Background: an optimization exercise with open tools, aiming at small area, a short achievable clock period and few clock cycles. Do not read the settings as production practice.
Where RTL was checked, it was by simulation tests only, not by an equivalence proof against the original.
Some runs may be left out. An edit can pass the tests and still lose a function that they never use.
The RTL of runs 4 to 8 was laid out without a check of its function.

[flow/config.mk]
export PLATFORM = sky130hd
export DESIGN_NAME = cpu
export DESIGN_NICKNAME = cpu
export VERILOG_FILES = /design/flow/design.v
export SDC_FILE = /design/flow/constraint.sdc
export NUM_CORES = 4
export LEC_CHECK = 0
export CAP_MARGIN = 20
export CORE_MARGIN = 2
export CORE_UTILIZATION = 40
export PLACE_DENSITY = 0.6
export SLEW_MARGIN = 20
[flow/design.v]
module sm(
  output reg [3:0] q,
  input start,
  input stop,
  input CLK,
  input RSTN
  );
  always @(posedge CLK or negedge RSTN)
  begin
    if (!RSTN) begin
      q <= 4'b0000;
    end
    else begin
      casex ({q,start,stop})
      6'b0000_1_x: q <= 4'b0001;
      6'b0001_x_x: q <= 4'b0010;
      6'b0010_x_x: q <= 4'b0100;
      6'b0100_x_x: q <= 4'b1000;
      6'b1000_x_0: q <= 4'b0001;
      6'b1000_x_1: q <= 4'b0000;
      endcase
    end
  end
endmodule
module count16rle(
  output reg [15:0] q,
  input [15:0] d,
  input load,
  input inc,
  input CLK,
  input RSTN
  );
  always @(posedge CLK or negedge RSTN)
  begin
    if (!RSTN) begin
      q <= 0;
    end
    else begin
      if (load) begin
        q <= d;
      end
      else if (inc) begin
        q <= q+1;
      end
    end
  end
endmodule
module reg16(
  output reg [15:0] q,
  input [15:0] d,
  input load,
  input CLK,
  input RSTN
  );
  always @(posedge CLK or negedge RSTN)
  begin
    if (!RSTN) begin
      q <= 0;
    end
    else begin
      if (load) begin
        q <= d;
      end
    end
  end
endmodule
module regfile (
  output reg [15:0] q0,
  output reg [15:0] q1,
  output reg [15:0] q2,
  output reg [15:0] q3,
  output reg [15:0] q4,
  output reg [15:0] q5,
  output reg [15:0] q6,
  output reg [15:0] q7,
  input [15:0] d,
  input load,
  input [2:0] wsel,
  input CLK,
  input RSTN
  );
  always @(posedge CLK or negedge RSTN)
  begin
    if (!RSTN) begin
      {q0,q1,q2,q3,q4,q5,q6,q7} <= 128'b0;
    end
    else if (load) begin
      case (wsel)
      3'b000 : q0 <= d;
      3'b001 : q1 <= d;
      3'b010 : q2 <= d;
      3'b011 : q3 <= d;
      3'b100 : q4 <= d;
      3'b101 : q5 <= d;
      3'b110 : q6 <= d;
      3'b111 : q7 <= d;
      endcase
    end
  end
endmodule
module muxreg16 (
  output reg [15:0] q,
  input [15:0] d0,
  input [15:0] d1,
  input [15:0] d2,
  input [15:0] d3,
  input [15:0] d4,
  input [15:0] d5,
  input [15:0] d6,
  input [15:0] d7,
  input load,
  input [2:0] sel,
  input CLK,
  input RSTN
  );
  always @(posedge CLK or negedge RSTN)
  begin
    if (!RSTN) begin
      q <= 0;
    end
    else if (load) begin
      case (sel)
      3'b000 : q <= d0;
      3'b001 : q <= d1;
      3'b010 : q <= d2;
      3'b011 : q <= d3;
      3'b100 : q <= d4;
      3'b101 : q <= d5;
      3'b110 : q <= d6;
      3'b111 : q <= d7;
      endcase
    end	
  end
endmodule
module alu (
  output reg [15:0] q,
  input [15:0] sr1,
  input [15:0] sr2,
  input [15:0] pc,
  input [15:0] ir,
  input [3:0] ph,
  input CLK,
  input RSTN
  );
  wire [15:0] imm8 = {{8{ir[7]}},ir[7:0]};
  always @(posedge CLK or negedge RSTN)
  begin
    if (!RSTN)
    begin
      q <= 0;
    end
    else
    begin
      casex ({ph,ir})
      {4'bx1xx,16'b00_xxx_xxx_xxx_00010}: q <= sr1 + sr2;
      {4'bx1xx,16'b01_xxx_000_xxxxxxxx}:  q <= imm8;
      {4'bx1xx,16'b10_000_000_xxxxxxxx}:   q <= pc + imm8;
      {4'bx1xx,16'b10_001_xxx_xxxxxxxx}: q <= sr1 != 0 ? pc + imm8 : pc;
      {4'bx1xx,16'b10_010_xxx_xxxxxxxx}:  q <= sr1 == 0 ? pc + imm8 : pc;
      {4'bx1xx,16'b00_xxx_xxx_xxx_00100}: q <= sr1 > sr2 ? 'hffff : 'h0000;
      {4'bx1xx,16'b00_xxx_xxx_xxx_00101}: q <= sr1 * sr2;
      endcase
    end
  end
endmodule
module cpu (
  output [15:0] imem_addr,
  input  [15:0] imem_rdata,
  output [15:0] dmem_addr,
  input  [15:0] dmem_rdata,
  output [15:0] dmem_wdata,
  output reg    dmem_write,
  input         start,
  input         stop,
  input         CLK,
  input         RSTN
  );
  wire [3:0] ph;
  wire [15:0] w_pc, w_ir, w_sr1, w_sr2, w_alu, w_dr;
  wire [15:0] r0, r1, r2, r3, r4, r5, r6, r7;
  reg [15:0] regfile_wdata;
  reg pc_write, dr_write, regfile_write;
  assign imem_addr = w_pc;
  assign dmem_addr = w_sr1;
  assign dmem_wdata = w_sr2;
  always @*
  begin
    casex ({ph,w_ir})
    {4'b1xxx,16'b10_000_000_xxxxxxxx}:   pc_write = 1'b1;  
    {4'b1xxx,16'b10_001_xxx_xxxxxxxx}: pc_write = 1'b1;  
    {4'b1xxx,16'b10_010_xxx_xxxxxxxx}:  pc_write = 1'b1;  
    default:     pc_write = 1'b0;
    endcase
  end
  always @*
  begin
    casex ({ph,w_ir})
    {4'b1xxx,16'b00_xxx_xxx_000_00001}:  regfile_write = 1'b1;
    {4'b1xxx,16'b00_xxx_xxx_xxx_00010}: regfile_write = 1'b1;
    {4'b1xxx,16'b01_xxx_000_xxxxxxxx}:  regfile_write = 1'b1;
    {4'b1xxx,16'b00_xxx_xxx_xxx_00101}: regfile_write = 1'b1;
    {4'b1xxx,16'b00_xxx_xxx_xxx_00100}: regfile_write = 1'b1;
    default:     regfile_write = 1'b0;
    endcase
  end
  always @*
  begin
    casex ({ph,w_ir})
    {4'bx1xx,16'b00_000_xxx_xxx_00000}:  dmem_write = 1'b1;
    default:    dmem_write = 1'b0;
    endcase
  end
  always @*
  begin
    casex ({ph,w_ir})
    {4'bx1xx,16'b00_xxx_xxx_000_00001}: dr_write = 1'b1;
    default:    dr_write = 1'b0;
    endcase
  end
  always @*
  begin
    casex (w_ir)
    16'b00_xxx_xxx_000_00001:     regfile_wdata = w_dr;
    default: regfile_wdata = w_alu;
    endcase
  end
  sm sm (
    .q(ph),
    .start(start),
    .stop(stop),
    .CLK(CLK),
    .RSTN(RSTN)
  );
  count16rle pc (
    .q(w_pc),
    .load(pc_write),
    .inc(ph[0]),
    .d(w_alu),
    .CLK(CLK),
    .RSTN(RSTN)
  );
  reg16 ir (
    .q(w_ir),
    .load(ph[0]),
    .d(imem_rdata),
    .CLK(CLK),
    .RSTN(RSTN)
  );
  regfile regfile (
    .q0(r0),
    .q1(r1),
    .q2(r2),
    .q3(r3),
    .q4(r4),
    .q5(r5),
    .q6(r6),
    .q7(r7),
    .load(regfile_write),
    .wsel(w_ir[13:11]),
    .d(regfile_wdata),
    .CLK(CLK),
    .RSTN(RSTN)
  );
  muxreg16 sr1 (
    .q(w_sr1),
    .load(ph[1]),
    .d0(r0),
    .d1(r1),
    .d2(r2),
    .d3(r3),
    .d4(r4),
    .d5(r5),
    .d6(r6),
    .d7(r7),
    .sel(w_ir[10:8]),
    .CLK(CLK),
    .RSTN(RSTN)
  );
  muxreg16 sr2 (
    .q(w_sr2),
    .load(ph[1]),
    .d0(r0),
    .d1(r1),
    .d2(r2),
    .d3(r3),
    .d4(r4),
    .d5(r5),
    .d6(r6),
    .d7(r7),
    .sel(w_ir[7:5]),
    .CLK(CLK),
    .RSTN(RSTN)
  );
  alu alu (
    .q(w_alu),
    .sr1(w_sr1),
    .sr2(w_sr2),
    .pc(w_pc),
    .ir(w_ir),
    .ph(ph),
    .CLK(CLK),
    .RSTN(RSTN)
  );
  reg16 dr (
    .q(w_dr),
    .load(dr_write),
    .d(dmem_rdata),
    .CLK(CLK),
    .RSTN(RSTN)
  );
endmodule
[flow/run.sh]
#!/bin/bash
# synth_recipe.tcl (not shown) runs the flow's synth.tcl, then flattens the netlist and writes it again
# the make line also repeats each setting of config.mk as NAME=value (left out here)
make -C /OpenROAD-flow-scripts/flow DESIGN_CONFIG=/design/flow/config.mk WORK_HOME=/design/flow/orfs CLKGATE_MAP_FILE= SYNTH_SCRIPT=/design/flow/synth_recipe.tcl finish
[flow/constraint.sdc]
create_clock -name core_clock -period 8.0 [get_ports {CLK}]
set_input_delay 1.6000 -clock core_clock [delete_from_list [all_inputs] [get_ports {CLK}]]
set_output_delay 1.6000 -clock core_clock [all_outputs]
set_load 0.01 [all_outputs]
Run 1, close-up of the layout:
Window x 32 to 72, y 137 to 177 um. Cells in grey, sequential cells in the stronger grey; small squares are vias.
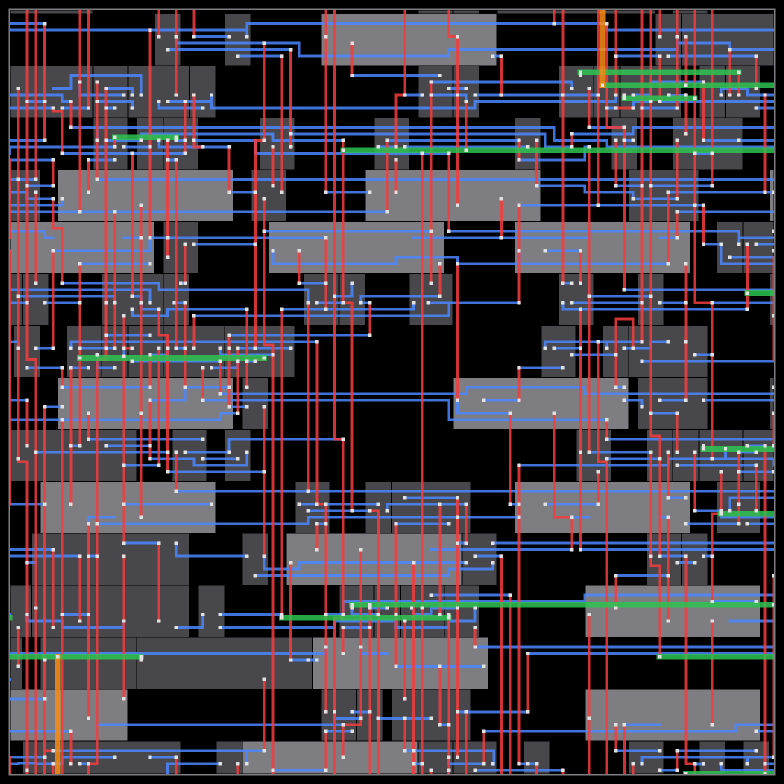
layer	colour
metal 3	green
metal 1	blue
metal 4	orange
metal 2	red
cells with their middle in the window	101
sequential cells in the window	16
netlist names of flops here include	regfile.q1 (4), regfile.q3 (3), regfile.q4 (3)
most frequent	nand2_1 (26), o21ai_0 (18), dfrtp_1 (16)

Run 1, placement density heat map:
The bar under the picture is 50 um long. 21 x 21 tiles, from white (low) to dark blue (high), 0 to 100% covered.
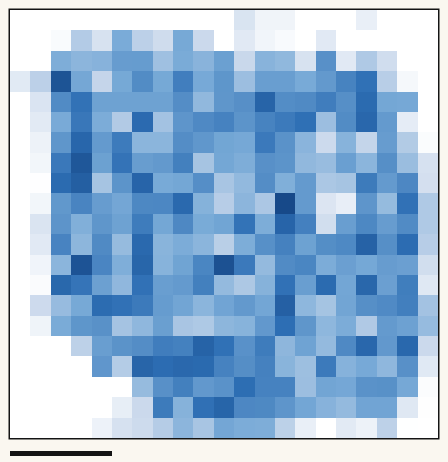
fullest tile	90%
emptiest ninth of the die	lower left
mean over tiles	42%
core box area: 41800 um^2
Layout Utilization: 45.4%
initial core utilization: 40.4%

==> results.json, run 1 <==
{
  "yosys_warnings": 7,
  "grt_use_met3_pct": 3.70,
  "worstPathMaxFanout": 11,
  "commonest_non_fill_non_tap_cells_in_the_layout": "271 x sky130_fd_sc_hd__nand2_1, 224 x sky130_fd_sc_hd__dfrtp_1, 171 x sky130_fd_sc_hd__inv_1",
  "maxUsedRoutingLayer": "met5",
  "met3WireLength_mm": 3.24,
  "place_worst_setup_slack_ps": 1880,
  "clkbuf_count": 37,
  "number_of_pins_with_negative_max_slew_slack_in_the_final_report": 0,
  "place.port_buffers": 84,
  "synth_fp_nets": 2047,
  "ys_types": 82,
  "layout-drive-gt1-share_pct": 8.83,
  "status": "no timing/DRC/antenna violations",
  "regToRegStartpoint": "sr1.q[1]",
  "synth-compound-area-share_pct": 17.0,
  "async_reset_ff_share_pct": 100,
  "yosys-top-cells-area": "sky130_fd_sc_hd__dfrtp_1 34%, sky130_fd_sc_hd__fa_1 9.7%, sky130_fd_sc_hd__ha_1 7.1%",
  "post-synth-top-count-cell": "sky130_fd_sc_hd__nand2_1",
  "synth_ff_type": "sky130_fd_sc_hd__dfrtp_1",
  "diodes": 0,
  "cp.required_ps": 8400,
  "xor_xnor_share_of_the_synthesized_area_pct": 4.18,
  "cp_top_family": "adder cells",
  "most_frequent_cell_on_the_critical_path": "sky130_fd_sc_hd__fa_1",
  "initial_antenna_violation_count": 1,
  "reg2reg_depth": 21,
  "hold_buffers": 0
}
Testbench counts for the RTL of run 1, summed over its fixed seeds: cycles 105,216.
Run 1, metal 1:
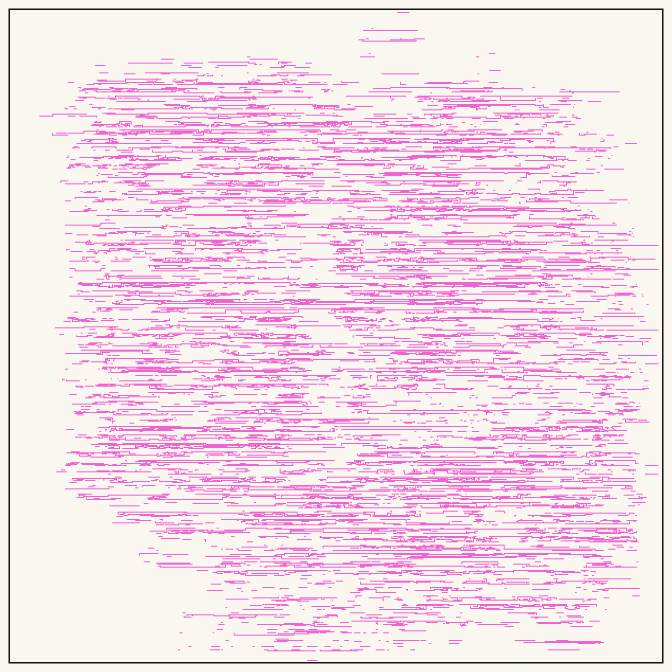
wire length on this layer	22.8 mm
longest straight run	63.0 um

Run 1, cell outlines without signal wires:
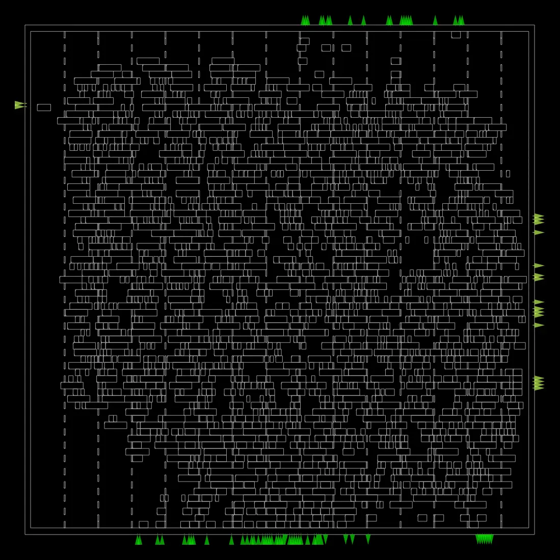
num sequential: 228
number of well taps: 539
fraction of area in registers: 30.1%
Filler Cells Inserted: 4079

Run 1, routing view:
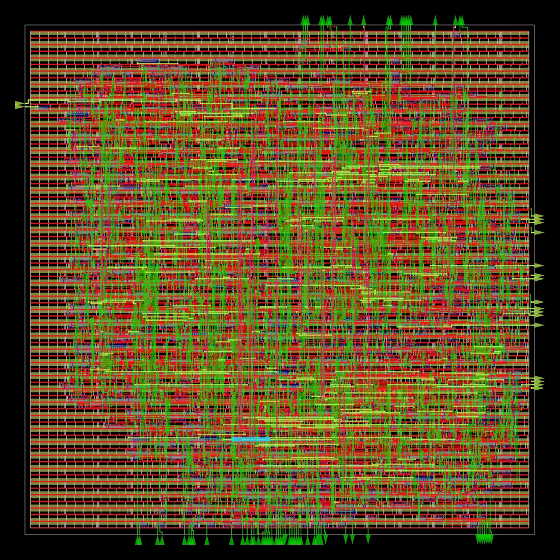

## Run 2: files that changed since run 1, shown whole
==> flow/design.v <==
module cpu (
  output [15:0] imem_addr,
  input  [15:0] imem_rdata,
  output [15:0] dmem_addr,
  input  [15:0] dmem_rdata,
  output [15:0] dmem_wdata,
  output        dmem_write,
  input         start,
  input         stop,
  input         CLK,
  input         RSTN
  );
  reg  [15:0] pc;         
  reg         run;        
  reg  [15:0] ir;         
  reg         rv;         
  reg  [15:0] ra, rb;     
  reg         e_st;       
  reg         e_wen;      
  reg         e_mlt;      
  reg         e_ld, e_sgt, e_li;
  reg  [2:0]  e_dst;
  reg  [1:0]  mcnt;       
  reg         bprev;      
  reg  [15:0] acc;        
  reg  [127:0] rf;        
  wire [1:0] op = ir[15:14];
  wire [2:0] fd = ir[13:11];
  wire [2:0] fs = ir[10:8];
  wire [2:0] ft = ir[7:5];
  wire [4:0] fn = ir[4:0];
  wire [15:0] imm = {{8{ir[7]}}, ir[7:0]};
  wire op0   = (op == 2'b00);
  wire d_st  = op0 & (fd == 3'b000) & (fn == 5'b00000);
  wire d_ld  = op0 & (ft == 3'b000) & (fn == 5'b00001);
  wire d_add = op0 & (fn == 5'b00010);
  wire d_sgt = op0 & (fn == 5'b00100);
  wire d_mlt = op0 & (fn == 5'b00101);
  wire d_li  = (op == 2'b01) & (fs == 3'b000);
  wire d_b   = (op == 2'b10) & (fd == 3'b000) & (fs == 3'b000);
  wire d_bnz = (op == 2'b10) & (fd == 3'b001);
  wire d_bz  = (op == 2'b10) & (fd == 3'b010);
  wire last  = (mcnt == 2'd3);
  wire mbusy = e_mlt & ~last;
  wire wen   = e_wen | (e_mlt & last);
  wire one0 = e_mlt ? (rb[0] ^ bprev) : 1'b1;
  wire two0 = e_mlt & ((rb[1] & ~rb[0] & ~bprev) | (~rb[1] & rb[0] & bprev));
  wire neg0 = e_mlt & rb[1];
  wire one1 = e_mlt & (rb[2] ^ rb[1]);
  wire two1 = e_mlt & ((rb[3] & ~rb[2] & ~rb[1]) | (~rb[3] & rb[2] & rb[1]));
  wire neg1 = e_mlt & rb[3];
  wire [15:0] ra1 = {ra[14:0], 1'b0};
  wire [15:0] pp0 = ({16{one0}} & ra | {16{two0}} & ra1) ^ {16{neg0}};
  wire [15:0] pp1 = {(({14{one1}} & ra[13:0] | {14{two1}} & ra1[13:0]) ^ {14{neg1}}), {2{neg1}}};
  wire [15:0] x0  = e_mlt ? (mcnt == 2'd0 ? 16'h0000 : acc) : rb;
  wire [15:0] cs_s = x0 ^ pp0 ^ pp1;
  wire [15:0] cs_c = {(x0[14:0] & pp0[14:0]) | (x0[14:0] & pp1[14:0]) | (pp0[14:0] & pp1[14:0]), neg0};
  wire [16:0] sum17 = {cs_s, neg1} + {cs_c, neg1};
  wire [15:0] sum = sum17[16:1];
  wire gt = ra > rb;
  wire [15:0] res = e_ld  ? dmem_rdata :
                    e_sgt ? {16{gt}} :
                    e_li  ? rb : sum;
  wire [15:0] zx = ra ^ rb;
  wire [15:0] zo = {ra[14:0] | rb[14:0], 1'b0};
  wire z_add = (zx == zo);
  wire z_ex  = e_sgt ? ~gt : e_li ? (rb == 16'h0000) : z_add;
  wire [15:0] rf_s = rf[{fs, 4'b0000} +: 16];
  wire [15:0] rf_t = rf[{ft, 4'b0000} +: 16];
  wire fwd_s = wen & (e_dst == fs);
  wire fwd_t = wen & (e_dst == ft);
  wire [15:0] vs = fwd_s ? res : rf_s;
  wire [15:0] vt = fwd_t ? res : rf_t;
  wire zs = fwd_s ? z_ex : (rf_s == 16'h0000);
  wire is_bc  = d_bnz | d_bz;
  wire hazard = is_bc & (e_dst == fs) & ((e_wen & e_ld) | e_mlt);
  wire taken  = d_b | (d_bnz & ~zs) | (d_bz & zs);
  wire issue  = rv & run & ~mbusy & ~hazard;
  wire fetch  = ~rv | issue;
  always @(posedge CLK or negedge RSTN) begin
    if (!RSTN) begin
      pc    <= 16'h0000;
      run   <= 1'b0;
      rv    <= 1'b0;
      e_st  <= 1'b0;
      e_wen <= 1'b0;
      e_mlt <= 1'b0;
      mcnt  <= 2'd0;
    end else begin
      if (start)
        run <= 1'b1;
      else if (stop)
        run <= 1'b0;
      if (issue & taken) begin
        pc <= pc + imm;
        rv <= 1'b0;
      end else if (fetch) begin
        pc <= pc + 16'd1;
        rv <= 1'b1;
      end
      e_st  <= issue & d_st;
      e_wen <= issue & (d_ld | d_add | d_sgt | d_li);
      e_mlt <= mbusy | (issue & d_mlt);
      mcnt  <= mbusy ? mcnt + 2'd1 : 2'd0;
    end
  end
  always @(posedge CLK) begin
    if (fetch)
      ir <= imem_rdata;
    if (mbusy) begin
      ra    <= {ra[11:0], 4'b0000};
      rb    <= {4'b0000, rb[15:4]};
      bprev <= rb[3];
    end else begin
      ra    <= vs;
      rb    <= d_li ? imm : vt;
      bprev <= 1'b0;
      e_ld  <= d_ld;
      e_sgt <= d_sgt;
      e_li  <= d_li;
      e_dst <= fd;
    end
    acc <= sum;
  end
  genvar i;
  generate
    for (i = 0; i < 8; i = i + 1) begin : g_rf
      always @(posedge CLK or negedge RSTN) begin
        if (!RSTN)
          rf[16*i +: 16] <= 16'h0000;
        else if (wen && e_dst == i)
          rf[16*i +: 16] <= res;
      end
    end
  endgenerate
  assign imem_addr  = pc;
  assign dmem_addr  = ra;
  assign dmem_wdata = rb;
  assign dmem_write = e_st;
endmodule
==> flow/config.mk <==
export PLATFORM = sky130hd
export DESIGN_NAME = cpu
export DESIGN_NICKNAME = cpu
export VERILOG_FILES = /design/flow/design.v
export SDC_FILE = /design/flow/constraint.sdc
export NUM_CORES = 4
export LEC_CHECK = 0
export ABC_CLOCK_PERIOD_IN_PS = 2500
export CAP_MARGIN = 20
export CORE_MARGIN = 2
export CORE_UTILIZATION = 40
export PLACE_DENSITY = 0.6
export SETUP_SLACK_MARGIN = 5
export SLEW_MARGIN = 20
Run 2, routing view:
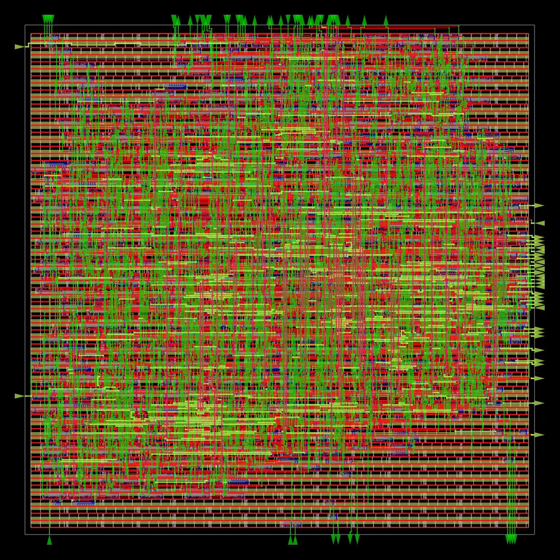
routed length on met2: 26.8 mm
average wire per cell in the routed design: 25.8 um

Run 2, close-up of the layout:
Window x 29 to 69, y 127 to 167 um. Cells in grey, sequential cells in the stronger grey; small squares are vias.
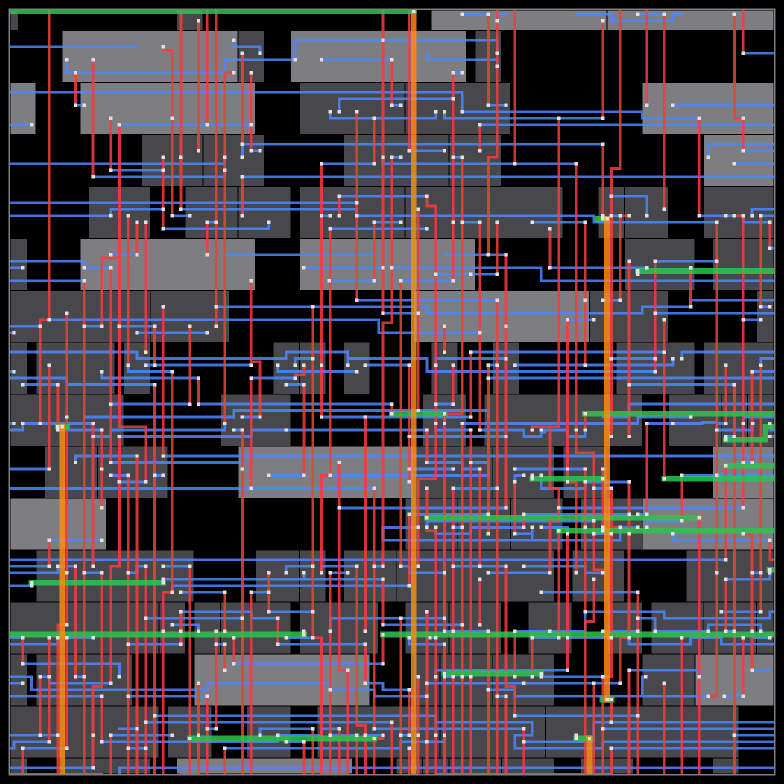
layer	colour
metal 3	green
metal 4	orange
metal 1	blue
metal 2	red
netlist names of flops here include	rf (11)
sequential cells in the window	11
cells with their middle in the window	88
most frequent	nand2_1 (17), buf_4 (11), dfrtp_1 (11)

==> results.json, run 2 <==
{
  "met3WireLength_mm": 4.24,
  "worst-slew-pin-transition_ps": 1230,
  "ys_types": 80,
  "hold_buffers": 0,
  "critical_path_end": "pc[14]",
  "netlist_area_um2": 14800,
  "synth_fp_nets": 1708,
  "cts.clk_slew.worst_paths_ps": 60,
  "seq_share_pct": 26.9,
  "worstPathMaxFanout": 4,
  "post-synth-top-count-cell": "sky130_fd_sc_hd__nand2_1",
  "finClkSkew_ps": 37.6,
  "diodes": 1,
  "number_of_pins_with_negative_max_slew_slack_in_the_final_report": 0,
  "start_util_pct": 40.6,
  "grt_start_max_net_pins": 101,
  "grt_use_met3_pct": 4.12,
  "cp_top_family": "compound AO/OA/AOI/OAI gates",
  "yosys-top-cells-area": "sky130_fd_sc_hd__dfrtp_1 26%, sky130_fd_sc_hd__mux4_2 8.7%, sky130_fd_sc_hd__dfxtp_1 6.6%",
  "setup_slack_reg_to_reg_ps": 3300,
  "synth_ff_type": "sky130_fd_sc_hd__dfrtp_1",
  "layout.filler_cells": 3072,
  "status": "no timing/DRC/antenna violations",
  "cts_inserted_buffers": 26,
  "initial_antenna_violation_count": 1,
  "remaining_drc_errors": 0,
  "synth-compound-area-share_pct": 18.4,
  "yosys_warnings": 1,
  "reg2reg_depth": 22,
  "place.port_buffers": 84,
  "cts_resized": 360,
  "maxUsedRoutingLayer": "met4",
  "cp.required_ps": 8490,
  "flops_and_latches": 222,
  "clkbuf_count": 39,
  "commonest_non_fill_non_tap_cells_in_the_layout": "229 x sky130_fd_sc_hd__nand2_1, 144 x sky130_fd_sc_hd__dfrtp_1, 96 x sky130_fd_sc_hd__buf_4",
  "place_worst_setup_slack_ps": 2210,
  "post_dp_cell_area_um2": 16400,
  "slew_headroom_pct": 17.5,
  "xor_xnor_share_of_the_synthesized_area_pct": 2.84,
  "post-route-util_pct": 56.2,
  "grt_pass1_wl_mm": 85.5,
  "hold-path-endpoint": "mcnt[0]",
  "layout-drive-gt1-share_pct": 36.8,
  "async_reset_ff_share_pct": 68.0,
  "number_of_well_taps": 468,
  "core_region_area_um2": 36500,
  "cp-startpoint": "rb[7]",
  "regToRegStartpoint": "rb[7]"
}
Testbench counts for the RTL of run 2, summed over its fixed seeds: cycles 35,342.
Run 2, metal 1:
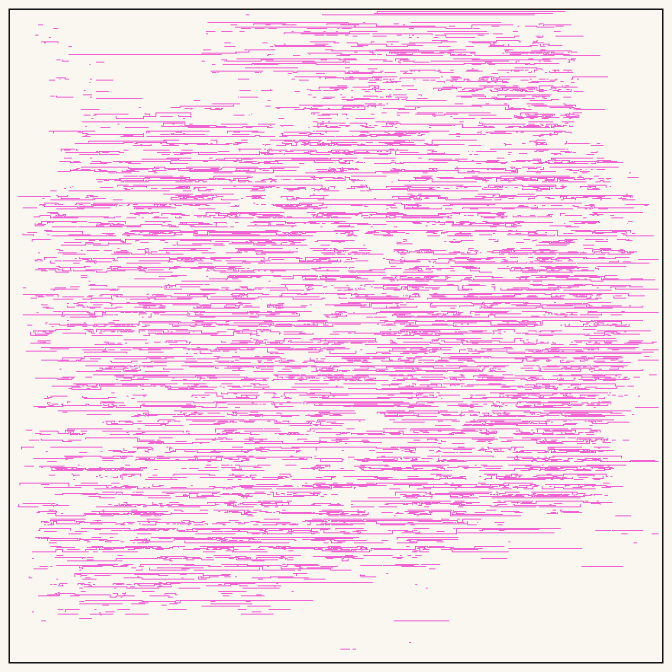
number of vias in the routed layout: 14.0k
routed wire length: 58.2 mm
met1 layer usage reported by global route: 39.3%

Run 2, placement density heat map:
The bar under the picture is 50 um long. 20 x 20 tiles, from white (low) to dark blue (high), 0 to 100% covered.
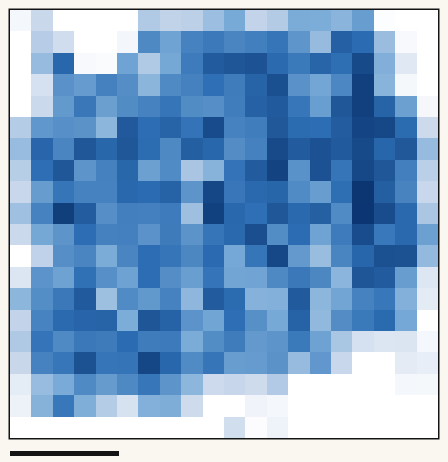

==> inputs of run 3 (changes only) <==
==> flow/config.mk (replaced) <==
export PLATFORM = sky130hd
export DESIGN_NAME = cpu
export DESIGN_NICKNAME = cpu
export VERILOG_FILES = /design/flow/design.v
export SDC_FILE = /design/flow/constraint.sdc
export NUM_CORES = 4
export LEC_CHECK = 0
export CAP_MARGIN = 20
export CORE_MARGIN = 2
export CORE_UTILIZATION = 40
export PLACE_DENSITY = 0.6
export SLEW_MARGIN = 20
Run 3, placement density heat map:
The bar under the picture is 50 um long. 20 x 20 tiles, from white (low) to dark blue (high), 0 to 100% covered.
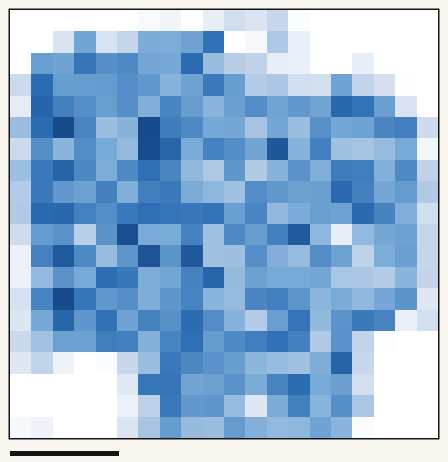
emptiest ninth of the die	upper right
fullest tile	89%
tiles over 75% full	6.8%
mean over tiles	42%
nearly empty tiles	16%

Run 3, routing view:
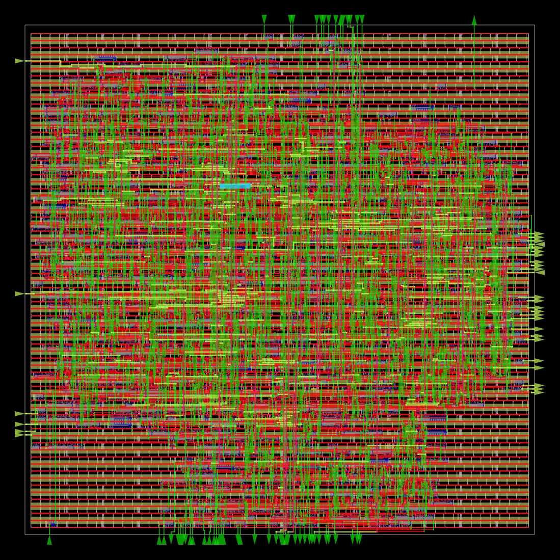
routed length on met2: 23.1 mm
routed wire length: 49.6 mm
routed wl met3: 2.92 mm
average wire per cell in the routed design: 23.5 um
top routing layer in use: met5

Run 3, cell outlines without signal wires:
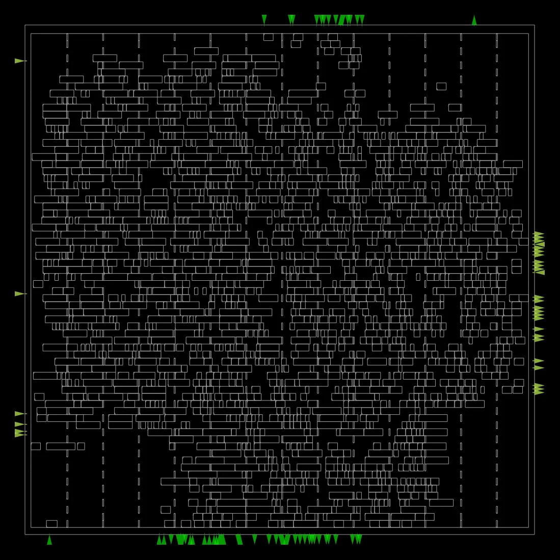
Filler Cells Inserted: 3415
number of well taps: 468
number of core rows: 70
num sequential: 222
fraction of area in registers: 32.0%

==> results.json, run 3 <==
{
  "place.port_buffers": 84,
  "commonest_non_fill_non_tap_cells_in_the_layout": "258 x sky130_fd_sc_hd__nand2_1, 151 x sky130_fd_sc_hd__dfrtp_1, 106 x sky130_fd_sc_hd__o21ai_0",
  "diodes": 0,
  "grt_util_met1_pct": 34.7,
  "synth_fp_nets": 1708,
  "netlist_area_um2": 14800,
  "cp_top_family": "compound AO/OA/AOI/OAI gates",
  "remaining_drc_errors": 0,
  "comb.multi_input.count": 1170,
  "post-route-util_pct": 46.4,
  "grt_use_met3_pct": 2.94,
  "reg2reg_depth": 16,
  "worstPathMaxFanout": 25,
  "regToRegStartpoint": "rb[2]",
  "cp-startpoint": "rb[2]",
  "core_region_area_um2": 36500,
  "worst-slew-pin-transition_ps": 1160,
  "synth_ff_type": "sky130_fd_sc_hd__dfrtp_1",
  "post_dp_cell_area_um2": 16000,
  "cp.required_ps": 8440,
  "xor_xnor_share_of_the_synthesized_area_pct": 2.84,
  "yosys-top-cells-area": "sky130_fd_sc_hd__dfrtp_1 26%, sky130_fd_sc_hd__mux4_2 8.7%, sky130_fd_sc_hd__dfxtp_1 6.6%",
  "cts_resized": 0,
  "grt_start_max_net_pins": 91,
  "ys_types": 80,
  "layout-drive-gt1-share_pct": 11.2,
  "slew_headroom_pct": 22.4,
  "status": "no timing/DRC/antenna violations",
  "cts.clk_slew.worst_paths_ps": 60,
  "number_of_pins_with_negative_max_slew_slack_in_the_final_report": 0,
  "hold-path-endpoint": "mcnt[0]",
  "post-synth-top-count-cell": "sky130_fd_sc_hd__nand2_1",
  "cts_inserted_buffers": 26,
  "critical_path_end": "ra[10]",
  "start_util_pct": 40.6,
  "finClkSkew_ps": 28.1,
  "clockNetworkAreaShare_pct": 5.44,
  "num_vias": 12800,
  "setup_slack_reg_to_reg_ps": 1900,
  "synth-compound-area-share_pct": 18.4,
  "place_worst_setup_slack_ps": 2040,
  "grt_pass1_wl_mm": 75.1,
  "clkbuf_count": 39,
  "yosys_warnings": 1,
  "async_reset_ff_share_pct": 68.0
}
Run 3, register map, names as in the netlist:
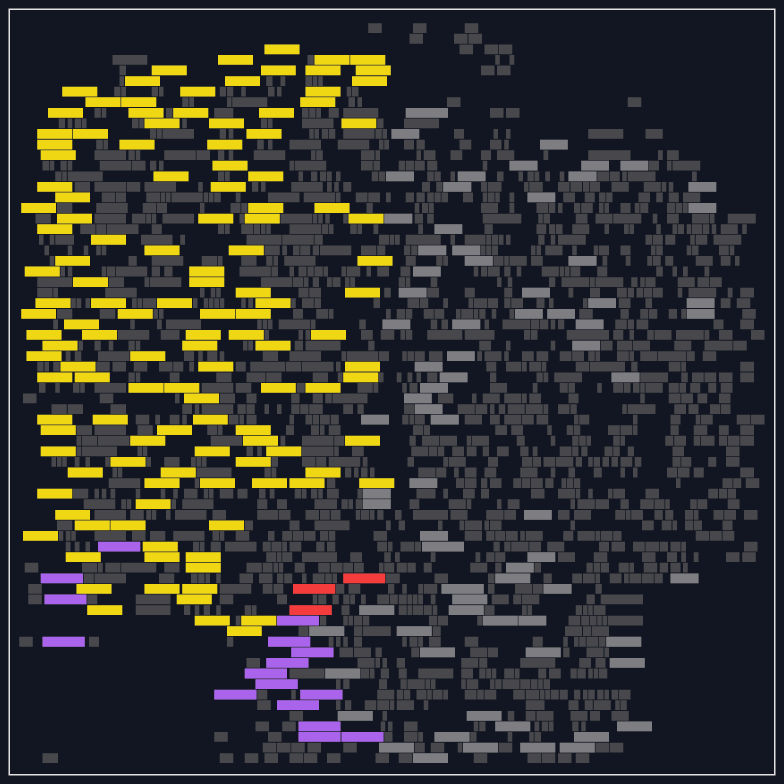

## Run 4: files that changed since run 3, shown whole
==> flow/design.v <==
module cpu (
  output [15:0] imem_addr,
  input  [15:0] imem_rdata,
  output [15:0] dmem_addr,
  input  [15:0] dmem_rdata,
  output [15:0] dmem_wdata,
  output        dmem_write,
  input         start,
  input         stop,
  input         CLK,
  input         RSTN
  );
  reg  [15:0] pc;         
  reg         run;        
  reg  [15:0] ir;         
  reg         rv;         
  reg  [15:0] ra, rb;     
  reg         e_st;       
  reg         e_wen;      
  reg         e_mlt;      
  reg         e_ld, e_sgt;
  reg  [2:0]  e_dst;
  reg  [1:0]  mcnt;       
  reg         bprev;      
  reg  [15:0] acc_s, acc_c;   
  reg  [127:0] rf;        
  reg  [7:0]  rvld;       
  wire [1:0] op = ir[15:14];
  wire [2:0] fd = ir[13:11];
  wire [2:0] fs = ir[10:8];
  wire [2:0] ft = ir[7:5];
  wire [4:0] fn = ir[4:0];
  wire [15:0] imm = {{8{ir[7]}}, ir[7:0]};
  wire op0   = (op == 2'b00);
  wire d_st  = op0 & (fd == 3'b000) & (fn == 5'b00000);
  wire d_ld  = op0 & (ft == 3'b000) & (fn == 5'b00001);
  wire d_add = op0 & (fn == 5'b00010);
  wire d_sgt = op0 & (fn == 5'b00100);
  wire d_mlt = op0 & (fn == 5'b00101);
  wire d_li  = (op == 2'b01) & (fs == 3'b000);
  wire d_b   = (op == 2'b10) & (fd == 3'b000) & (fs == 3'b000);
  wire d_bnz = (op == 2'b10) & (fd == 3'b001);
  wire d_bz  = (op == 2'b10) & (fd == 3'b010);
  wire last = (mcnt == 2'd3);
  wire [15:0] sum = ra + rb;
  wire gt = ra > rb;
  wire [15:0] res = e_ld  ? dmem_rdata :
                    e_sgt ? {16{gt}} : sum;
  wire z_add = ((ra ^ rb) == {ra[14:0] | rb[14:0], 1'b0});
  wire z_ex  = e_sgt ? ~gt : z_add;
  wire one0 = rb[0] ^ bprev;
  wire two0 = (rb[1] & ~rb[0] & ~bprev) | (~rb[1] & rb[0] & bprev);
  wire neg0 = rb[1];
  wire one1 = rb[2] ^ rb[1];
  wire two1 = (rb[3] & ~rb[2] & ~rb[1]) | (~rb[3] & rb[2] & rb[1]);
  wire neg1 = rb[3];
  wire [15:0] ra1 = {ra[14:0], 1'b0};
  wire [15:0] pp0 = ({16{one0}} & ra | {16{two0}} & ra1) ^ {16{neg0}};
  wire [15:0] pp1 = {(({14{one1}} & ra[13:0] | {14{two1}} & ra1[13:0]) ^ {14{neg1}}), {2{neg1}}};
  wire first = (mcnt == 2'd0);
  wire [15:0] as = acc_s & {16{~first}};
  wire [15:0] ac = acc_c & {16{~first}};
  wire [15:0] s1 = as ^ ac ^ pp0;
  wire [15:0] c1 = {(as[14:0] & ac[14:0]) | (as[14:0] & pp0[14:0]) | (ac[14:0] & pp0[14:0]), neg0};
  wire [15:0] s2 = s1 ^ c1 ^ pp1;
  wire [15:0] c2 = {(s1[14:0] & c1[14:0]) | (s1[14:0] & pp1[14:0]) | (c1[14:0] & pp1[14:0]), neg1};
  wire [15:0] rf_s = rf[{fs, 4'b0000} +: 16] & {16{rvld[fs]}};
  wire [15:0] rf_t = rf[{ft, 4'b0000} +: 16] & {16{rvld[ft]}};
  wire fwd_s = e_wen & (e_dst == fs);
  wire fwd_t = e_wen & (e_dst == ft);
  wire [15:0] vs = fwd_s ? res : rf_s;
  wire [15:0] vt = fwd_t ? res : rf_t;
  wire zs = fwd_s ? z_ex : (rf_s == 16'h0000);
  wire hazard = (d_bnz | d_bz) & e_wen & e_ld & (e_dst == fs);
  wire taken  = d_b | (d_bnz & ~zs) | (d_bz & zs);
  wire issue  = rv & run & ~e_mlt & ~hazard;
  wire fetch  = ~rv | issue;
  wire [8:0]  lo_t   = {1'b0, pc[7:0]} + {1'b0, ir[7:0]};
  wire [8:0]  lo_i   = {1'b0, pc[7:0]} + 9'd1;
  wire [7:0]  hi_inc = pc[15:8] + 8'd1;
  wire [7:0]  hi_dec = pc[15:8] - 8'd1;
  wire [15:0] pc_inc = {lo_i[8] ? hi_inc : pc[15:8], lo_i[7:0]};
  wire [15:0] target = {(lo_t[8] & ~ir[7]) ? hi_inc :
                        (~lo_t[8] & ir[7]) ? hi_dec : pc[15:8], lo_t[7:0]};
  always @(posedge CLK or negedge RSTN) begin
    if (!RSTN) begin
      pc    <= 16'h0000;
      run   <= 1'b0;
      rv    <= 1'b0;
      e_st  <= 1'b0;
      e_wen <= 1'b0;
      e_mlt <= 1'b0;
      mcnt  <= 2'd0;
      rvld  <= 8'h00;
    end else begin
      if (start)
        run <= 1'b1;
      else if (stop)
        run <= 1'b0;
      if (issue & taken) begin
        pc <= target;
        rv <= 1'b0;
      end else if (fetch) begin
        pc <= pc_inc;
        rv <= 1'b1;
      end
      e_st  <= issue & d_st;
      e_wen <= (issue & (d_ld | d_add | d_sgt | d_li)) | (e_mlt & last);
      e_mlt <= (e_mlt & ~last) | (issue & d_mlt);
      mcnt  <= e_mlt ? mcnt + 2'd1 : 2'd0;
      if (e_wen)
        rvld[e_dst] <= 1'b1;
    end
  end
  always @(posedge CLK) begin
    if (fetch)
      ir <= imem_rdata;
    if (e_mlt) begin
      if (last) begin
        ra <= s2;
        rb <= c2;
      end else begin
        ra <= {ra[11:0], 4'b0000};
        rb <= {4'b0000, rb[15:4]};
      end
      bprev <= rb[3];
      e_ld  <= 1'b0;
      e_sgt <= 1'b0;
    end else begin
      ra    <= d_li ? 16'h0000 : vs;
      rb    <= d_li ? imm : vt;
      bprev <= 1'b0;
      e_ld  <= d_ld;
      e_sgt <= d_sgt;
      e_dst <= fd;
    end
    acc_s <= s2;
    acc_c <= c2;
  end
  genvar i;
  generate
    for (i = 0; i < 8; i = i + 1) begin : g_rf
      always @(posedge CLK) begin
        if (e_wen && e_dst == i)
          rf[16*i +: 16] <= res;
      end
    end
  endgenerate
  assign imem_addr  = pc;
  assign dmem_addr  = ra;
  assign dmem_wdata = rb;
  assign dmem_write = e_st;
endmodule
==> flow/config.mk <==
export PLATFORM = sky130hd
export DESIGN_NAME = cpu
export DESIGN_NICKNAME = cpu
export VERILOG_FILES = /design/flow/design.v
export SDC_FILE = /design/flow/constraint.sdc
export NUM_CORES = 4
export LEC_CHECK = 0
export CAP_MARGIN = 20
export CORE_MARGIN = 2
export CORE_UTILIZATION = 40
export PLACE_DENSITY = 0.6
export SETUP_SLACK_MARGIN = 5
export SLEW_MARGIN = 20
Run 4, register map, names as in the netlist:
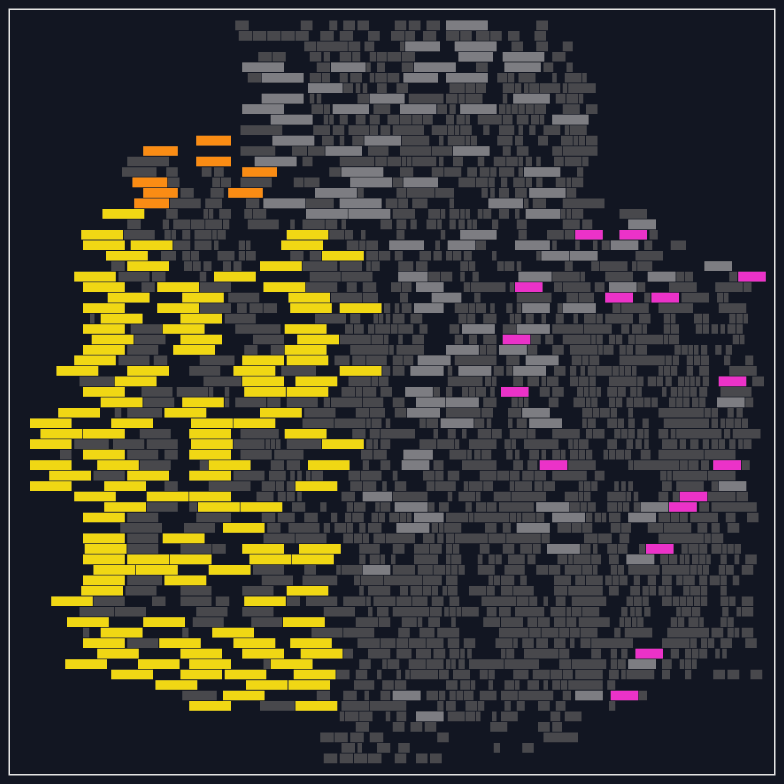
signal	colour	sequential cells
rf	yellow	128
rvld	orange	8
acc_s	magenta	16

Run 4, cell outlines without signal wires:
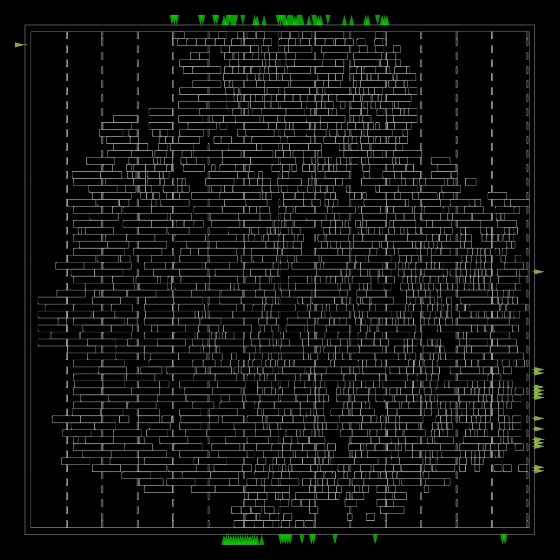
number of well taps: 511
core box area: 37500 um^2
num sequential: 245

==> results.json, run 4 <==
{
  "status": "no timing/DRC/antenna violations",
  "reg2reg_depth": 12,
  "layout-drive-gt1-share_pct": 29.8,
  "cp.required_ps": 8480,
  "finClkSkew_ps": 14.5,
  "cts_inserted_buffers": 28,
  "slew_headroom_pct": 26.1,
  "yosys-top-cells-area": "sky130_fd_sc_hd__edfxtp_1 29%, sky130_fd_sc_hd__mux4_2 9.7%, sky130_fd_sc_hd__dfxtp_1 8.9%",
  "final.setup.tns_ps": 0,
  "commonest_non_fill_non_tap_cells_in_the_layout": "147 x sky130_fd_sc_hd__edfxtp_1, 117 x sky130_fd_sc_hd__a21oi_1, 113 x sky130_fd_sc_hd__buf_4",
  "grt_use_met3_pct": 3.58,
  "seq_share_pct": 33.3,
  "ys_types": 75,
  "synth_fp_nets": 1545,
  "worstPathMaxFanout": 6,
  "regToRegStartpoint": "ir[8]",
  "top_usage_layer": "met2",
  "netlist_area_um2": 15100,
  "synth_enable_flop_cells": 147,
  "synth-compound-area-share_pct": 14.7,
  "post-synth-top-count-cell": "sky130_fd_sc_hd__edfxtp_1",
  "synth_ff_type": "sky130_fd_sc_hd__edfxtp_1",
  "yosys_warnings": 1,
  "remaining_drc_errors": 0,
  "met3WireLength_mm": 4.28,
  "async_reset_ff_share_pct": 12.7,
  "start_util_pct": 40.4,
  "place_worst_setup_slack_ps": 3380,
  "number_of_flip_flops_in_the_largest_register": 128,
  "met2WireLength_mm": 24.9,
  "critical_path_end": "pc[14]",
  "yosys-top-cells-count": "147 x sky130_fd_sc_hd__edfxtp_1, 139 x sky130_fd_sc_hd__a21oi_1, 113 x sky130_fd_sc_hd__nand2_1",
  "place.port_buffers": 84,
  "post_dp_cell_area_um2": 16500,
  "wl_met1_mm": 20.3,
  "cp_top_family": "multiplexers",
  "xor_xnor_share_of_the_synthesized_area_pct": 3.30,
  "rows": 71,
  "cts_resized": 253,
  "grt_pass1_wl_mm": 77.8,
  "post-route-util_pct": 53.2,
  "comb.multi_input.count": 986,
  "diodes": 1,
  "worst-slew-pin-transition_ps": 1110,
  "maxUsedRoutingLayer": "met4",
  "grt_start_max_net_pins": 46,
  "clkbuf_count": 29,
  "avgRoutedWirePerCell_um": 24.8,
  "cts.clk_slew.worst_paths_ps": 70
}
Run 4, metal 1:
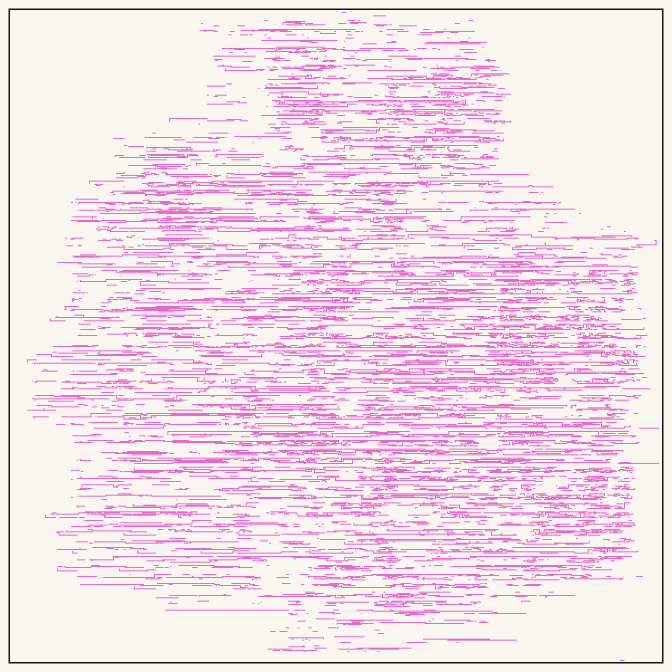
routed wire length: 52.5 mm
number of vias in the routed layout: 12.7k
met1 layer usage reported by global route: 34.3%

Run 4, placement density heat map:
The bar under the picture is 50 um long. 20 x 20 tiles, from white (low) to dark blue (high), 0 to 100% covered.
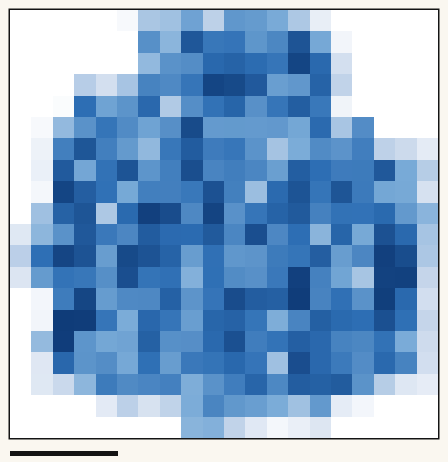

--- run 5 (changed files replaced; the others as in run 4) ---
==> flow/design.v <==
module cpu (
  output [15:0] imem_addr,
  input  [15:0] imem_rdata,
  output [15:0] dmem_addr,
  input  [15:0] dmem_rdata,
  output [15:0] dmem_wdata,
  output        dmem_write,
  input         start,
  input         stop,
  input         CLK,
  input         RSTN
  );
  reg  [15:0] pc;         
  reg         run;        
  reg  [15:0] ir;         
  reg         rv;         
  reg  [15:0] ra, rb;     
  reg         e_st;       
  reg         e_wen;      
  reg         e_mlt;      
  reg         e_ld, e_sgt;
  reg  [2:0]  e_dst;
  reg  [127:0] rf;        
  reg  [7:0]  rvld;       
  wire [1:0] op = ir[15:14];
  wire [2:0] fd = ir[13:11];
  wire [2:0] fs = ir[10:8];
  wire [2:0] ft = ir[7:5];
  wire [4:0] fn = ir[4:0];
  wire [15:0] imm = {{8{ir[7]}}, ir[7:0]};
  wire op0   = (op == 2'b00);
  wire d_st  = op0 & (fd == 3'b000) & (fn == 5'b00000);
  wire d_ld  = op0 & (ft == 3'b000) & (fn == 5'b00001);
  wire d_add = op0 & (fn == 5'b00010);
  wire d_sgt = op0 & (fn == 5'b00100);
  wire d_mlt = op0 & (fn == 5'b00101);
  wire d_li  = (op == 2'b01) & (fs == 3'b000);
  wire d_b   = (op == 2'b10) & (fd == 3'b000) & (fs == 3'b000);
  wire d_bnz = (op == 2'b10) & (fd == 3'b001);
  wire d_bz  = (op == 2'b10) & (fd == 3'b010);
  wire [15:0] sum = ra + rb;
  wire gt = ra > rb;
  wire [15:0] res = e_ld  ? dmem_rdata :
                    e_sgt ? {16{gt}} : sum;
  wire z_add = ((ra ^ rb) == {ra[14:0] | rb[14:0], 1'b0});
  wire z_ex  = e_sgt ? ~gt : z_add;
  wire [16:0] bx = {rb, 1'b0};
  wire [15:0] ra1 = {ra[14:0], 1'b0};
  reg  [15:0] pp [0:7];
  reg  [15:0] nb;
  reg  [15:0] row;
  reg         one, two, neg;
  integer j;
  always @* begin
    nb = 16'h0000;
    for (j = 0; j < 8; j = j + 1) begin
      one = bx[2*j+1] ^ bx[2*j];
      two = (bx[2*j+2] & ~bx[2*j+1] & ~bx[2*j]) | (~bx[2*j+2] & bx[2*j+1] & bx[2*j]);
      neg = bx[2*j+2];
      row = ({16{one}} & ra | {16{two}} & ra1) ^ {16{neg}};
      pp[j] = row << (2*j);
      nb[2*j] = neg;
    end
  end
  function [31:0] csa;    
    input [15:0] x, y, z;
    begin
      csa[15:0]  = x ^ y ^ z;
      csa[31:16] = {(x[14:0] & y[14:0]) | (x[14:0] & z[14:0]) | (y[14:0] & z[14:0]), 1'b0};
    end
  endfunction
  wire [31:0] l1a = csa(pp[0], pp[1], pp[2]);
  wire [31:0] l1b = csa(pp[3], pp[4], pp[5]);
  wire [31:0] l1c = csa(pp[6], pp[7], nb);
  wire [31:0] l2a = csa(l1a[15:0], l1a[31:16], l1b[15:0]);
  wire [31:0] l2b = csa(l1b[31:16], l1c[15:0], l1c[31:16]);
  wire [31:0] l3  = csa(l2a[15:0], l2a[31:16], l2b[15:0]);
  wire [31:0] l4  = csa(l3[15:0], l3[31:16], l2b[31:16]);
  wire [15:0] rf_s = rf[{fs, 4'b0000} +: 16] & {16{rvld[fs]}};
  wire [15:0] rf_t = rf[{ft, 4'b0000} +: 16] & {16{rvld[ft]}};
  wire fwd_s = e_wen & (e_dst == fs);
  wire fwd_t = e_wen & (e_dst == ft);
  wire [15:0] vs = fwd_s ? res : rf_s;
  wire [15:0] vt = fwd_t ? res : rf_t;
  wire zs = fwd_s ? z_ex : (rf_s == 16'h0000);
  wire hazard = (d_bnz | d_bz) & e_wen & e_ld & (e_dst == fs);
  wire taken  = d_b | (d_bnz & ~zs) | (d_bz & zs);
  wire issue  = rv & run & ~e_mlt & ~hazard;
  wire fetch  = ~rv | issue;
  wire [8:0]  lo_t   = {1'b0, pc[7:0]} + {1'b0, ir[7:0]};
  wire [8:0]  lo_i   = {1'b0, pc[7:0]} + 9'd1;
  wire [7:0]  hi_inc = pc[15:8] + 8'd1;
  wire [7:0]  hi_dec = pc[15:8] - 8'd1;
  wire [15:0] pc_inc = {lo_i[8] ? hi_inc : pc[15:8], lo_i[7:0]};
  wire [15:0] target = {(lo_t[8] & ~ir[7]) ? hi_inc :
                        (~lo_t[8] & ir[7]) ? hi_dec : pc[15:8], lo_t[7:0]};
  always @(posedge CLK or negedge RSTN) begin
    if (!RSTN) begin
      pc    <= 16'h0000;
      run   <= 1'b0;
      rv    <= 1'b0;
      e_st  <= 1'b0;
      e_wen <= 1'b0;
      e_mlt <= 1'b0;
      rvld  <= 8'h00;
    end else begin
      if (start)
        run <= 1'b1;
      else if (stop)
        run <= 1'b0;
      if (issue & taken) begin
        pc <= target;
        rv <= 1'b0;
      end else if (fetch) begin
        pc <= pc_inc;
        rv <= 1'b1;
      end
      e_st  <= issue & d_st;
      e_wen <= (issue & (d_ld | d_add | d_sgt | d_li)) | e_mlt;
      e_mlt <= issue & d_mlt;
      if (e_wen)
        rvld[e_dst] <= 1'b1;
    end
  end
  always @(posedge CLK) begin
    if (fetch)
      ir <= imem_rdata;
    if (e_mlt) begin
      ra    <= l4[15:0];
      rb    <= l4[31:16];
      e_ld  <= 1'b0;
      e_sgt <= 1'b0;
    end else begin
      ra    <= d_li ? 16'h0000 : vs;
      rb    <= d_li ? imm : vt;
      e_ld  <= d_ld;
      e_sgt <= d_sgt;
      e_dst <= fd;
    end
  end
  genvar i;
  generate
    for (i = 0; i < 8; i = i + 1) begin : g_rf
      always @(posedge CLK) begin
        if (e_wen && e_dst == i)
          rf[16*i +: 16] <= res;
      end
    end
  endgenerate
  assign imem_addr  = pc;
  assign dmem_addr  = ra;
  assign dmem_wdata = rb;
  assign dmem_write = e_st;
endmodule
Run 5, placement density heat map:
The bar under the picture is 50 um long. 21 x 21 tiles, from white (low) to dark blue (high), 0 to 100% covered.
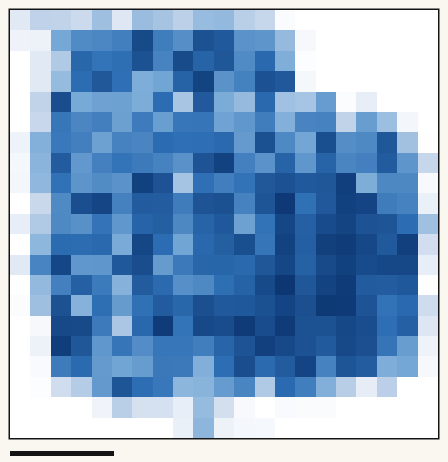
tiles over 75% full	34%
emptiest ninth of the die	upper right
nearly empty tiles	17%
fullest tile	97%
mean over tiles	52%
core box area: 39800 um^2
Layout Utilization: 56.6%
initial core utilization: 40.6%

Run 5, close-up of the layout:
Window x 31 to 71, y 134 to 174 um. Cells in grey, sequential cells in the stronger grey; small squares are vias.
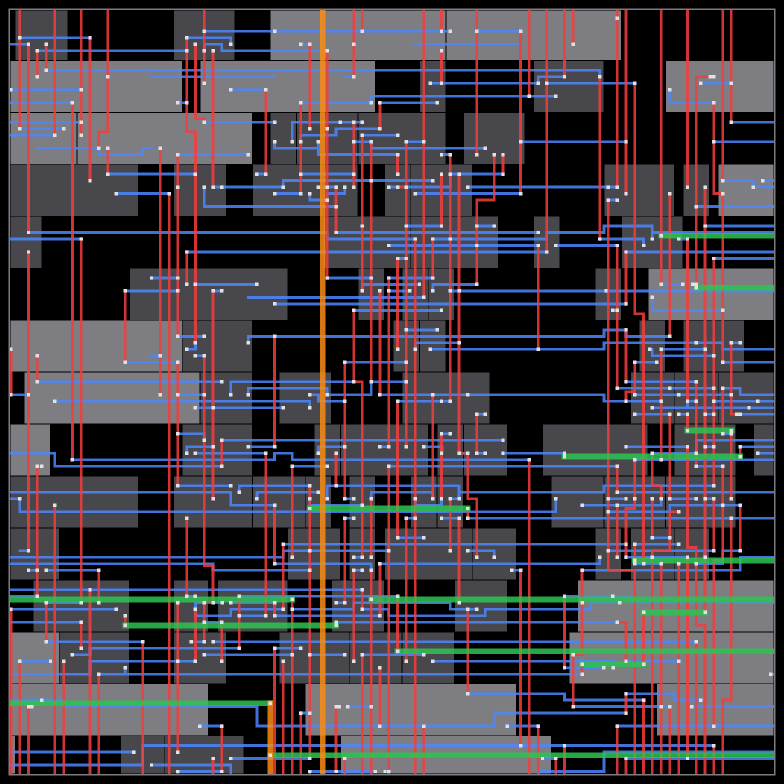

Run 5, cell outlines without signal wires:
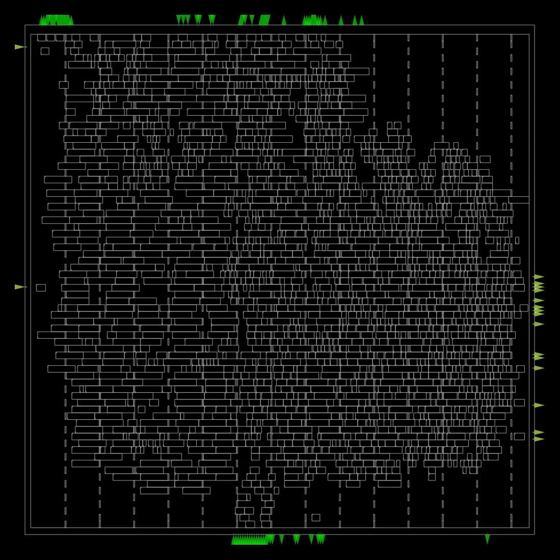
number of core rows: 73
non-filler instance count after layout: 2479
fraction of area in registers: 26.4%
number of well taps: 525

==> results.json, run 5 <==
{
  "cts_resized": 410,
  "cts_inserted_buffers": 23,
  "yosys-top-cells-area": "sky130_fd_sc_hd__edfxtp_1 27%, sky130_fd_sc_hd__mux4_2 9.2%, sky130_fd_sc_hd__ha_1 6.8%",
  "grt_pass1_wl_mm": 92.2,
  "worstPathMaxFanout": 6,
  "met2WireLength_mm": 29.0,
  "avgRoutedWirePerCell_um": 26.4,
  "flops_and_latches": 210,
  "top_usage_layer": "met2",
  "reg2reg_depth": 16,
  "commonest_non_fill_non_tap_cells_in_the_layout": "177 x sky130_fd_sc_hd__buf_4, 147 x sky130_fd_sc_hd__edfxtp_1, 124 x sky130_fd_sc_hd__nand2_1",
  "place_worst_setup_slack_ps": 3350,
  "maxUsedRoutingLayer": "met5",
  "ys_types": 73,
  "netlist_area_um2": 16200,
  "place.port_buffers": 84,
  "yosys-top-cells-count": "182 x sky130_fd_sc_hd__a21oi_1, 147 x sky130_fd_sc_hd__edfxtp_1, 132 x sky130_fd_sc_hd__nand2_1",
  "regToRegStartpoint": "rb[4]",
  "postRouteWirelength_mm": 65.4,
  "cp.required_ps": 8370,
  "comb.multi_input.count": 1201,
  "synth-compound-area-share_pct": 17.8,
  "grt_use_met3_pct": 6.12,
  "diodes": 4,
  "finClkSkew_ps": 12.8,
  "async_reset_ff_share_pct": 13.8,
  "num_vias": 15700,
  "final.setup.tns_ps": 0,
  "synth_ff_type": "sky130_fd_sc_hd__edfxtp_1",
  "clkbuf_count": 27,
  "synth_enable_flop_cells": 147,
  "critical_path_end": "ra[15]",
  "cts.clk_slew.worst_paths_ps": 70,
  "slew_headroom_pct": 29.0,
  "post-synth-top-count-cell": "sky130_fd_sc_hd__a21oi_1",
  "number_of_flip_flops_in_the_largest_register": 128,
  "cp_top_family": "adder cells",
  "yosys_warnings": 2,
  "post_dp_cell_area_um2": 17400,
  "grt_util_met1_pct": 37.4,
  "status": "no timing/DRC/antenna violations",
  "via_count_of_the_first_global_routing_pass": 14700,
  "worst-slew-pin-transition_ps": 1070,
  "synth_fp_nets": 1826,
  "met3WireLength_mm": 7.24
}
Run 5, register map, names as in the netlist:
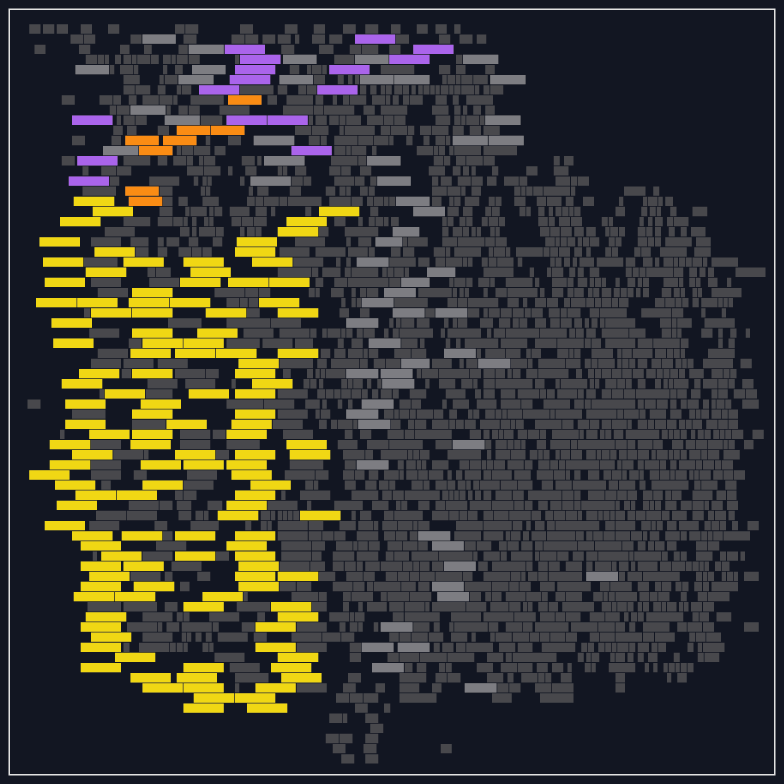

## Run 6: files that changed since run 5, shown whole
==> flow/design.v <==
module cpu (
  output [15:0] imem_addr,
  input  [15:0] imem_rdata,
  output [15:0] dmem_addr,
  input  [15:0] dmem_rdata,
  output [15:0] dmem_wdata,
  output        dmem_write,
  input         start,
  input         stop,
  input         CLK,
  input         RSTN
  );
  reg  [15:0] pc;         
  reg         run;        
  reg  [15:0] ir;         
  reg         rv;         
  reg  [15:0] ra, rb;     
  reg         e_st;       
  reg         e_wen;      
  reg         e_mlt;      
  reg         e_ml2;      
  reg  [15:0] mq;         
  reg         e_ld, e_sgt;
  reg  [2:0]  e_dst;
  reg  [127:0] rf;        
  reg  [7:0]  rvld;       
  reg  [7:0]  zf;         
  reg         e_add;      
  wire [1:0] op = ir[15:14];
  wire [2:0] fd = ir[13:11];
  wire [2:0] fs = ir[10:8];
  wire [2:0] ft = ir[7:5];
  wire [4:0] fn = ir[4:0];
  wire [15:0] imm = {{8{ir[7]}}, ir[7:0]};
  wire op0   = (op == 2'b00);
  wire d_st  = op0 & (fd == 3'b000) & (fn == 5'b00000);
  wire d_ld  = op0 & (ft == 3'b000) & (fn == 5'b00001);
  wire d_add = op0 & (fn == 5'b00010);
  wire d_sgt = op0 & (fn == 5'b00100);
  wire d_mlt = op0 & (fn == 5'b00101);
  wire d_li  = (op == 2'b01) & (fs == 3'b000);
  wire d_b   = (op == 2'b10) & (fd == 3'b000) & (fs == 3'b000);
  wire d_bnz = (op == 2'b10) & (fd == 3'b001);
  wire d_bz  = (op == 2'b10) & (fd == 3'b010);
  wire [15:0] sum = ra + rb;
  wire gt = ra > rb;
  wire [15:0] res = ({16{e_ld}} & dmem_rdata) | {16{e_sgt & gt}} | ({16{e_add}} & sum);
  wire z_add = ((ra ^ rb) == {ra[14:0] | rb[14:0], 1'b0});
  wire z_ex  = e_sgt ? ~gt : z_add;
  wire [15:0] m1_s, m1_c, m2_s, m2_c;
  wire as1 = (rb[0] & ra[6]) ^ (rb[1] & ra[5]);
  wire ac2 = (rb[0] & ra[6]) & (rb[1] & ra[5]);
  wire as3 = (rb[0] & ra[7]) ^ (rb[1] & ra[6]) ^ (rb[2] & ra[5]);
  wire ac4 = ((rb[0] & ra[7]) & (rb[1] & ra[6])) | ((rb[0] & ra[7]) & (rb[2] & ra[5])) | ((rb[1] & ra[6]) & (rb[2] & ra[5]));
  wire as5 = (rb[3] & ra[4]) ^ (rb[4] & ra[3]);
  wire ac6 = (rb[3] & ra[4]) & (rb[4] & ra[3]);
  wire as7 = (rb[0] & ra[8]) ^ (rb[1] & ra[7]) ^ (rb[2] & ra[6]);
  wire ac8 = ((rb[0] & ra[8]) & (rb[1] & ra[7])) | ((rb[0] & ra[8]) & (rb[2] & ra[6])) | ((rb[1] & ra[7]) & (rb[2] & ra[6]));
  wire as9 = (rb[3] & ra[5]) ^ (rb[4] & ra[4]) ^ (rb[5] & ra[3]);
  wire ac10 = ((rb[3] & ra[5]) & (rb[4] & ra[4])) | ((rb[3] & ra[5]) & (rb[5] & ra[3])) | ((rb[4] & ra[4]) & (rb[5] & ra[3]));
  wire as11 = (rb[0] & ra[9]) ^ (rb[1] & ra[8]) ^ (rb[2] & ra[7]);
  wire ac12 = ((rb[0] & ra[9]) & (rb[1] & ra[8])) | ((rb[0] & ra[9]) & (rb[2] & ra[7])) | ((rb[1] & ra[8]) & (rb[2] & ra[7]));
  wire as13 = (rb[3] & ra[6]) ^ (rb[4] & ra[5]) ^ (rb[5] & ra[4]);
  wire ac14 = ((rb[3] & ra[6]) & (rb[4] & ra[5])) | ((rb[3] & ra[6]) & (rb[5] & ra[4])) | ((rb[4] & ra[5]) & (rb[5] & ra[4]));
  wire as15 = (rb[0] & ra[10]) ^ (rb[1] & ra[9]) ^ (rb[2] & ra[8]);
  wire ac16 = ((rb[0] & ra[10]) & (rb[1] & ra[9])) | ((rb[0] & ra[10]) & (rb[2] & ra[8])) | ((rb[1] & ra[9]) & (rb[2] & ra[8]));
  wire as17 = (rb[3] & ra[7]) ^ (rb[4] & ra[6]) ^ (rb[5] & ra[5]);
  wire ac18 = ((rb[3] & ra[7]) & (rb[4] & ra[6])) | ((rb[3] & ra[7]) & (rb[5] & ra[5])) | ((rb[4] & ra[6]) & (rb[5] & ra[5]));
  wire as19 = (rb[0] & ra[11]) ^ (rb[1] & ra[10]) ^ (rb[2] & ra[9]);
  wire ac20 = ((rb[0] & ra[11]) & (rb[1] & ra[10])) | ((rb[0] & ra[11]) & (rb[2] & ra[9])) | ((rb[1] & ra[10]) & (rb[2] & ra[9]));
  wire as21 = (rb[3] & ra[8]) ^ (rb[4] & ra[7]) ^ (rb[5] & ra[6]);
  wire ac22 = ((rb[3] & ra[8]) & (rb[4] & ra[7])) | ((rb[3] & ra[8]) & (rb[5] & ra[6])) | ((rb[4] & ra[7]) & (rb[5] & ra[6]));
  wire as23 = (rb[0] & ra[12]) ^ (rb[1] & ra[11]) ^ (rb[2] & ra[10]);
  wire ac24 = ((rb[0] & ra[12]) & (rb[1] & ra[11])) | ((rb[0] & ra[12]) & (rb[2] & ra[10])) | ((rb[1] & ra[11]) & (rb[2] & ra[10]));
  wire as25 = (rb[3] & ra[9]) ^ (rb[4] & ra[8]) ^ (rb[5] & ra[7]);
  wire ac26 = ((rb[3] & ra[9]) & (rb[4] & ra[8])) | ((rb[3] & ra[9]) & (rb[5] & ra[7])) | ((rb[4] & ra[8]) & (rb[5] & ra[7]));
  wire as27 = (rb[0] & ra[13]) ^ (rb[1] & ra[12]) ^ (rb[2] & ra[11]);
  wire ac28 = ((rb[0] & ra[13]) & (rb[1] & ra[12])) | ((rb[0] & ra[13]) & (rb[2] & ra[11])) | ((rb[1] & ra[12]) & (rb[2] & ra[11]));
  wire as29 = (rb[3] & ra[10]) ^ (rb[4] & ra[9]) ^ (rb[5] & ra[8]);
  wire ac30 = ((rb[3] & ra[10]) & (rb[4] & ra[9])) | ((rb[3] & ra[10]) & (rb[5] & ra[8])) | ((rb[4] & ra[9]) & (rb[5] & ra[8]));
  wire as31 = (rb[0] & ra[14]) ^ (rb[1] & ra[13]) ^ (rb[2] & ra[12]);
  wire ac32 = ((rb[0] & ra[14]) & (rb[1] & ra[13])) | ((rb[0] & ra[14]) & (rb[2] & ra[12])) | ((rb[1] & ra[13]) & (rb[2] & ra[12]));
  wire as33 = (rb[3] & ra[11]) ^ (rb[4] & ra[10]) ^ (rb[5] & ra[9]);
  wire ac34 = ((rb[3] & ra[11]) & (rb[4] & ra[10])) | ((rb[3] & ra[11]) & (rb[5] & ra[9])) | ((rb[4] & ra[10]) & (rb[5] & ra[9]));
  wire as35 = (rb[0] & ra[15]) ^ (rb[1] & ra[14]) ^ (rb[2] & ra[13]);
  wire as37 = (rb[3] & ra[12]) ^ (rb[4] & ra[11]) ^ (rb[5] & ra[10]);
  wire as39 = (rb[0] & ra[4]) ^ (rb[1] & ra[3]);
  wire ac40 = (rb[0] & ra[4]) & (rb[1] & ra[3]);
  wire as41 = (rb[0] & ra[5]) ^ (rb[1] & ra[4]) ^ (rb[2] & ra[3]);
  wire ac42 = ((rb[0] & ra[5]) & (rb[1] & ra[4])) | ((rb[0] & ra[5]) & (rb[2] & ra[3])) | ((rb[1] & ra[4]) & (rb[2] & ra[3]));
  wire as43 = (rb[3] & ra[2]) ^ (rb[4] & ra[1]);
  wire ac44 = (rb[3] & ra[2]) & (rb[4] & ra[1]);
  wire as45 = (rb[2] & ra[4]) ^ (rb[3] & ra[3]) ^ (rb[4] & ra[2]);
  wire ac46 = ((rb[2] & ra[4]) & (rb[3] & ra[3])) | ((rb[2] & ra[4]) & (rb[4] & ra[2])) | ((rb[3] & ra[3]) & (rb[4] & ra[2]));
  wire as47 = (rb[5] & ra[1]) ^ (rb[6] & ra[0]) ^ as1;
  wire ac48 = ((rb[5] & ra[1]) & (rb[6] & ra[0])) | ((rb[5] & ra[1]) & as1) | ((rb[6] & ra[0]) & as1);
  wire as49 = (rb[5] & ra[2]) ^ (rb[6] & ra[1]) ^ (rb[7] & ra[0]);
  wire ac50 = ((rb[5] & ra[2]) & (rb[6] & ra[1])) | ((rb[5] & ra[2]) & (rb[7] & ra[0])) | ((rb[6] & ra[1]) & (rb[7] & ra[0]));
  wire as51 = as3 ^ as5 ^ ac2;
  wire ac52 = (as3 & as5) | (as3 & ac2) | (as5 & ac2);
  wire as53 = (rb[6] & ra[2]) ^ (rb[7] & ra[1]) ^ as7;
  wire ac54 = ((rb[6] & ra[2]) & (rb[7] & ra[1])) | ((rb[6] & ra[2]) & as7) | ((rb[7] & ra[1]) & as7);
  wire as55 = as9 ^ ac4 ^ ac6;
  wire ac56 = (as9 & ac4) | (as9 & ac6) | (ac4 & ac6);
  wire as57 = (rb[6] & ra[3]) ^ (rb[7] & ra[2]) ^ as11;
  wire ac58 = ((rb[6] & ra[3]) & (rb[7] & ra[2])) | ((rb[6] & ra[3]) & as11) | ((rb[7] & ra[2]) & as11);
  wire as59 = as13 ^ ac8 ^ ac10;
  wire ac60 = (as13 & ac8) | (as13 & ac10) | (ac8 & ac10);
  wire as61 = (rb[6] & ra[4]) ^ (rb[7] & ra[3]) ^ as15;
  wire ac62 = ((rb[6] & ra[4]) & (rb[7] & ra[3])) | ((rb[6] & ra[4]) & as15) | ((rb[7] & ra[3]) & as15);
  wire as63 = as17 ^ ac12 ^ ac14;
  wire ac64 = (as17 & ac12) | (as17 & ac14) | (ac12 & ac14);
  wire as65 = (rb[6] & ra[5]) ^ (rb[7] & ra[4]) ^ as19;
  wire ac66 = ((rb[6] & ra[5]) & (rb[7] & ra[4])) | ((rb[6] & ra[5]) & as19) | ((rb[7] & ra[4]) & as19);
  wire as67 = as21 ^ ac16 ^ ac18;
  wire ac68 = (as21 & ac16) | (as21 & ac18) | (ac16 & ac18);
  wire as69 = (rb[6] & ra[6]) ^ (rb[7] & ra[5]) ^ as23;
  wire ac70 = ((rb[6] & ra[6]) & (rb[7] & ra[5])) | ((rb[6] & ra[6]) & as23) | ((rb[7] & ra[5]) & as23);
  wire as71 = as25 ^ ac20 ^ ac22;
  wire ac72 = (as25 & ac20) | (as25 & ac22) | (ac20 & ac22);
  wire as73 = (rb[6] & ra[7]) ^ (rb[7] & ra[6]) ^ as27;
  wire ac74 = ((rb[6] & ra[7]) & (rb[7] & ra[6])) | ((rb[6] & ra[7]) & as27) | ((rb[7] & ra[6]) & as27);
  wire as75 = as29 ^ ac24 ^ ac26;
  wire ac76 = (as29 & ac24) | (as29 & ac26) | (ac24 & ac26);
  wire as77 = (rb[6] & ra[8]) ^ (rb[7] & ra[7]) ^ as31;
  wire ac78 = ((rb[6] & ra[8]) & (rb[7] & ra[7])) | ((rb[6] & ra[8]) & as31) | ((rb[7] & ra[7]) & as31);
  wire as79 = as33 ^ ac28 ^ ac30;
  wire ac80 = (as33 & ac28) | (as33 & ac30) | (ac28 & ac30);
  wire as81 = (rb[6] & ra[9]) ^ (rb[7] & ra[8]) ^ as35;
  wire as83 = as37 ^ ac32 ^ ac34;
  wire as85 = (rb[0] & ra[3]) ^ (rb[1] & ra[2]);
  wire ac86 = (rb[0] & ra[3]) & (rb[1] & ra[2]);
  wire as87 = (rb[2] & ra[2]) ^ (rb[3] & ra[1]) ^ (rb[4] & ra[0]);
  wire ac88 = ((rb[2] & ra[2]) & (rb[3] & ra[1])) | ((rb[2] & ra[2]) & (rb[4] & ra[0])) | ((rb[3] & ra[1]) & (rb[4] & ra[0]));
  wire as89 = (rb[5] & ra[0]) ^ as41 ^ as43;
  wire ac90 = ((rb[5] & ra[0]) & as41) | ((rb[5] & ra[0]) & as43) | (as41 & as43);
  wire as91 = as45 ^ as47 ^ ac42;
  wire ac92 = (as45 & as47) | (as45 & ac42) | (as47 & ac42);
  wire as93 = as49 ^ as51 ^ ac46;
  wire ac94 = (as49 & as51) | (as49 & ac46) | (as51 & ac46);
  wire as95 = as53 ^ as55 ^ ac50;
  wire ac96 = (as53 & as55) | (as53 & ac50) | (as55 & ac50);
  wire as97 = as57 ^ as59 ^ ac54;
  wire ac98 = (as57 & as59) | (as57 & ac54) | (as59 & ac54);
  wire as99 = as61 ^ as63 ^ ac58;
  wire ac100 = (as61 & as63) | (as61 & ac58) | (as63 & ac58);
  wire as101 = as65 ^ as67 ^ ac62;
  wire ac102 = (as65 & as67) | (as65 & ac62) | (as67 & ac62);
  wire as103 = as69 ^ as71 ^ ac66;
  wire ac104 = (as69 & as71) | (as69 & ac66) | (as71 & ac66);
  wire as105 = as73 ^ as75 ^ ac70;
  wire ac106 = (as73 & as75) | (as73 & ac70) | (as75 & ac70);
  wire as107 = as77 ^ as79 ^ ac74;
  wire ac108 = (as77 & as79) | (as77 & ac74) | (as79 & ac74);
  wire as109 = as81 ^ as83 ^ ac78;
  wire as111 = (rb[0] & ra[2]) ^ (rb[1] & ra[1]);
  wire ac112 = (rb[0] & ra[2]) & (rb[1] & ra[1]);
  wire as113 = (rb[2] & ra[1]) ^ (rb[3] & ra[0]) ^ as85;
  wire ac114 = ((rb[2] & ra[1]) & (rb[3] & ra[0])) | ((rb[2] & ra[1]) & as85) | ((rb[3] & ra[0]) & as85);
  wire as115 = as39 ^ as87 ^ ac86;
  wire ac116 = (as39 & as87) | (as39 & ac86) | (as87 & ac86);
  wire as117 = ac40 ^ as89 ^ ac88;
  wire ac118 = (ac40 & as89) | (ac40 & ac88) | (as89 & ac88);
  wire as119 = ac44 ^ as91 ^ ac90;
  wire ac120 = (ac44 & as91) | (ac44 & ac90) | (as91 & ac90);
  wire as121 = ac48 ^ as93 ^ ac92;
  wire ac122 = (ac48 & as93) | (ac48 & ac92) | (as93 & ac92);
  wire as123 = ac52 ^ as95 ^ ac94;
  wire ac124 = (ac52 & as95) | (ac52 & ac94) | (as95 & ac94);
  wire as125 = ac56 ^ as97 ^ ac96;
  wire ac126 = (ac56 & as97) | (ac56 & ac96) | (as97 & ac96);
  wire as127 = ac60 ^ as99 ^ ac98;
  wire ac128 = (ac60 & as99) | (ac60 & ac98) | (as99 & ac98);
  wire as129 = ac64 ^ as101 ^ ac100;
  wire ac130 = (ac64 & as101) | (ac64 & ac100) | (as101 & ac100);
  wire as131 = ac68 ^ as103 ^ ac102;
  wire ac132 = (ac68 & as103) | (ac68 & ac102) | (as103 & ac102);
  wire as133 = ac72 ^ as105 ^ ac104;
  wire ac134 = (ac72 & as105) | (ac72 & ac104) | (as105 & ac104);
  wire as135 = ac76 ^ as107 ^ ac106;
  wire ac136 = (ac76 & as107) | (ac76 & ac106) | (as107 & ac106);
  wire as137 = ac80 ^ as109 ^ ac108;
  assign m1_s = {as137, as135, as133, as131, as129, as127, as125, as123, as121, as119, as117, as115, as113, (rb[2] & ra[0]), (rb[0] & ra[1]), (rb[0] & ra[0])};
  assign m1_c = {ac136, ac134, ac132, ac130, ac128, ac126, ac124, ac122, ac120, ac118, ac116, ac114, ac112, as111, (rb[1] & ra[0]), 1'b0};
  wire bs139 = ra[15] ^ rb[15];
  wire bs141 = ra[12] ^ rb[12];
  wire bc142 = ra[12] & rb[12];
  wire bs143 = ra[13] ^ rb[13] ^ (mq[0] & mq[13]);
  wire bc144 = (ra[13] & rb[13]) | (ra[13] & (mq[0] & mq[13])) | (rb[13] & (mq[0] & mq[13]));
  wire bs145 = (mq[1] & mq[12]) ^ (mq[2] & mq[11]);
  wire bc146 = (mq[1] & mq[12]) & (mq[2] & mq[11]);
  wire bs147 = ra[14] ^ rb[14] ^ (mq[0] & mq[14]);
  wire bc148 = (ra[14] & rb[14]) | (ra[14] & (mq[0] & mq[14])) | (rb[14] & (mq[0] & mq[14]));
  wire bs149 = (mq[1] & mq[13]) ^ (mq[2] & mq[12]) ^ (mq[3] & mq[11]);
  wire bc150 = ((mq[1] & mq[13]) & (mq[2] & mq[12])) | ((mq[1] & mq[13]) & (mq[3] & mq[11])) | ((mq[2] & mq[12]) & (mq[3] & mq[11]));
  wire bs151 = (mq[4] & mq[10]) ^ (mq[5] & mq[9]);
  wire bc152 = (mq[4] & mq[10]) & (mq[5] & mq[9]);
  wire bs153 = (mq[0] & mq[15]) ^ (mq[1] & mq[14]) ^ (mq[2] & mq[13]);
  wire bs155 = (mq[3] & mq[12]) ^ (mq[4] & mq[11]) ^ (mq[5] & mq[10]);
  wire bs157 = (mq[6] & mq[9]) ^ (mq[7] & mq[8]) ^ bs139;
  wire bs159 = ra[10] ^ rb[10];
  wire bc160 = ra[10] & rb[10];
  wire bs161 = ra[11] ^ rb[11] ^ (mq[0] & mq[11]);
  wire bc162 = (ra[11] & rb[11]) | (ra[11] & (mq[0] & mq[11])) | (rb[11] & (mq[0] & mq[11]));
  wire bs163 = (mq[1] & mq[10]) ^ (mq[2] & mq[9]);
  wire bc164 = (mq[1] & mq[10]) & (mq[2] & mq[9]);
  wire bs165 = (mq[0] & mq[12]) ^ (mq[1] & mq[11]) ^ (mq[2] & mq[10]);
  wire bc166 = ((mq[0] & mq[12]) & (mq[1] & mq[11])) | ((mq[0] & mq[12]) & (mq[2] & mq[10])) | ((mq[1] & mq[11]) & (mq[2] & mq[10]));
  wire bs167 = (mq[3] & mq[9]) ^ (mq[4] & mq[8]) ^ bs141;
  wire bc168 = ((mq[3] & mq[9]) & (mq[4] & mq[8])) | ((mq[3] & mq[9]) & bs141) | ((mq[4] & mq[8]) & bs141);
  wire bs169 = (mq[3] & mq[10]) ^ (mq[4] & mq[9]) ^ (mq[5] & mq[8]);
  wire bc170 = ((mq[3] & mq[10]) & (mq[4] & mq[9])) | ((mq[3] & mq[10]) & (mq[5] & mq[8])) | ((mq[4] & mq[9]) & (mq[5] & mq[8]));
  wire bs171 = bs143 ^ bs145 ^ bc142;
  wire bc172 = (bs143 & bs145) | (bs143 & bc142) | (bs145 & bc142);
  wire bs173 = (mq[6] & mq[8]) ^ bs147 ^ bs149;
  wire bc174 = ((mq[6] & mq[8]) & bs147) | ((mq[6] & mq[8]) & bs149) | (bs147 & bs149);
  wire bs175 = bs151 ^ bc144 ^ bc146;
  wire bc176 = (bs151 & bc144) | (bs151 & bc146) | (bc144 & bc146);
  wire bs177 = bs153 ^ bs155 ^ bs157;
  wire bs179 = bc148 ^ bc150 ^ bc152;
  wire bs181 = ra[9] ^ rb[9];
  wire bc182 = ra[9] & rb[9];
  wire bs183 = (mq[0] & mq[10]) ^ (mq[1] & mq[9]) ^ (mq[2] & mq[8]);
  wire bc184 = ((mq[0] & mq[10]) & (mq[1] & mq[9])) | ((mq[0] & mq[10]) & (mq[2] & mq[8])) | ((mq[1] & mq[9]) & (mq[2] & mq[8]));
  wire bs185 = (mq[3] & mq[8]) ^ bs161 ^ bs163;
  wire bc186 = ((mq[3] & mq[8]) & bs161) | ((mq[3] & mq[8]) & bs163) | (bs161 & bs163);
  wire bs187 = bs165 ^ bs167 ^ bc162;
  wire bc188 = (bs165 & bs167) | (bs165 & bc162) | (bs167 & bc162);
  wire bs189 = bs169 ^ bs171 ^ bc166;
  wire bc190 = (bs169 & bs171) | (bs169 & bc166) | (bs171 & bc166);
  wire bs191 = bs173 ^ bs175 ^ bc170;
  wire bc192 = (bs173 & bs175) | (bs173 & bc170) | (bs175 & bc170);
  wire bs193 = bs177 ^ bs179 ^ bc174;
  wire bs195 = ra[8] ^ rb[8];
  wire bc196 = ra[8] & rb[8];
  wire bs197 = (mq[0] & mq[9]) ^ (mq[1] & mq[8]) ^ bs181;
  wire bc198 = ((mq[0] & mq[9]) & (mq[1] & mq[8])) | ((mq[0] & mq[9]) & bs181) | ((mq[1] & mq[8]) & bs181);
  wire bs199 = bs159 ^ bs183 ^ bc182;
  wire bc200 = (bs159 & bs183) | (bs159 & bc182) | (bs183 & bc182);
  wire bs201 = bc160 ^ bs185 ^ bc184;
  wire bc202 = (bc160 & bs185) | (bc160 & bc184) | (bs185 & bc184);
  wire bs203 = bc164 ^ bs187 ^ bc186;
  wire bc204 = (bc164 & bs187) | (bc164 & bc186) | (bs187 & bc186);
  wire bs205 = bc168 ^ bs189 ^ bc188;
  wire bc206 = (bc168 & bs189) | (bc168 & bc188) | (bs189 & bc188);
  wire bs207 = bc172 ^ bs191 ^ bc190;
  wire bc208 = (bc172 & bs191) | (bc172 & bc190) | (bs191 & bc190);
  wire bs209 = bc176 ^ bs193 ^ bc192;
  assign m2_s = {bs209, bs207, bs205, bs203, bs201, bs199, bs197, (mq[0] & mq[8]), ra[7], ra[6], ra[5], ra[4], ra[3], ra[2], ra[1], ra[0]};
  assign m2_c = {bc208, bc206, bc204, bc202, bc200, bc198, bc196, bs195, rb[7], rb[6], rb[5], rb[4], rb[3], rb[2], rb[1], rb[0]};
  wire [15:0] rf_s = rf[{fs, 4'b0000} +: 16];
  wire [15:0] rf_t = rf[{ft, 4'b0000} +: 16];
  wire fwd_s = e_wen & (e_dst == fs);
  wire fwd_t = e_wen & (e_dst == ft);
  wire busy = e_mlt | e_ml2;
  wire sa_f = ~busy & ~d_li & fwd_s;
  wire sa_r = ~busy & ~d_li & ~fwd_s & rvld[fs];
  wire sb_i = ~busy & d_li;
  wire sb_f = ~busy & ~d_li & fwd_t;
  wire sb_r = ~busy & ~d_li & ~fwd_t & rvld[ft];
  wire [15:0] ra_d = ({16{e_mlt}} & m1_s) | ({16{e_ml2}} & m2_s) |
                     ({16{sa_f}} & res) | ({16{sa_r}} & rf_s);
  wire [15:0] rb_d = ({16{e_mlt}} & m1_c) | ({16{e_ml2}} & m2_c) |
                     ({16{sb_f}} & res) | ({16{sb_r}} & rf_t) | ({16{sb_i}} & imm);
  wire zs = fwd_s ? z_ex : zf[fs];
  wire hazard = (d_bnz | d_bz) & e_wen & e_ld & (e_dst == fs);
  wire taken  = d_b | (d_bnz & ~zs) | (d_bz & zs);
  wire issue  = rv & run & ~busy & ~hazard;
  wire fetch  = ~rv | issue;
  wire [8:0]  lo_t   = {1'b0, pc[7:0]} + {1'b0, ir[7:0]};
  wire [8:0]  lo_i   = {1'b0, pc[7:0]} + 9'd1;
  wire [7:0]  hi_inc = pc[15:8] + 8'd1;
  wire [7:0]  hi_dec = pc[15:8] - 8'd1;
  wire [15:0] pc_inc = {lo_i[8] ? hi_inc : pc[15:8], lo_i[7:0]};
  wire [15:0] target = {(lo_t[8] & ~ir[7]) ? hi_inc :
                        (~lo_t[8] & ir[7]) ? hi_dec : pc[15:8], lo_t[7:0]};
  always @(posedge CLK or negedge RSTN) begin
    if (!RSTN) begin
      pc    <= 16'h0000;
      run   <= 1'b0;
      rv    <= 1'b0;
      e_st  <= 1'b0;
      e_wen <= 1'b0;
      e_mlt <= 1'b0;
      e_ml2 <= 1'b0;
      rvld  <= 8'h00;
      zf    <= 8'hff;
    end else begin
      if (start)
        run <= 1'b1;
      else if (stop)
        run <= 1'b0;
      if (issue & taken) begin
        pc <= target;
        rv <= 1'b0;
      end else if (fetch) begin
        pc <= pc_inc;
        rv <= 1'b1;
      end
      e_st  <= issue & d_st;
      e_wen <= (issue & (d_ld | d_add | d_sgt | d_li)) | e_ml2;
      e_mlt <= issue & d_mlt;
      e_ml2 <= e_mlt;
      if (e_wen) begin
        rvld[e_dst] <= 1'b1;
        zf[e_dst]   <= e_ld ? (dmem_rdata == 16'h0000) : z_ex;
      end
    end
  end
  always @(posedge CLK) begin
    if (fetch)
      ir <= imem_rdata;
    ra <= ra_d;
    rb <= rb_d;
    mq <= {ra[7:0], rb[15:8]};
    if (busy) begin
      e_ld  <= 1'b0;
      e_sgt <= 1'b0;
      e_add <= 1'b1;
    end else begin
      e_ld  <= d_ld;
      e_sgt <= d_sgt;
      e_add <= ~d_ld & ~d_sgt;
      e_dst <= fd;
    end
  end
  genvar i;
  generate
    for (i = 0; i < 8; i = i + 1) begin : g_rf
      always @(posedge CLK) begin
        if (e_wen && e_dst == i)
          rf[16*i +: 16] <= res;
      end
    end
  endgenerate
  assign imem_addr  = pc;
  assign dmem_addr  = ra;
  assign dmem_wdata = rb;
  assign dmem_write = e_st;
endmodule
Run 6, register map, names as in the netlist:
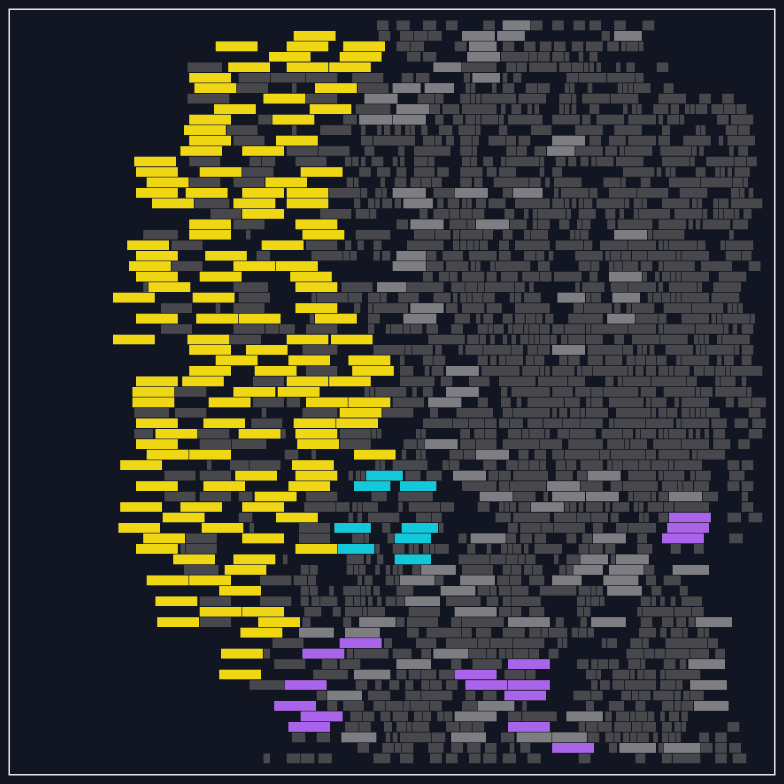
Layout Utilization: 54.1%
Storage cell area: 6540 um^2
fraction of area in registers: 32.3%

Run 6, cell outlines without signal wires:
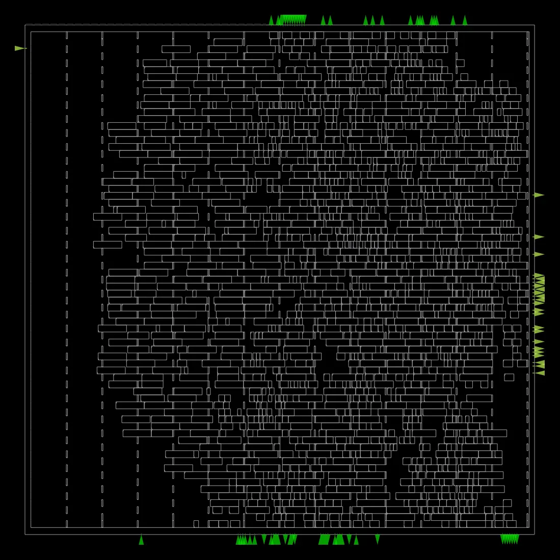
num sequential: 236
number of well taps: 511
Filler Cells Inserted: 3095
number of core rows: 71

Run 6, placement density heat map:
The bar under the picture is 50 um long. 20 x 20 tiles, from white (low) to dark blue (high), 0 to 100% covered.
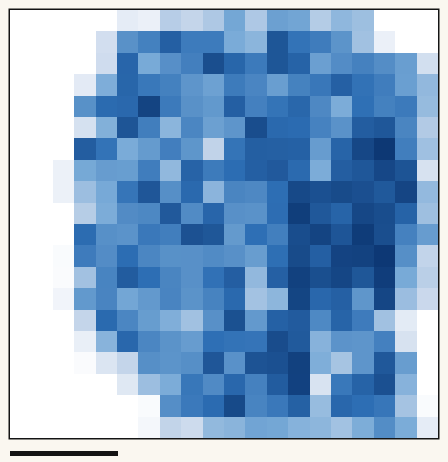
initial core utilization: 40.4%
core box area: 37500 um^2

==> results.json, run 6 <==
{
  "final-nonclk-buf-share_pct": 11.7,
  "synth-seq-cells": 236,
  "number_of_flip_flops_in_the_largest_register": 128,
  "yosys-top-cells-area": "sky130_fd_sc_hd__edfxtp_1 29%, sky130_fd_sc_hd__fa_1 11%, sky130_fd_sc_hd__mux4_2 10%",
  "regToRegStartpoint": "ir[0]",
  "slew_headroom_pct": 20.0,
  "yosys_warnings": 1,
  "maxUsedRoutingLayer": "met4",
  "via_count_of_the_first_global_routing_pass": 11400,
  "netlist_area_um2": 15100,
  "synth_ff_type": "sky130_fd_sc_hd__edfxtp_1",
  "status": "no timing/DRC/antenna violations",
  "commonest_non_fill_non_tap_cells_in_the_layout": "147 x sky130_fd_sc_hd__edfxtp_1, 126 x sky130_fd_sc_hd__nand2_1, 125 x sky130_fd_sc_hd__buf_4",
  "yosys-top-cells-count": "147 x sky130_fd_sc_hd__edfxtp_1, 142 x sky130_fd_sc_hd__nand2_1, 126 x sky130_fd_sc_hd__inv_1",
  "tritoncts_clock_tree": "yes",
  "worstPathMaxFanout": 4,
  "clkbuf_count": 31,
  "num_vias": 11500,
  "cts.clk_slew.worst_paths_ps": 60,
  "comb.multi_input.count": 864,
  "grt_util_met1_pct": 32.2,
  "cp.required_ps": 8460,
  "place.port_buffers": 84,
  "grt_use_met3_pct": 4.19,
  "finClkSkew_ps": 21.6,
  "postRouteWirelength_mm": 47.1,
  "final.setup.tns_ps": 0,
  "finalNonFillerCells": 2041,
  "critical_path_end": "pc[11]",
  "place_worst_setup_slack_ps": 4170,
  "avgRoutedWirePerCell_um": 23.1,
  "grt_pass1_wl_mm": 68.7,
  "synth_enable_flop_cells": 147,
  "gr-usage-all-layers_pct": 23.2,
  "cp_top_family": "compound AO/OA/AOI/OAI gates",
  "async_reset_ff_share_pct": 16.1,
  "ys_types": 73,
  "reg2reg_depth": 17,
  "post_dp_cell_area_um2": 16700,
  "synth_fp_nets": 1477,
  "post-synth-top-count-cell": "sky130_fd_sc_hd__edfxtp_1",
  "cts_resized": 251,
  "synth-compound-area-share_pct": 8.66,
  "top_usage_layer": "met2",
  "diodes": 0,
  "cts_inserted_buffers": 25,
  "synth.top_cell.area_share_pct": 29.2
}
Run 6, metal 1:
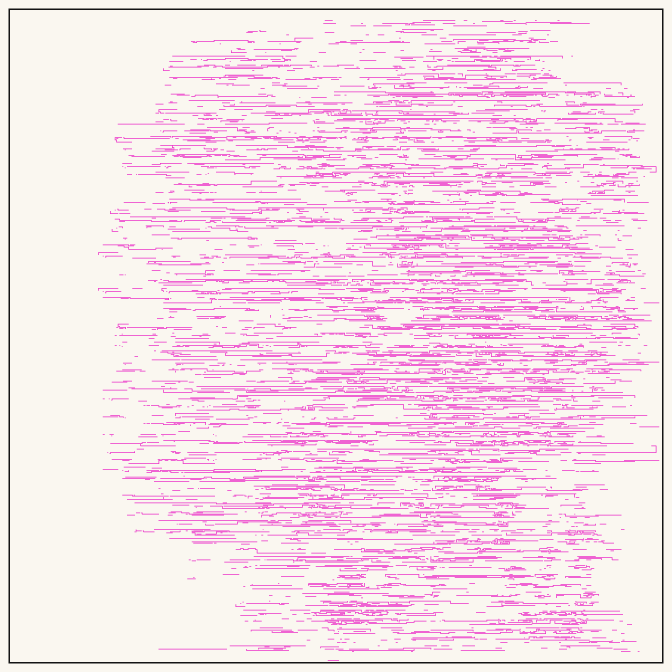

==> inputs of run 7 (changes only) <==
--- a/flow/config.mk
+++ b/flow/config.mk
@@ -9,5 +9,5 @@
 export CORE_MARGIN = 2
 export CORE_UTILIZATION = 40
 export PLACE_DENSITY = 0.6
-export SETUP_SLACK_MARGIN = 5
+export SETUP_SLACK_MARGIN = 4.4
 export SLEW_MARGIN = 20
Run 7, metal 1:
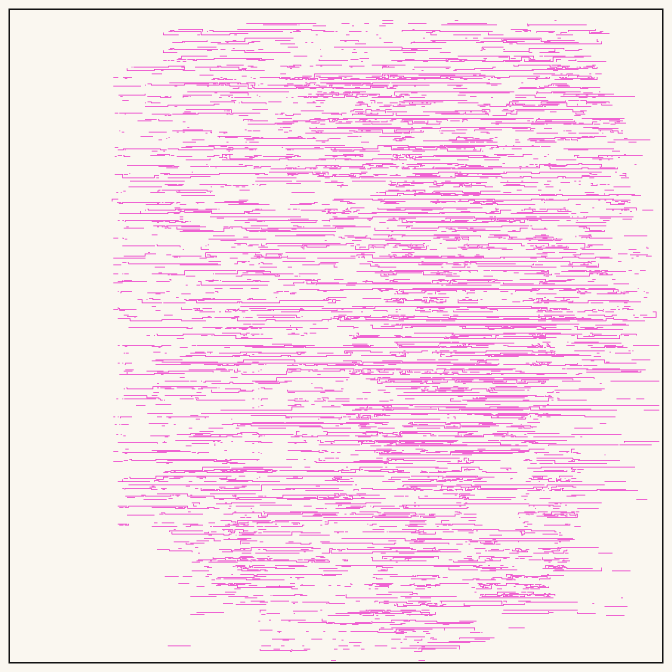
share of all routed wire	43%
longest straight run	62.1 um
wire length on this layer	18800 um
main direction	horizontal

Run 7, close-up of the layout:
Window x 30 to 70, y 129 to 169 um. Cells in grey, sequential cells in the stronger grey; small squares are vias.
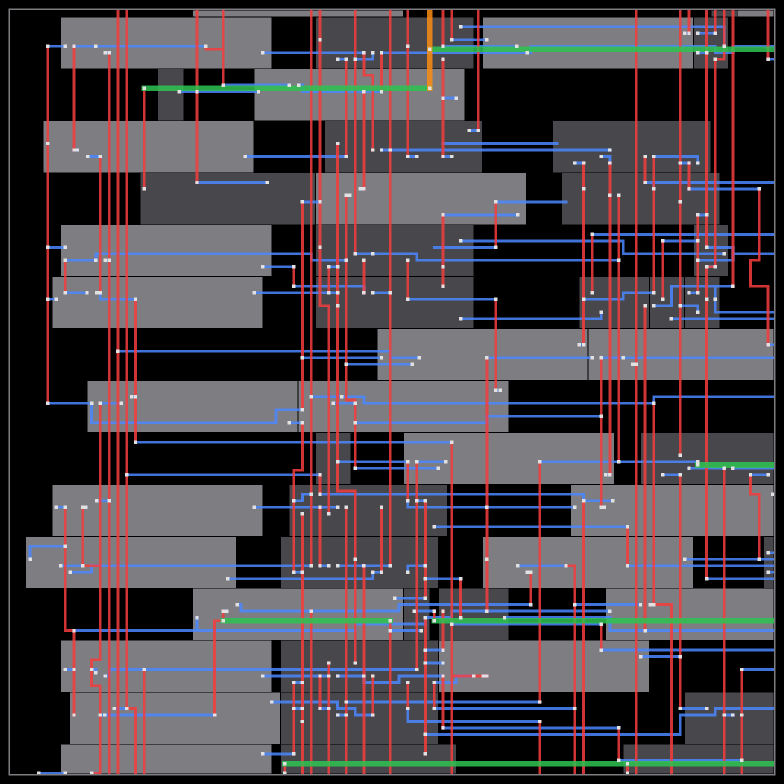
layer	colour
metal 1	blue
metal 4	orange
metal 3	green
metal 2	red
most frequent	edfxtp_1 (22), mux4_2 (12), clkbuf_16 (3)
netlist names of flops here include	rf (22)
cells with their middle in the window	46
sequential cells in the window	22

Run 7, placement density heat map:
The bar under the picture is 50 um long. 20 x 20 tiles, from white (low) to dark blue (high), 0 to 100% covered.
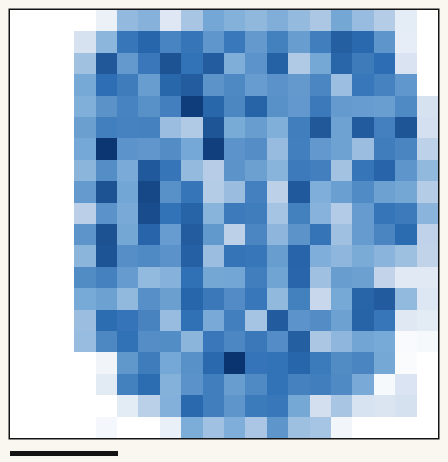
Layout Utilization: 48.3%

==> results.json, run 7 <==
{
  "status": "no timing/DRC/antenna violations",
  "clkbuf_count": 29,
  "commonest_non_fill_non_tap_cells_in_the_layout": "147 x sky130_fd_sc_hd__edfxtp_1, 142 x sky130_fd_sc_hd__nand2_1, 118 x sky130_fd_sc_hd__inv_1",
  "top_usage_layer": "met2",
  "number_of_well_taps": 511,
  "synth-seq-cells": 236,
  "synth_ff_type": "sky130_fd_sc_hd__edfxtp_1",
  "via_count_of_the_first_global_routing_pass": 10500,
  "start_util_pct": 40.4,
  "cts_inserted_buffers": 26,
  "avgRoutedWirePerCell_um": 22.8,
  "post-synth-top-area-cell": "sky130_fd_sc_hd__edfxtp_1",
  "synth.top_cell.area_share_pct": 29.2,
  "regToRegStartpoint": "ra[6]",
  "nets": 1573,
  "seq_share_pct": 35.7,
  "multi_input_area_share_pct": 46.0,
  "max_cap_viol_count": 0,
  "postRouteWirelength_mm": 43.7,
  "reg2reg_depth": 12,
  "finClkSkew_ps": 17.6,
  "final-nonclk-buf-share_pct": 6.56,
  "flops_and_latches": 236,
  "final.setup.tns_ps": 0,
  "final-seq-area_um2": 6470,
  "area_dominant_class": "multi-input gates",
  "ys_types": 73,
  "cts_resized": 65,
  "synth_enable_flop_cells": 147,
  "grt_pass1_wl_mm": 65.3,
  "grt_util_met1_pct": 31.3,
  "place_worst_setup_slack_ps": 3630,
  "finalNonFillerCells": 1915,
  "post_cts_buffers": 8,
  "yosys-top-cells-area": "sky130_fd_sc_hd__edfxtp_1 29%, sky130_fd_sc_hd__fa_1 11%, sky130_fd_sc_hd__mux4_2 10%",
  "yosys-top-cells-count": "147 x sky130_fd_sc_hd__edfxtp_1, 142 x sky130_fd_sc_hd__nand2_1, 126 x sky130_fd_sc_hd__inv_1",
  "cts.clk_slew.worst_paths_ps": 60,
  "post-synth-top-count-cell": "sky130_fd_sc_hd__edfxtp_1",
  "worstPathMaxFanout": 9,
  "slew_headroom_pct": 26.0,
  "grt_use_met3_pct": 3.59,
  "cp_top_family": "simple AND/OR/NAND/NOR gates",
  "layout_worst_path_cycle_share_pct": 44.2,
  "netlist_area_um2": 15100,
  "worstHoldPathCells": 0,
  "core_region_area_um2": 37500,
  "gr-usage-all-layers_pct": 22.3,
  "post_dp_cell_area_um2": 16500,
  "diodes": 0,
  "layout.filler_cells": 3378,
  "number_of_flip_flops_in_the_largest_register": 128,
  "yosys_warnings": 1,
  "comb.multi_input.count": 861,
  "num_vias": 10700,
  "maxUsedRoutingLayer": "met5",
  "place.port_buffers": 84
}
Run 7, cell outlines without signal wires:
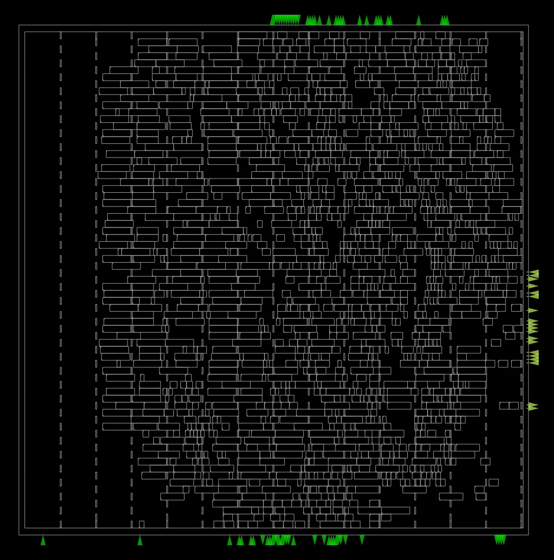

==> inputs of run 8 (changes only) <==
--- a/flow/design.v
+++ b/flow/design.v
@@ -43,7 +43,19 @@
   wire d_bnz = (op == 2'b10) & (fd == 3'b001);
   wire d_bz  = (op == 2'b10) & (fd == 3'b010);
   wire [15:0] sum = ra + rb;
-  wire gt = ra > rb;
+  reg [15:0] cg, cl;
+  integer q, r;
+  always @* begin
+    cg = ra & ~rb;
+    cl = ~ra & rb;
+    for (q = 1; q < 16; q = q * 2)
+      for (r = 15; r >= 0; r = r - 1)
+        if ((r % (2 * q)) == (2 * q - 1)) begin
+          cg[r] = cg[r] | (~cl[r] & cg[r - q]);
+          cl[r] = cl[r] | (~cg[r] & cl[r - q]);
+        end
+  end
+  wire gt = cg[15];
   wire [15:0] res = ({16{e_ld}} & dmem_rdata) | {16{e_sgt & gt}} | ({16{e_add}} & sum);
   wire z_add = ((ra ^ rb) == {ra[14:0] | rb[14:0], 1'b0});
   wire z_ex  = e_sgt ? ~gt : z_add;
@@ -262,11 +274,11 @@
                      ({16{sa_f}} & res) | ({16{sa_r}} & rf_s);
   wire [15:0] rb_d = ({16{e_mlt}} & m1_c) | ({16{e_ml2}} & m2_c) |
                      ({16{sb_f}} & res) | ({16{sb_r}} & rf_t) | ({16{sb_i}} & imm);
-  wire zs = fwd_s ? z_ex : zf[fs];
   wire hazard = (d_bnz | d_bz) & e_wen & e_ld & (e_dst == fs);
-  wire taken  = d_b | (d_bnz & ~zs) | (d_bz & zs);
   wire issue  = rv & run & ~busy & ~hazard;
   wire fetch  = ~rv | issue;
+  wire tk1 = issue & (d_b | d_bz);
+  wire tk0 = issue & (d_b | d_bnz);
   wire [8:0]  lo_t   = {1'b0, pc[7:0]} + {1'b0, ir[7:0]};
   wire [8:0]  lo_i   = {1'b0, pc[7:0]} + 9'd1;
   wire [7:0]  hi_inc = pc[15:8] + 8'd1;
@@ -274,6 +286,15 @@
   wire [15:0] pc_inc = {lo_i[8] ? hi_inc : pc[15:8], lo_i[7:0]};
   wire [15:0] target = {(lo_t[8] & ~ir[7]) ? hi_inc :
                         (~lo_t[8] & ir[7]) ? hi_dec : pc[15:8], lo_t[7:0]};
+  wire [15:0] pc_n  = fetch ? pc_inc : pc;
+  wire [15:0] pc_z1 = tk1 ? target : pc_n;
+  wire [15:0] pc_z0 = tk0 ? target : pc_n;
+  wire        rv_z1 = ~tk1 & (rv | fetch);
+  wire        rv_z0 = ~tk0 & (rv | fetch);
+  wire [15:0] pc_r  = zf[fs] ? pc_z1 : pc_z0;
+  wire        rv_r  = zf[fs] ? rv_z1 : rv_z0;
+  wire [15:0] pc_d  = ~fwd_s ? pc_r : z_ex ? pc_z1 : pc_z0;
+  wire        rv_d  = ~fwd_s ? rv_r : z_ex ? rv_z1 : rv_z0;
   always @(posedge CLK or negedge RSTN) begin
     if (!RSTN) begin
       pc    <= 16'h0000;
@@ -290,13 +311,8 @@
         run <= 1'b1;
       else if (stop)
         run <= 1'b0;
-      if (issue & taken) begin
-        pc <= target;
-        rv <= 1'b0;
-      end else if (fetch) begin
-        pc <= pc_inc;
-        rv <= 1'b1;
-      end
+      pc <= pc_d;
+      rv <= rv_d;
       e_st  <= issue & d_st;
       e_wen <= (issue & (d_ld | d_add | d_sgt | d_li)) | e_ml2;
       e_mlt <= issue & d_mlt;
--- a/flow/config.mk
+++ b/flow/config.mk
@@ -9,5 +9,5 @@
 export CORE_MARGIN = 2
 export CORE_UTILIZATION = 40
 export PLACE_DENSITY = 0.6
-export SETUP_SLACK_MARGIN = 4.4
+export SETUP_SLACK_MARGIN = 5
 export SLEW_MARGIN = 20
Run 8, cell outlines without signal wires:
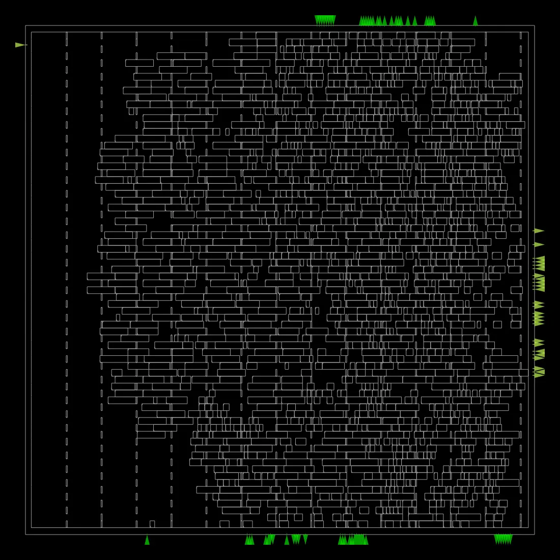
core box area: 38500 um^2
Layout Utilization: 51.1%
number of core rows: 72

Run 8, placement density heat map:
The bar under the picture is 50 um long. 20 x 20 tiles, from white (low) to dark blue (high), 0 to 100% covered.
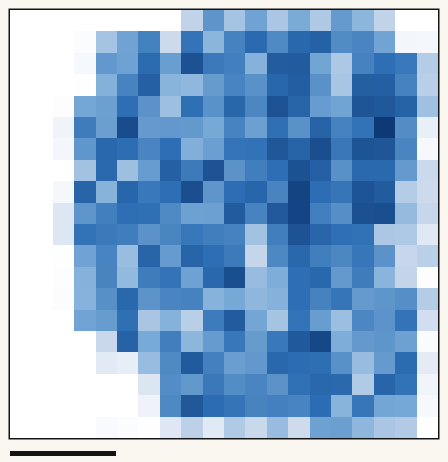
initial core utilization: 40.4%

==> results.json, run 8 <==
{
  "via_count_of_the_first_global_routing_pass": 11800,
  "seq_share_pct": 33.2,
  "area_dominant_class": "multi-input gates",
  "diodes": 0,
  "cts.clk_slew.worst_paths_ps": 80,
  "layout.filler_cells": 3341,
  "multi_input_area_share_pct": 46.3,
  "ys_types": 70,
  "avgRoutedWirePerCell_um": 23.6,
  "worstPathMaxFanout": 7,
  "regToRegStartpoint": "ra[6]",
  "final-seq-area_um2": 6520,
  "number_of_well_taps": 518,
  "top_usage_layer": "met2",
  "synth_enable_flop_cells": 147,
  "commonest_non_fill_non_tap_cells_in_the_layout": "147 x sky130_fd_sc_hd__edfxtp_1, 98 x sky130_fd_sc_hd__inv_1, 90 x sky130_fd_sc_hd__buf_4",
  "place.port_buffers": 84,
  "grt_pass1_wl_mm": 72.8,
  "post-synth-top-area-cell": "sky130_fd_sc_hd__edfxtp_1",
  "synth-seq-cells": 236,
  "reg2reg_depth": 10,
  "yosys-top-cells-area": "sky130_fd_sc_hd__edfxtp_1 28%, sky130_fd_sc_hd__fa_1 10%, sky130_fd_sc_hd__mux4_2 10%",
  "final-nonclk-buf-share_pct": 9.72,
  "yosys_warnings": 1,
  "comb.multi_input.count": 876,
  "final.setup.tns_ps": 0,
  "number_of_flip_flops_in_the_largest_register": 128,
  "post_dp_cell_area_um2": 17000,
  "place_worst_setup_slack_ps": 3840,
  "cts_inserted_buffers": 27,
  "status": "no timing/DRC/antenna violations",
  "nets": 1687,
  "yosys-top-cells-count": "147 x sky130_fd_sc_hd__edfxtp_1, 137 x sky130_fd_sc_hd__inv_1, 101 x sky130_fd_sc_hd__nor2_1",
  "gr-usage-all-layers_pct": 23.6,
  "grt_use_met3_pct": 3.29,
  "slew_headroom_pct": 18.0,
  "finClkSkew_ps": 25.4,
  "layout_worst_path_cycle_share_pct": 41.9,
  "max_cap_viol_count": 0,
  "post-synth-top-count-cell": "sky130_fd_sc_hd__edfxtp_1"
}
Run 8, metal 1:
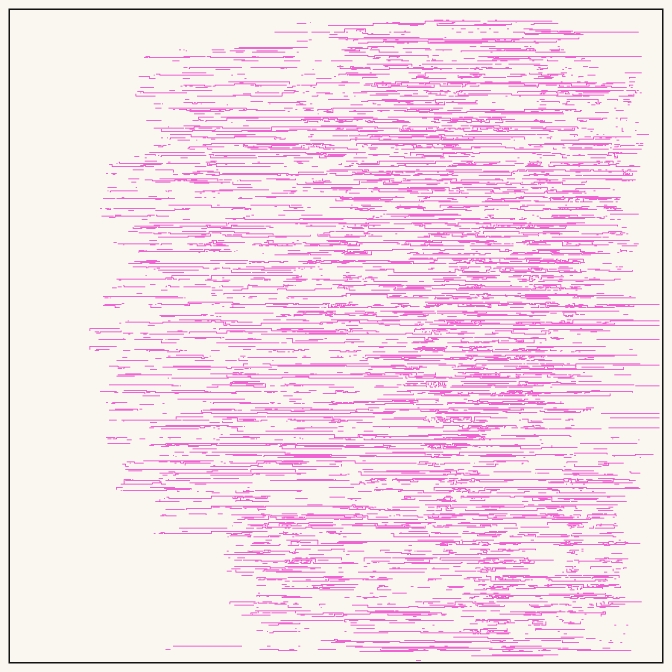
main direction	horizontal
share of all routed wire	44%
wire length on this layer	20.8 mm
longest straight run	50.2 um
nets with wire on the layer	1538
number of vias in the routed layout: 11.5k
routed wire length: 47.6 mm
met1 layer usage reported by global route: 33.1%

Run 8, close-up of the layout:
Window x 30 to 70, y 131 to 171 um. Cells in grey, sequential cells in the stronger grey; small squares are vias.
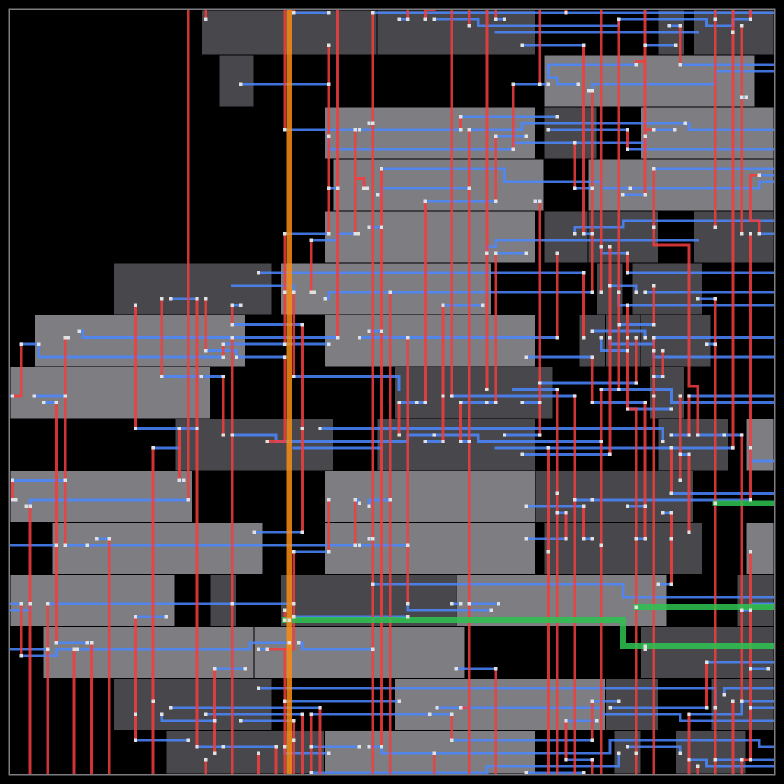

==> inputs of run 9 (changes only) <==
--- a/flow/design.v
+++ b/flow/design.v
@@ -23,7 +23,6 @@
   reg         e_ld, e_sgt;
   reg  [2:0]  e_dst;
   reg  [127:0] rf;        
-  reg  [7:0]  rvld;       
   reg  [7:0]  zf;         
   reg         e_add;      
   wire [1:0] op = ir[15:14];
@@ -266,10 +265,10 @@
   wire fwd_t = e_wen & (e_dst == ft);
   wire busy = e_mlt | e_ml2;
   wire sa_f = ~busy & ~d_li & fwd_s;
-  wire sa_r = ~busy & ~d_li & ~fwd_s & rvld[fs];
+  wire sa_r = ~busy & ~d_li & ~fwd_s & ~zf[fs];
   wire sb_i = ~busy & d_li;
   wire sb_f = ~busy & ~d_li & fwd_t;
-  wire sb_r = ~busy & ~d_li & ~fwd_t & rvld[ft];
+  wire sb_r = ~busy & ~d_li & ~fwd_t & ~zf[ft];
   wire [15:0] ra_d = ({16{e_mlt}} & m1_s) | ({16{e_ml2}} & m2_s) |
                      ({16{sa_f}} & res) | ({16{sa_r}} & rf_s);
   wire [15:0] rb_d = ({16{e_mlt}} & m1_c) | ({16{e_ml2}} & m2_c) |
@@ -304,7 +303,6 @@
       e_wen <= 1'b0;
       e_mlt <= 1'b0;
       e_ml2 <= 1'b0;
-      rvld  <= 8'h00;
       zf    <= 8'hff;
     end else begin
       if (start)
@@ -318,7 +316,6 @@
       e_mlt <= issue & d_mlt;
       e_ml2 <= e_mlt;
       if (e_wen) begin
-        rvld[e_dst] <= 1'b1;
         zf[e_dst]   <= e_ld ? (dmem_rdata == 16'h0000) : z_ex;
       end
     end
Run 9, close-up of the layout:
Window x 29 to 69, y 128 to 168 um. Cells in grey, sequential cells in the stronger grey; small squares are vias.
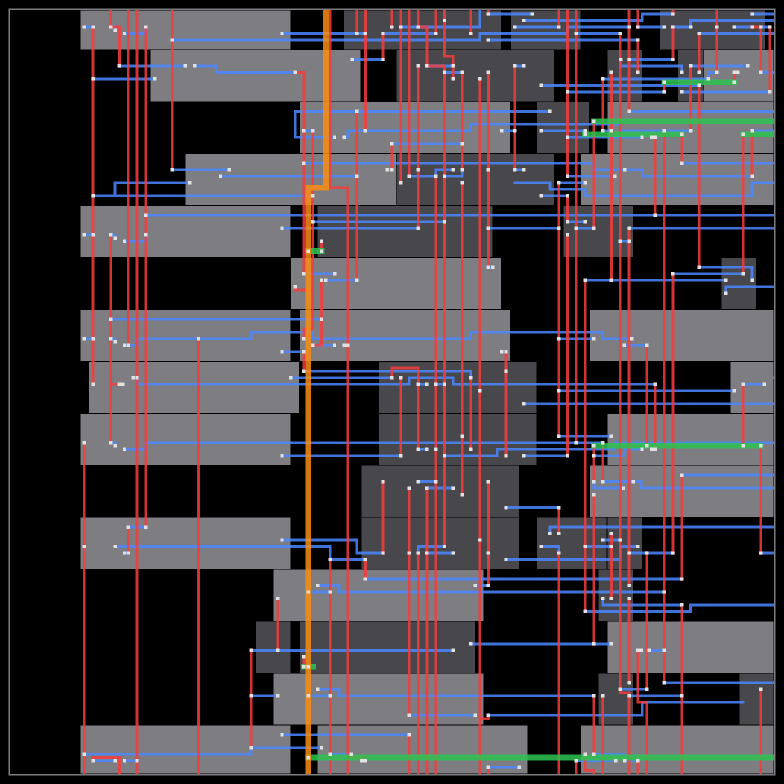
layer	colour
metal 4	orange
metal 2	red
metal 3	green
metal 1	blue
sequential cells in the window	22
most frequent	edfxtp_1 (22), mux4_2 (7)
netlist names of flops here include	rf (22)
cells with their middle in the window	43

Run 9, placement density heat map:
The bar under the picture is 50 um long. 20 x 20 tiles, from white (low) to dark blue (high), 0 to 100% covered.
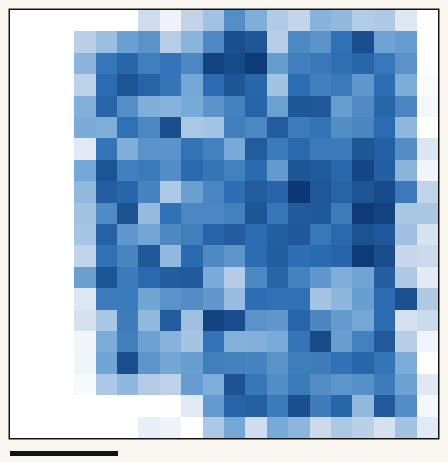
initial core utilization: 40.3%
Layout Utilization: 51.9%
core box area: 37300 um^2

==> results.json, run 9 <==
{
  "yosys_warnings": 1,
  "deepest_level_of_the_cts_h_tree": 1,
  "slew_headroom_pct": 25.6,
  "post-synth-top-count-cell": "sky130_fd_sc_hd__edfxtp_1",
  "commonest_non_fill_non_tap_cells_in_the_layout": "147 x sky130_fd_sc_hd__edfxtp_1, 106 x sky130_fd_sc_hd__nand2_1, 88 x sky130_fd_sc_hd__buf_4",
  "worstPathMaxFanout": 7,
  "final-nonclk-buf-share_pct": 9.56,
  "status": "no timing/DRC/antenna violations",
  "grt_util_met1_pct": 31.5,
  "nets": 1651,
  "grt.overflow.total": 0,
  "rows": 71,
  "timing_worst_setup_path_type": "flop to flop",
  "gr-usage-all-layers_pct": 22.9,
  "diodes": 0,
  "synth_enable_flop_cells": 147,
  "ys_types": 74,
  "final.setup.tns_ps": 0,
  "synth_top_family_by_area": "adder cells",
  "final-seq-area_um2": 6310,
  "comb.multi_input.count": 870,
  "number_of_well_taps": 474,
  "via_count_of_the_first_global_routing_pass": 11200,
  "multi_input_area_share_pct": 48.0,
  "finClkSkew_ps": 13.7,
  "reg2reg_depth": 9,
  "layout_worst_path_cycle_share_pct": 41.4,
  "avgRoutedWirePerCell_um": 23.3,
  "grt_start_max_net_pins": 39,
  "number_of_flip_flops_in_the_largest_register": 128,
  "synth-seq-cells": 228,
  "regToRegStartpoint": "ra[6]",
  "min_period_ps": 3310,
  "post_dp_cell_area_um2": 16500,
  "top_usage_layer": "met2",
  "seq_share_pct": 32.6,
  "cts_inserted_buffers": 25,
  "postRouteWirelength_mm": 45.1,
  "yosys-top-cells-count": "147 x sky130_fd_sc_hd__edfxtp_1, 118 x sky130_fd_sc_hd__inv_1, 112 x sky130_fd_sc_hd__nand2_1",
  "yosys-top-cells-area": "sky130_fd_sc_hd__edfxtp_1 29%, sky130_fd_sc_hd__fa_1 11%, sky130_fd_sc_hd__mux4_2 10%",
  "place_worst_setup_slack_ps": 4020,
  "die_height_um": 198,
  "post-synth-top-area-cell": "sky130_fd_sc_hd__edfxtp_1",
  "place.port_buffers": 84,
  "path_buf_inv": 2,
  "slowest_stage": "sky130_fd_sc_hd__fa_2",
  "num_vias": 11000
}
Testbench counts for the RTL of run 9, summed over its fixed seeds: cycles 33,795.
Run 9, cell outlines without signal wires:
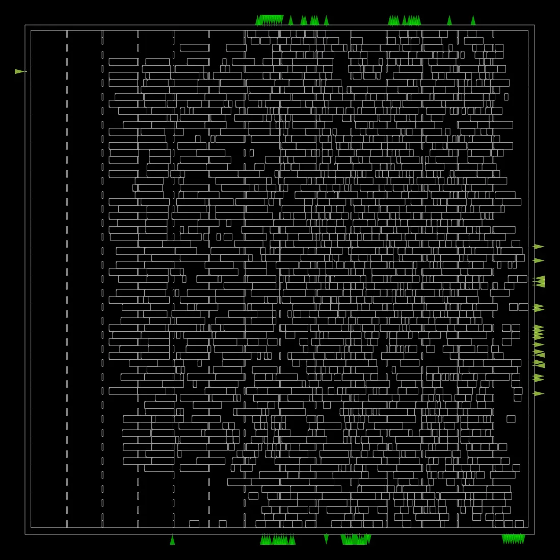
Filler Cells Inserted: 3161
num sequential: 228

Run 9, routing view:
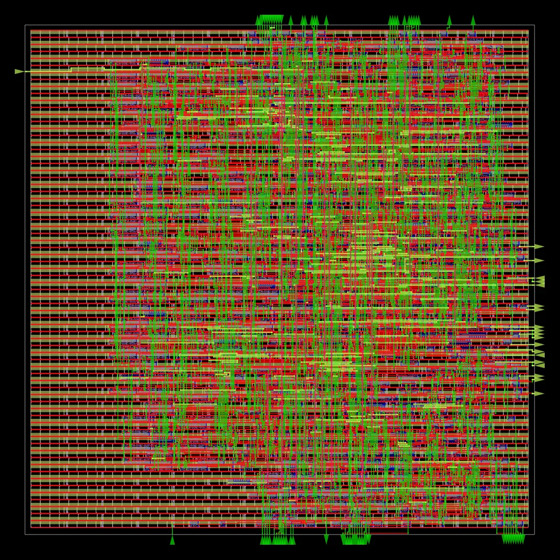

==> inputs of run 10 (changes only) <==
--- a/flow/config.mk
+++ b/flow/config.mk
@@ -11,3 +11,4 @@
 export PLACE_DENSITY = 0.6
 export SETUP_SLACK_MARGIN = 5
 export SLEW_MARGIN = 20
+export TNS_END_PERCENT = 0
Run 10, routing view:
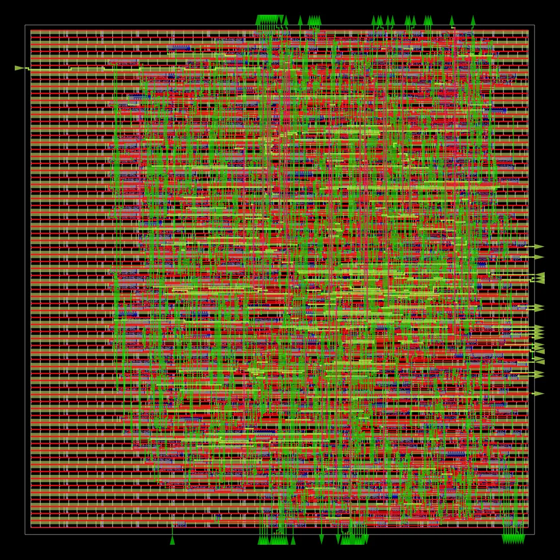
Metal-1 WL: 17.9 mm
routed length on met2: 20.9 mm
number of vias in the routed layout: 10.6k
routed wl met3: 2.94 mm
Global Route Usage Sum: 22.5%

Run 10, placement density heat map:
The bar under the picture is 50 um long. 20 x 20 tiles, from white (low) to dark blue (high), 0 to 100% covered.
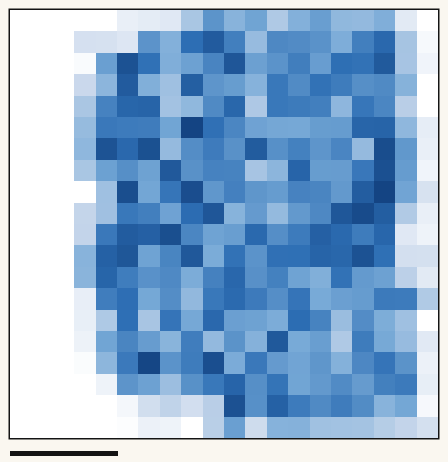
Layout Utilization: 48.7%

Run 10, register map, names as in the netlist:
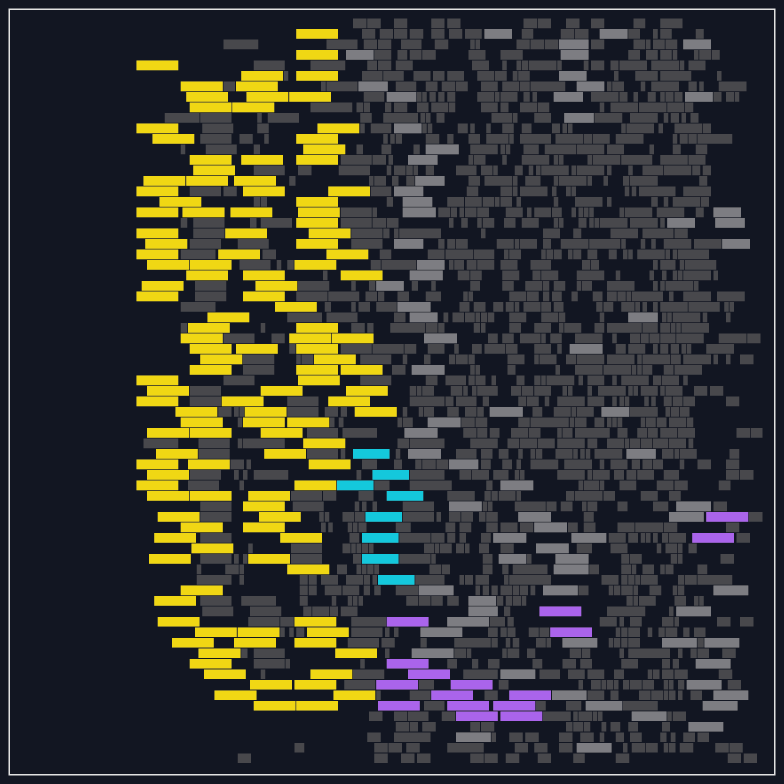
fraction of area in registers: 34.6%
Storage cell area: 6280 um^2

==> results.json, run 10 <==
{
  "status": "no timing/DRC/antenna violations",
  "rows": 71,
  "yosys-top-cells-count": "147 x sky130_fd_sc_hd__edfxtp_1, 118 x sky130_fd_sc_hd__inv_1, 112 x sky130_fd_sc_hd__nand2_1",
  "multi_input_area_share_pct": 46.9,
  "comb.multi_input.count": 868,
  "finClkSkew_ps": 23.6,
  "top_usage_layer": "met2",
  "synth-seq-cells": 228,
  "number_of_flip_flops_in_the_largest_register": 128,
  "commonest_non_fill_non_tap_cells_in_the_layout": "147 x sky130_fd_sc_hd__edfxtp_1, 112 x sky130_fd_sc_hd__nand2_1, 98 x sky130_fd_sc_hd__nor2_1",
  "reg2reg_depth": 8,
  "cts_inserted_buffers": 25,
  "diodes": 0,
  "avgRoutedWirePerCell_um": 23.1,
  "layout_worst_path_cycle_share_pct": 41.5,
  "via_count_of_the_first_global_routing_pass": 10800,
  "grt_start_max_net_pins": 39,
  "synth_enable_flop_cells": 147,
  "slowest_stage": "sky130_fd_sc_hd__fa_1",
  "post-synth-top-count-cell": "sky130_fd_sc_hd__edfxtp_1",
  "final-nonclk-buf-share_pct": 7.32,
  "post-synth-top-area-cell": "sky130_fd_sc_hd__edfxtp_1",
  "flops_and_latches": 228,
  "layout.filler_cells": 3256,
  "worstPathMaxFanout": 8,
  "regToRegStartpoint": "ra[4]",
  "yosys_warnings": 1,
  "grt_util_met1_pct": 29.7,
  "deepest_level_of_the_cts_h_tree": 1,
  "postRouteWirelength_mm": 43.4,
  "place_worst_setup_slack_ps": 4100,
  "start_util_pct": 40.3,
  "timing_worst_setup_path_type": "flop to flop",
  "final.setup.tns_ps": 0,
  "path_buf_inv": 1,
  "grt.overflow.total": 0,
  "yosys-top-cells-area": "sky130_fd_sc_hd__edfxtp_1 29%, sky130_fd_sc_hd__fa_1 11%, sky130_fd_sc_hd__mux4_2 10%",
  "core_region_area_um2": 37300,
  "post_dp_cell_area_um2": 16400
}

[port drivers added, routing unchanged]
In the flow no input, the clock included, has a driving cell. The finished layouts below were timed again as built, in two steps. Step 1 sets driving cells, clkbuf_16 on the clock port and buf_2 on the other inputs (assumed; they add their load-dependent delay and slew). Step 2 also shifts input and output timing later by t, the mid clock arrival at the registers, as if the neighbouring blocks saw the same clock. a / b / c = ideal / step 1 / step 2; a / b = the first two.
run	shift t [ns]	slack for setup (ns)	hold slack, ns	worst setup path after step 2	cell pins on the clock port's net
run 1	0.599	1.911 / 1.911 / 1.911	0.486 / 0.486 / 0.486	register to register	1
run 2	0.614	3.296 / 3.296 / 3.296	0.474 / 0.474 / 0.474	register to register	1
run 3	0.589	1.896 / 1.896 / 1.896	0.473 / 0.473 / 0.473	register to register	1
run 4	0.613	4.815 / 4.815 / 4.815	0.452 / 0.452 / 0.452	register to register	1
run 5	0.562	4.154 / 4.154 / 4.154	0.486 / 0.486 / 0.486	register to register	1
run 6	0.579	4.613 / 4.613 / 4.463	0.375 / 0.375 / 0.375	input to register	1
run 7	0.599	4.465 / 4.465 / 3.902	0.412 / 0.412 / 0.412	input to register	1
run 8	0.598	4.648 / 4.648 / 4.477	0.388 / 0.388 / 0.388	input to register	1
run 9	0.575	4.687 / 4.687 / 4.511	0.398 / 0.398 / 0.398	input to register	1
run 10	0.586	4.676 / 4.676 / 4.232	0.399 / 0.399 / 0.399	input to register	1
After both steps setup and hold are still met in every run listed. For run 7, which loses most, drivers alone change the setup slack by 0.000 ns; drivers and shift together by -0.563 ns.
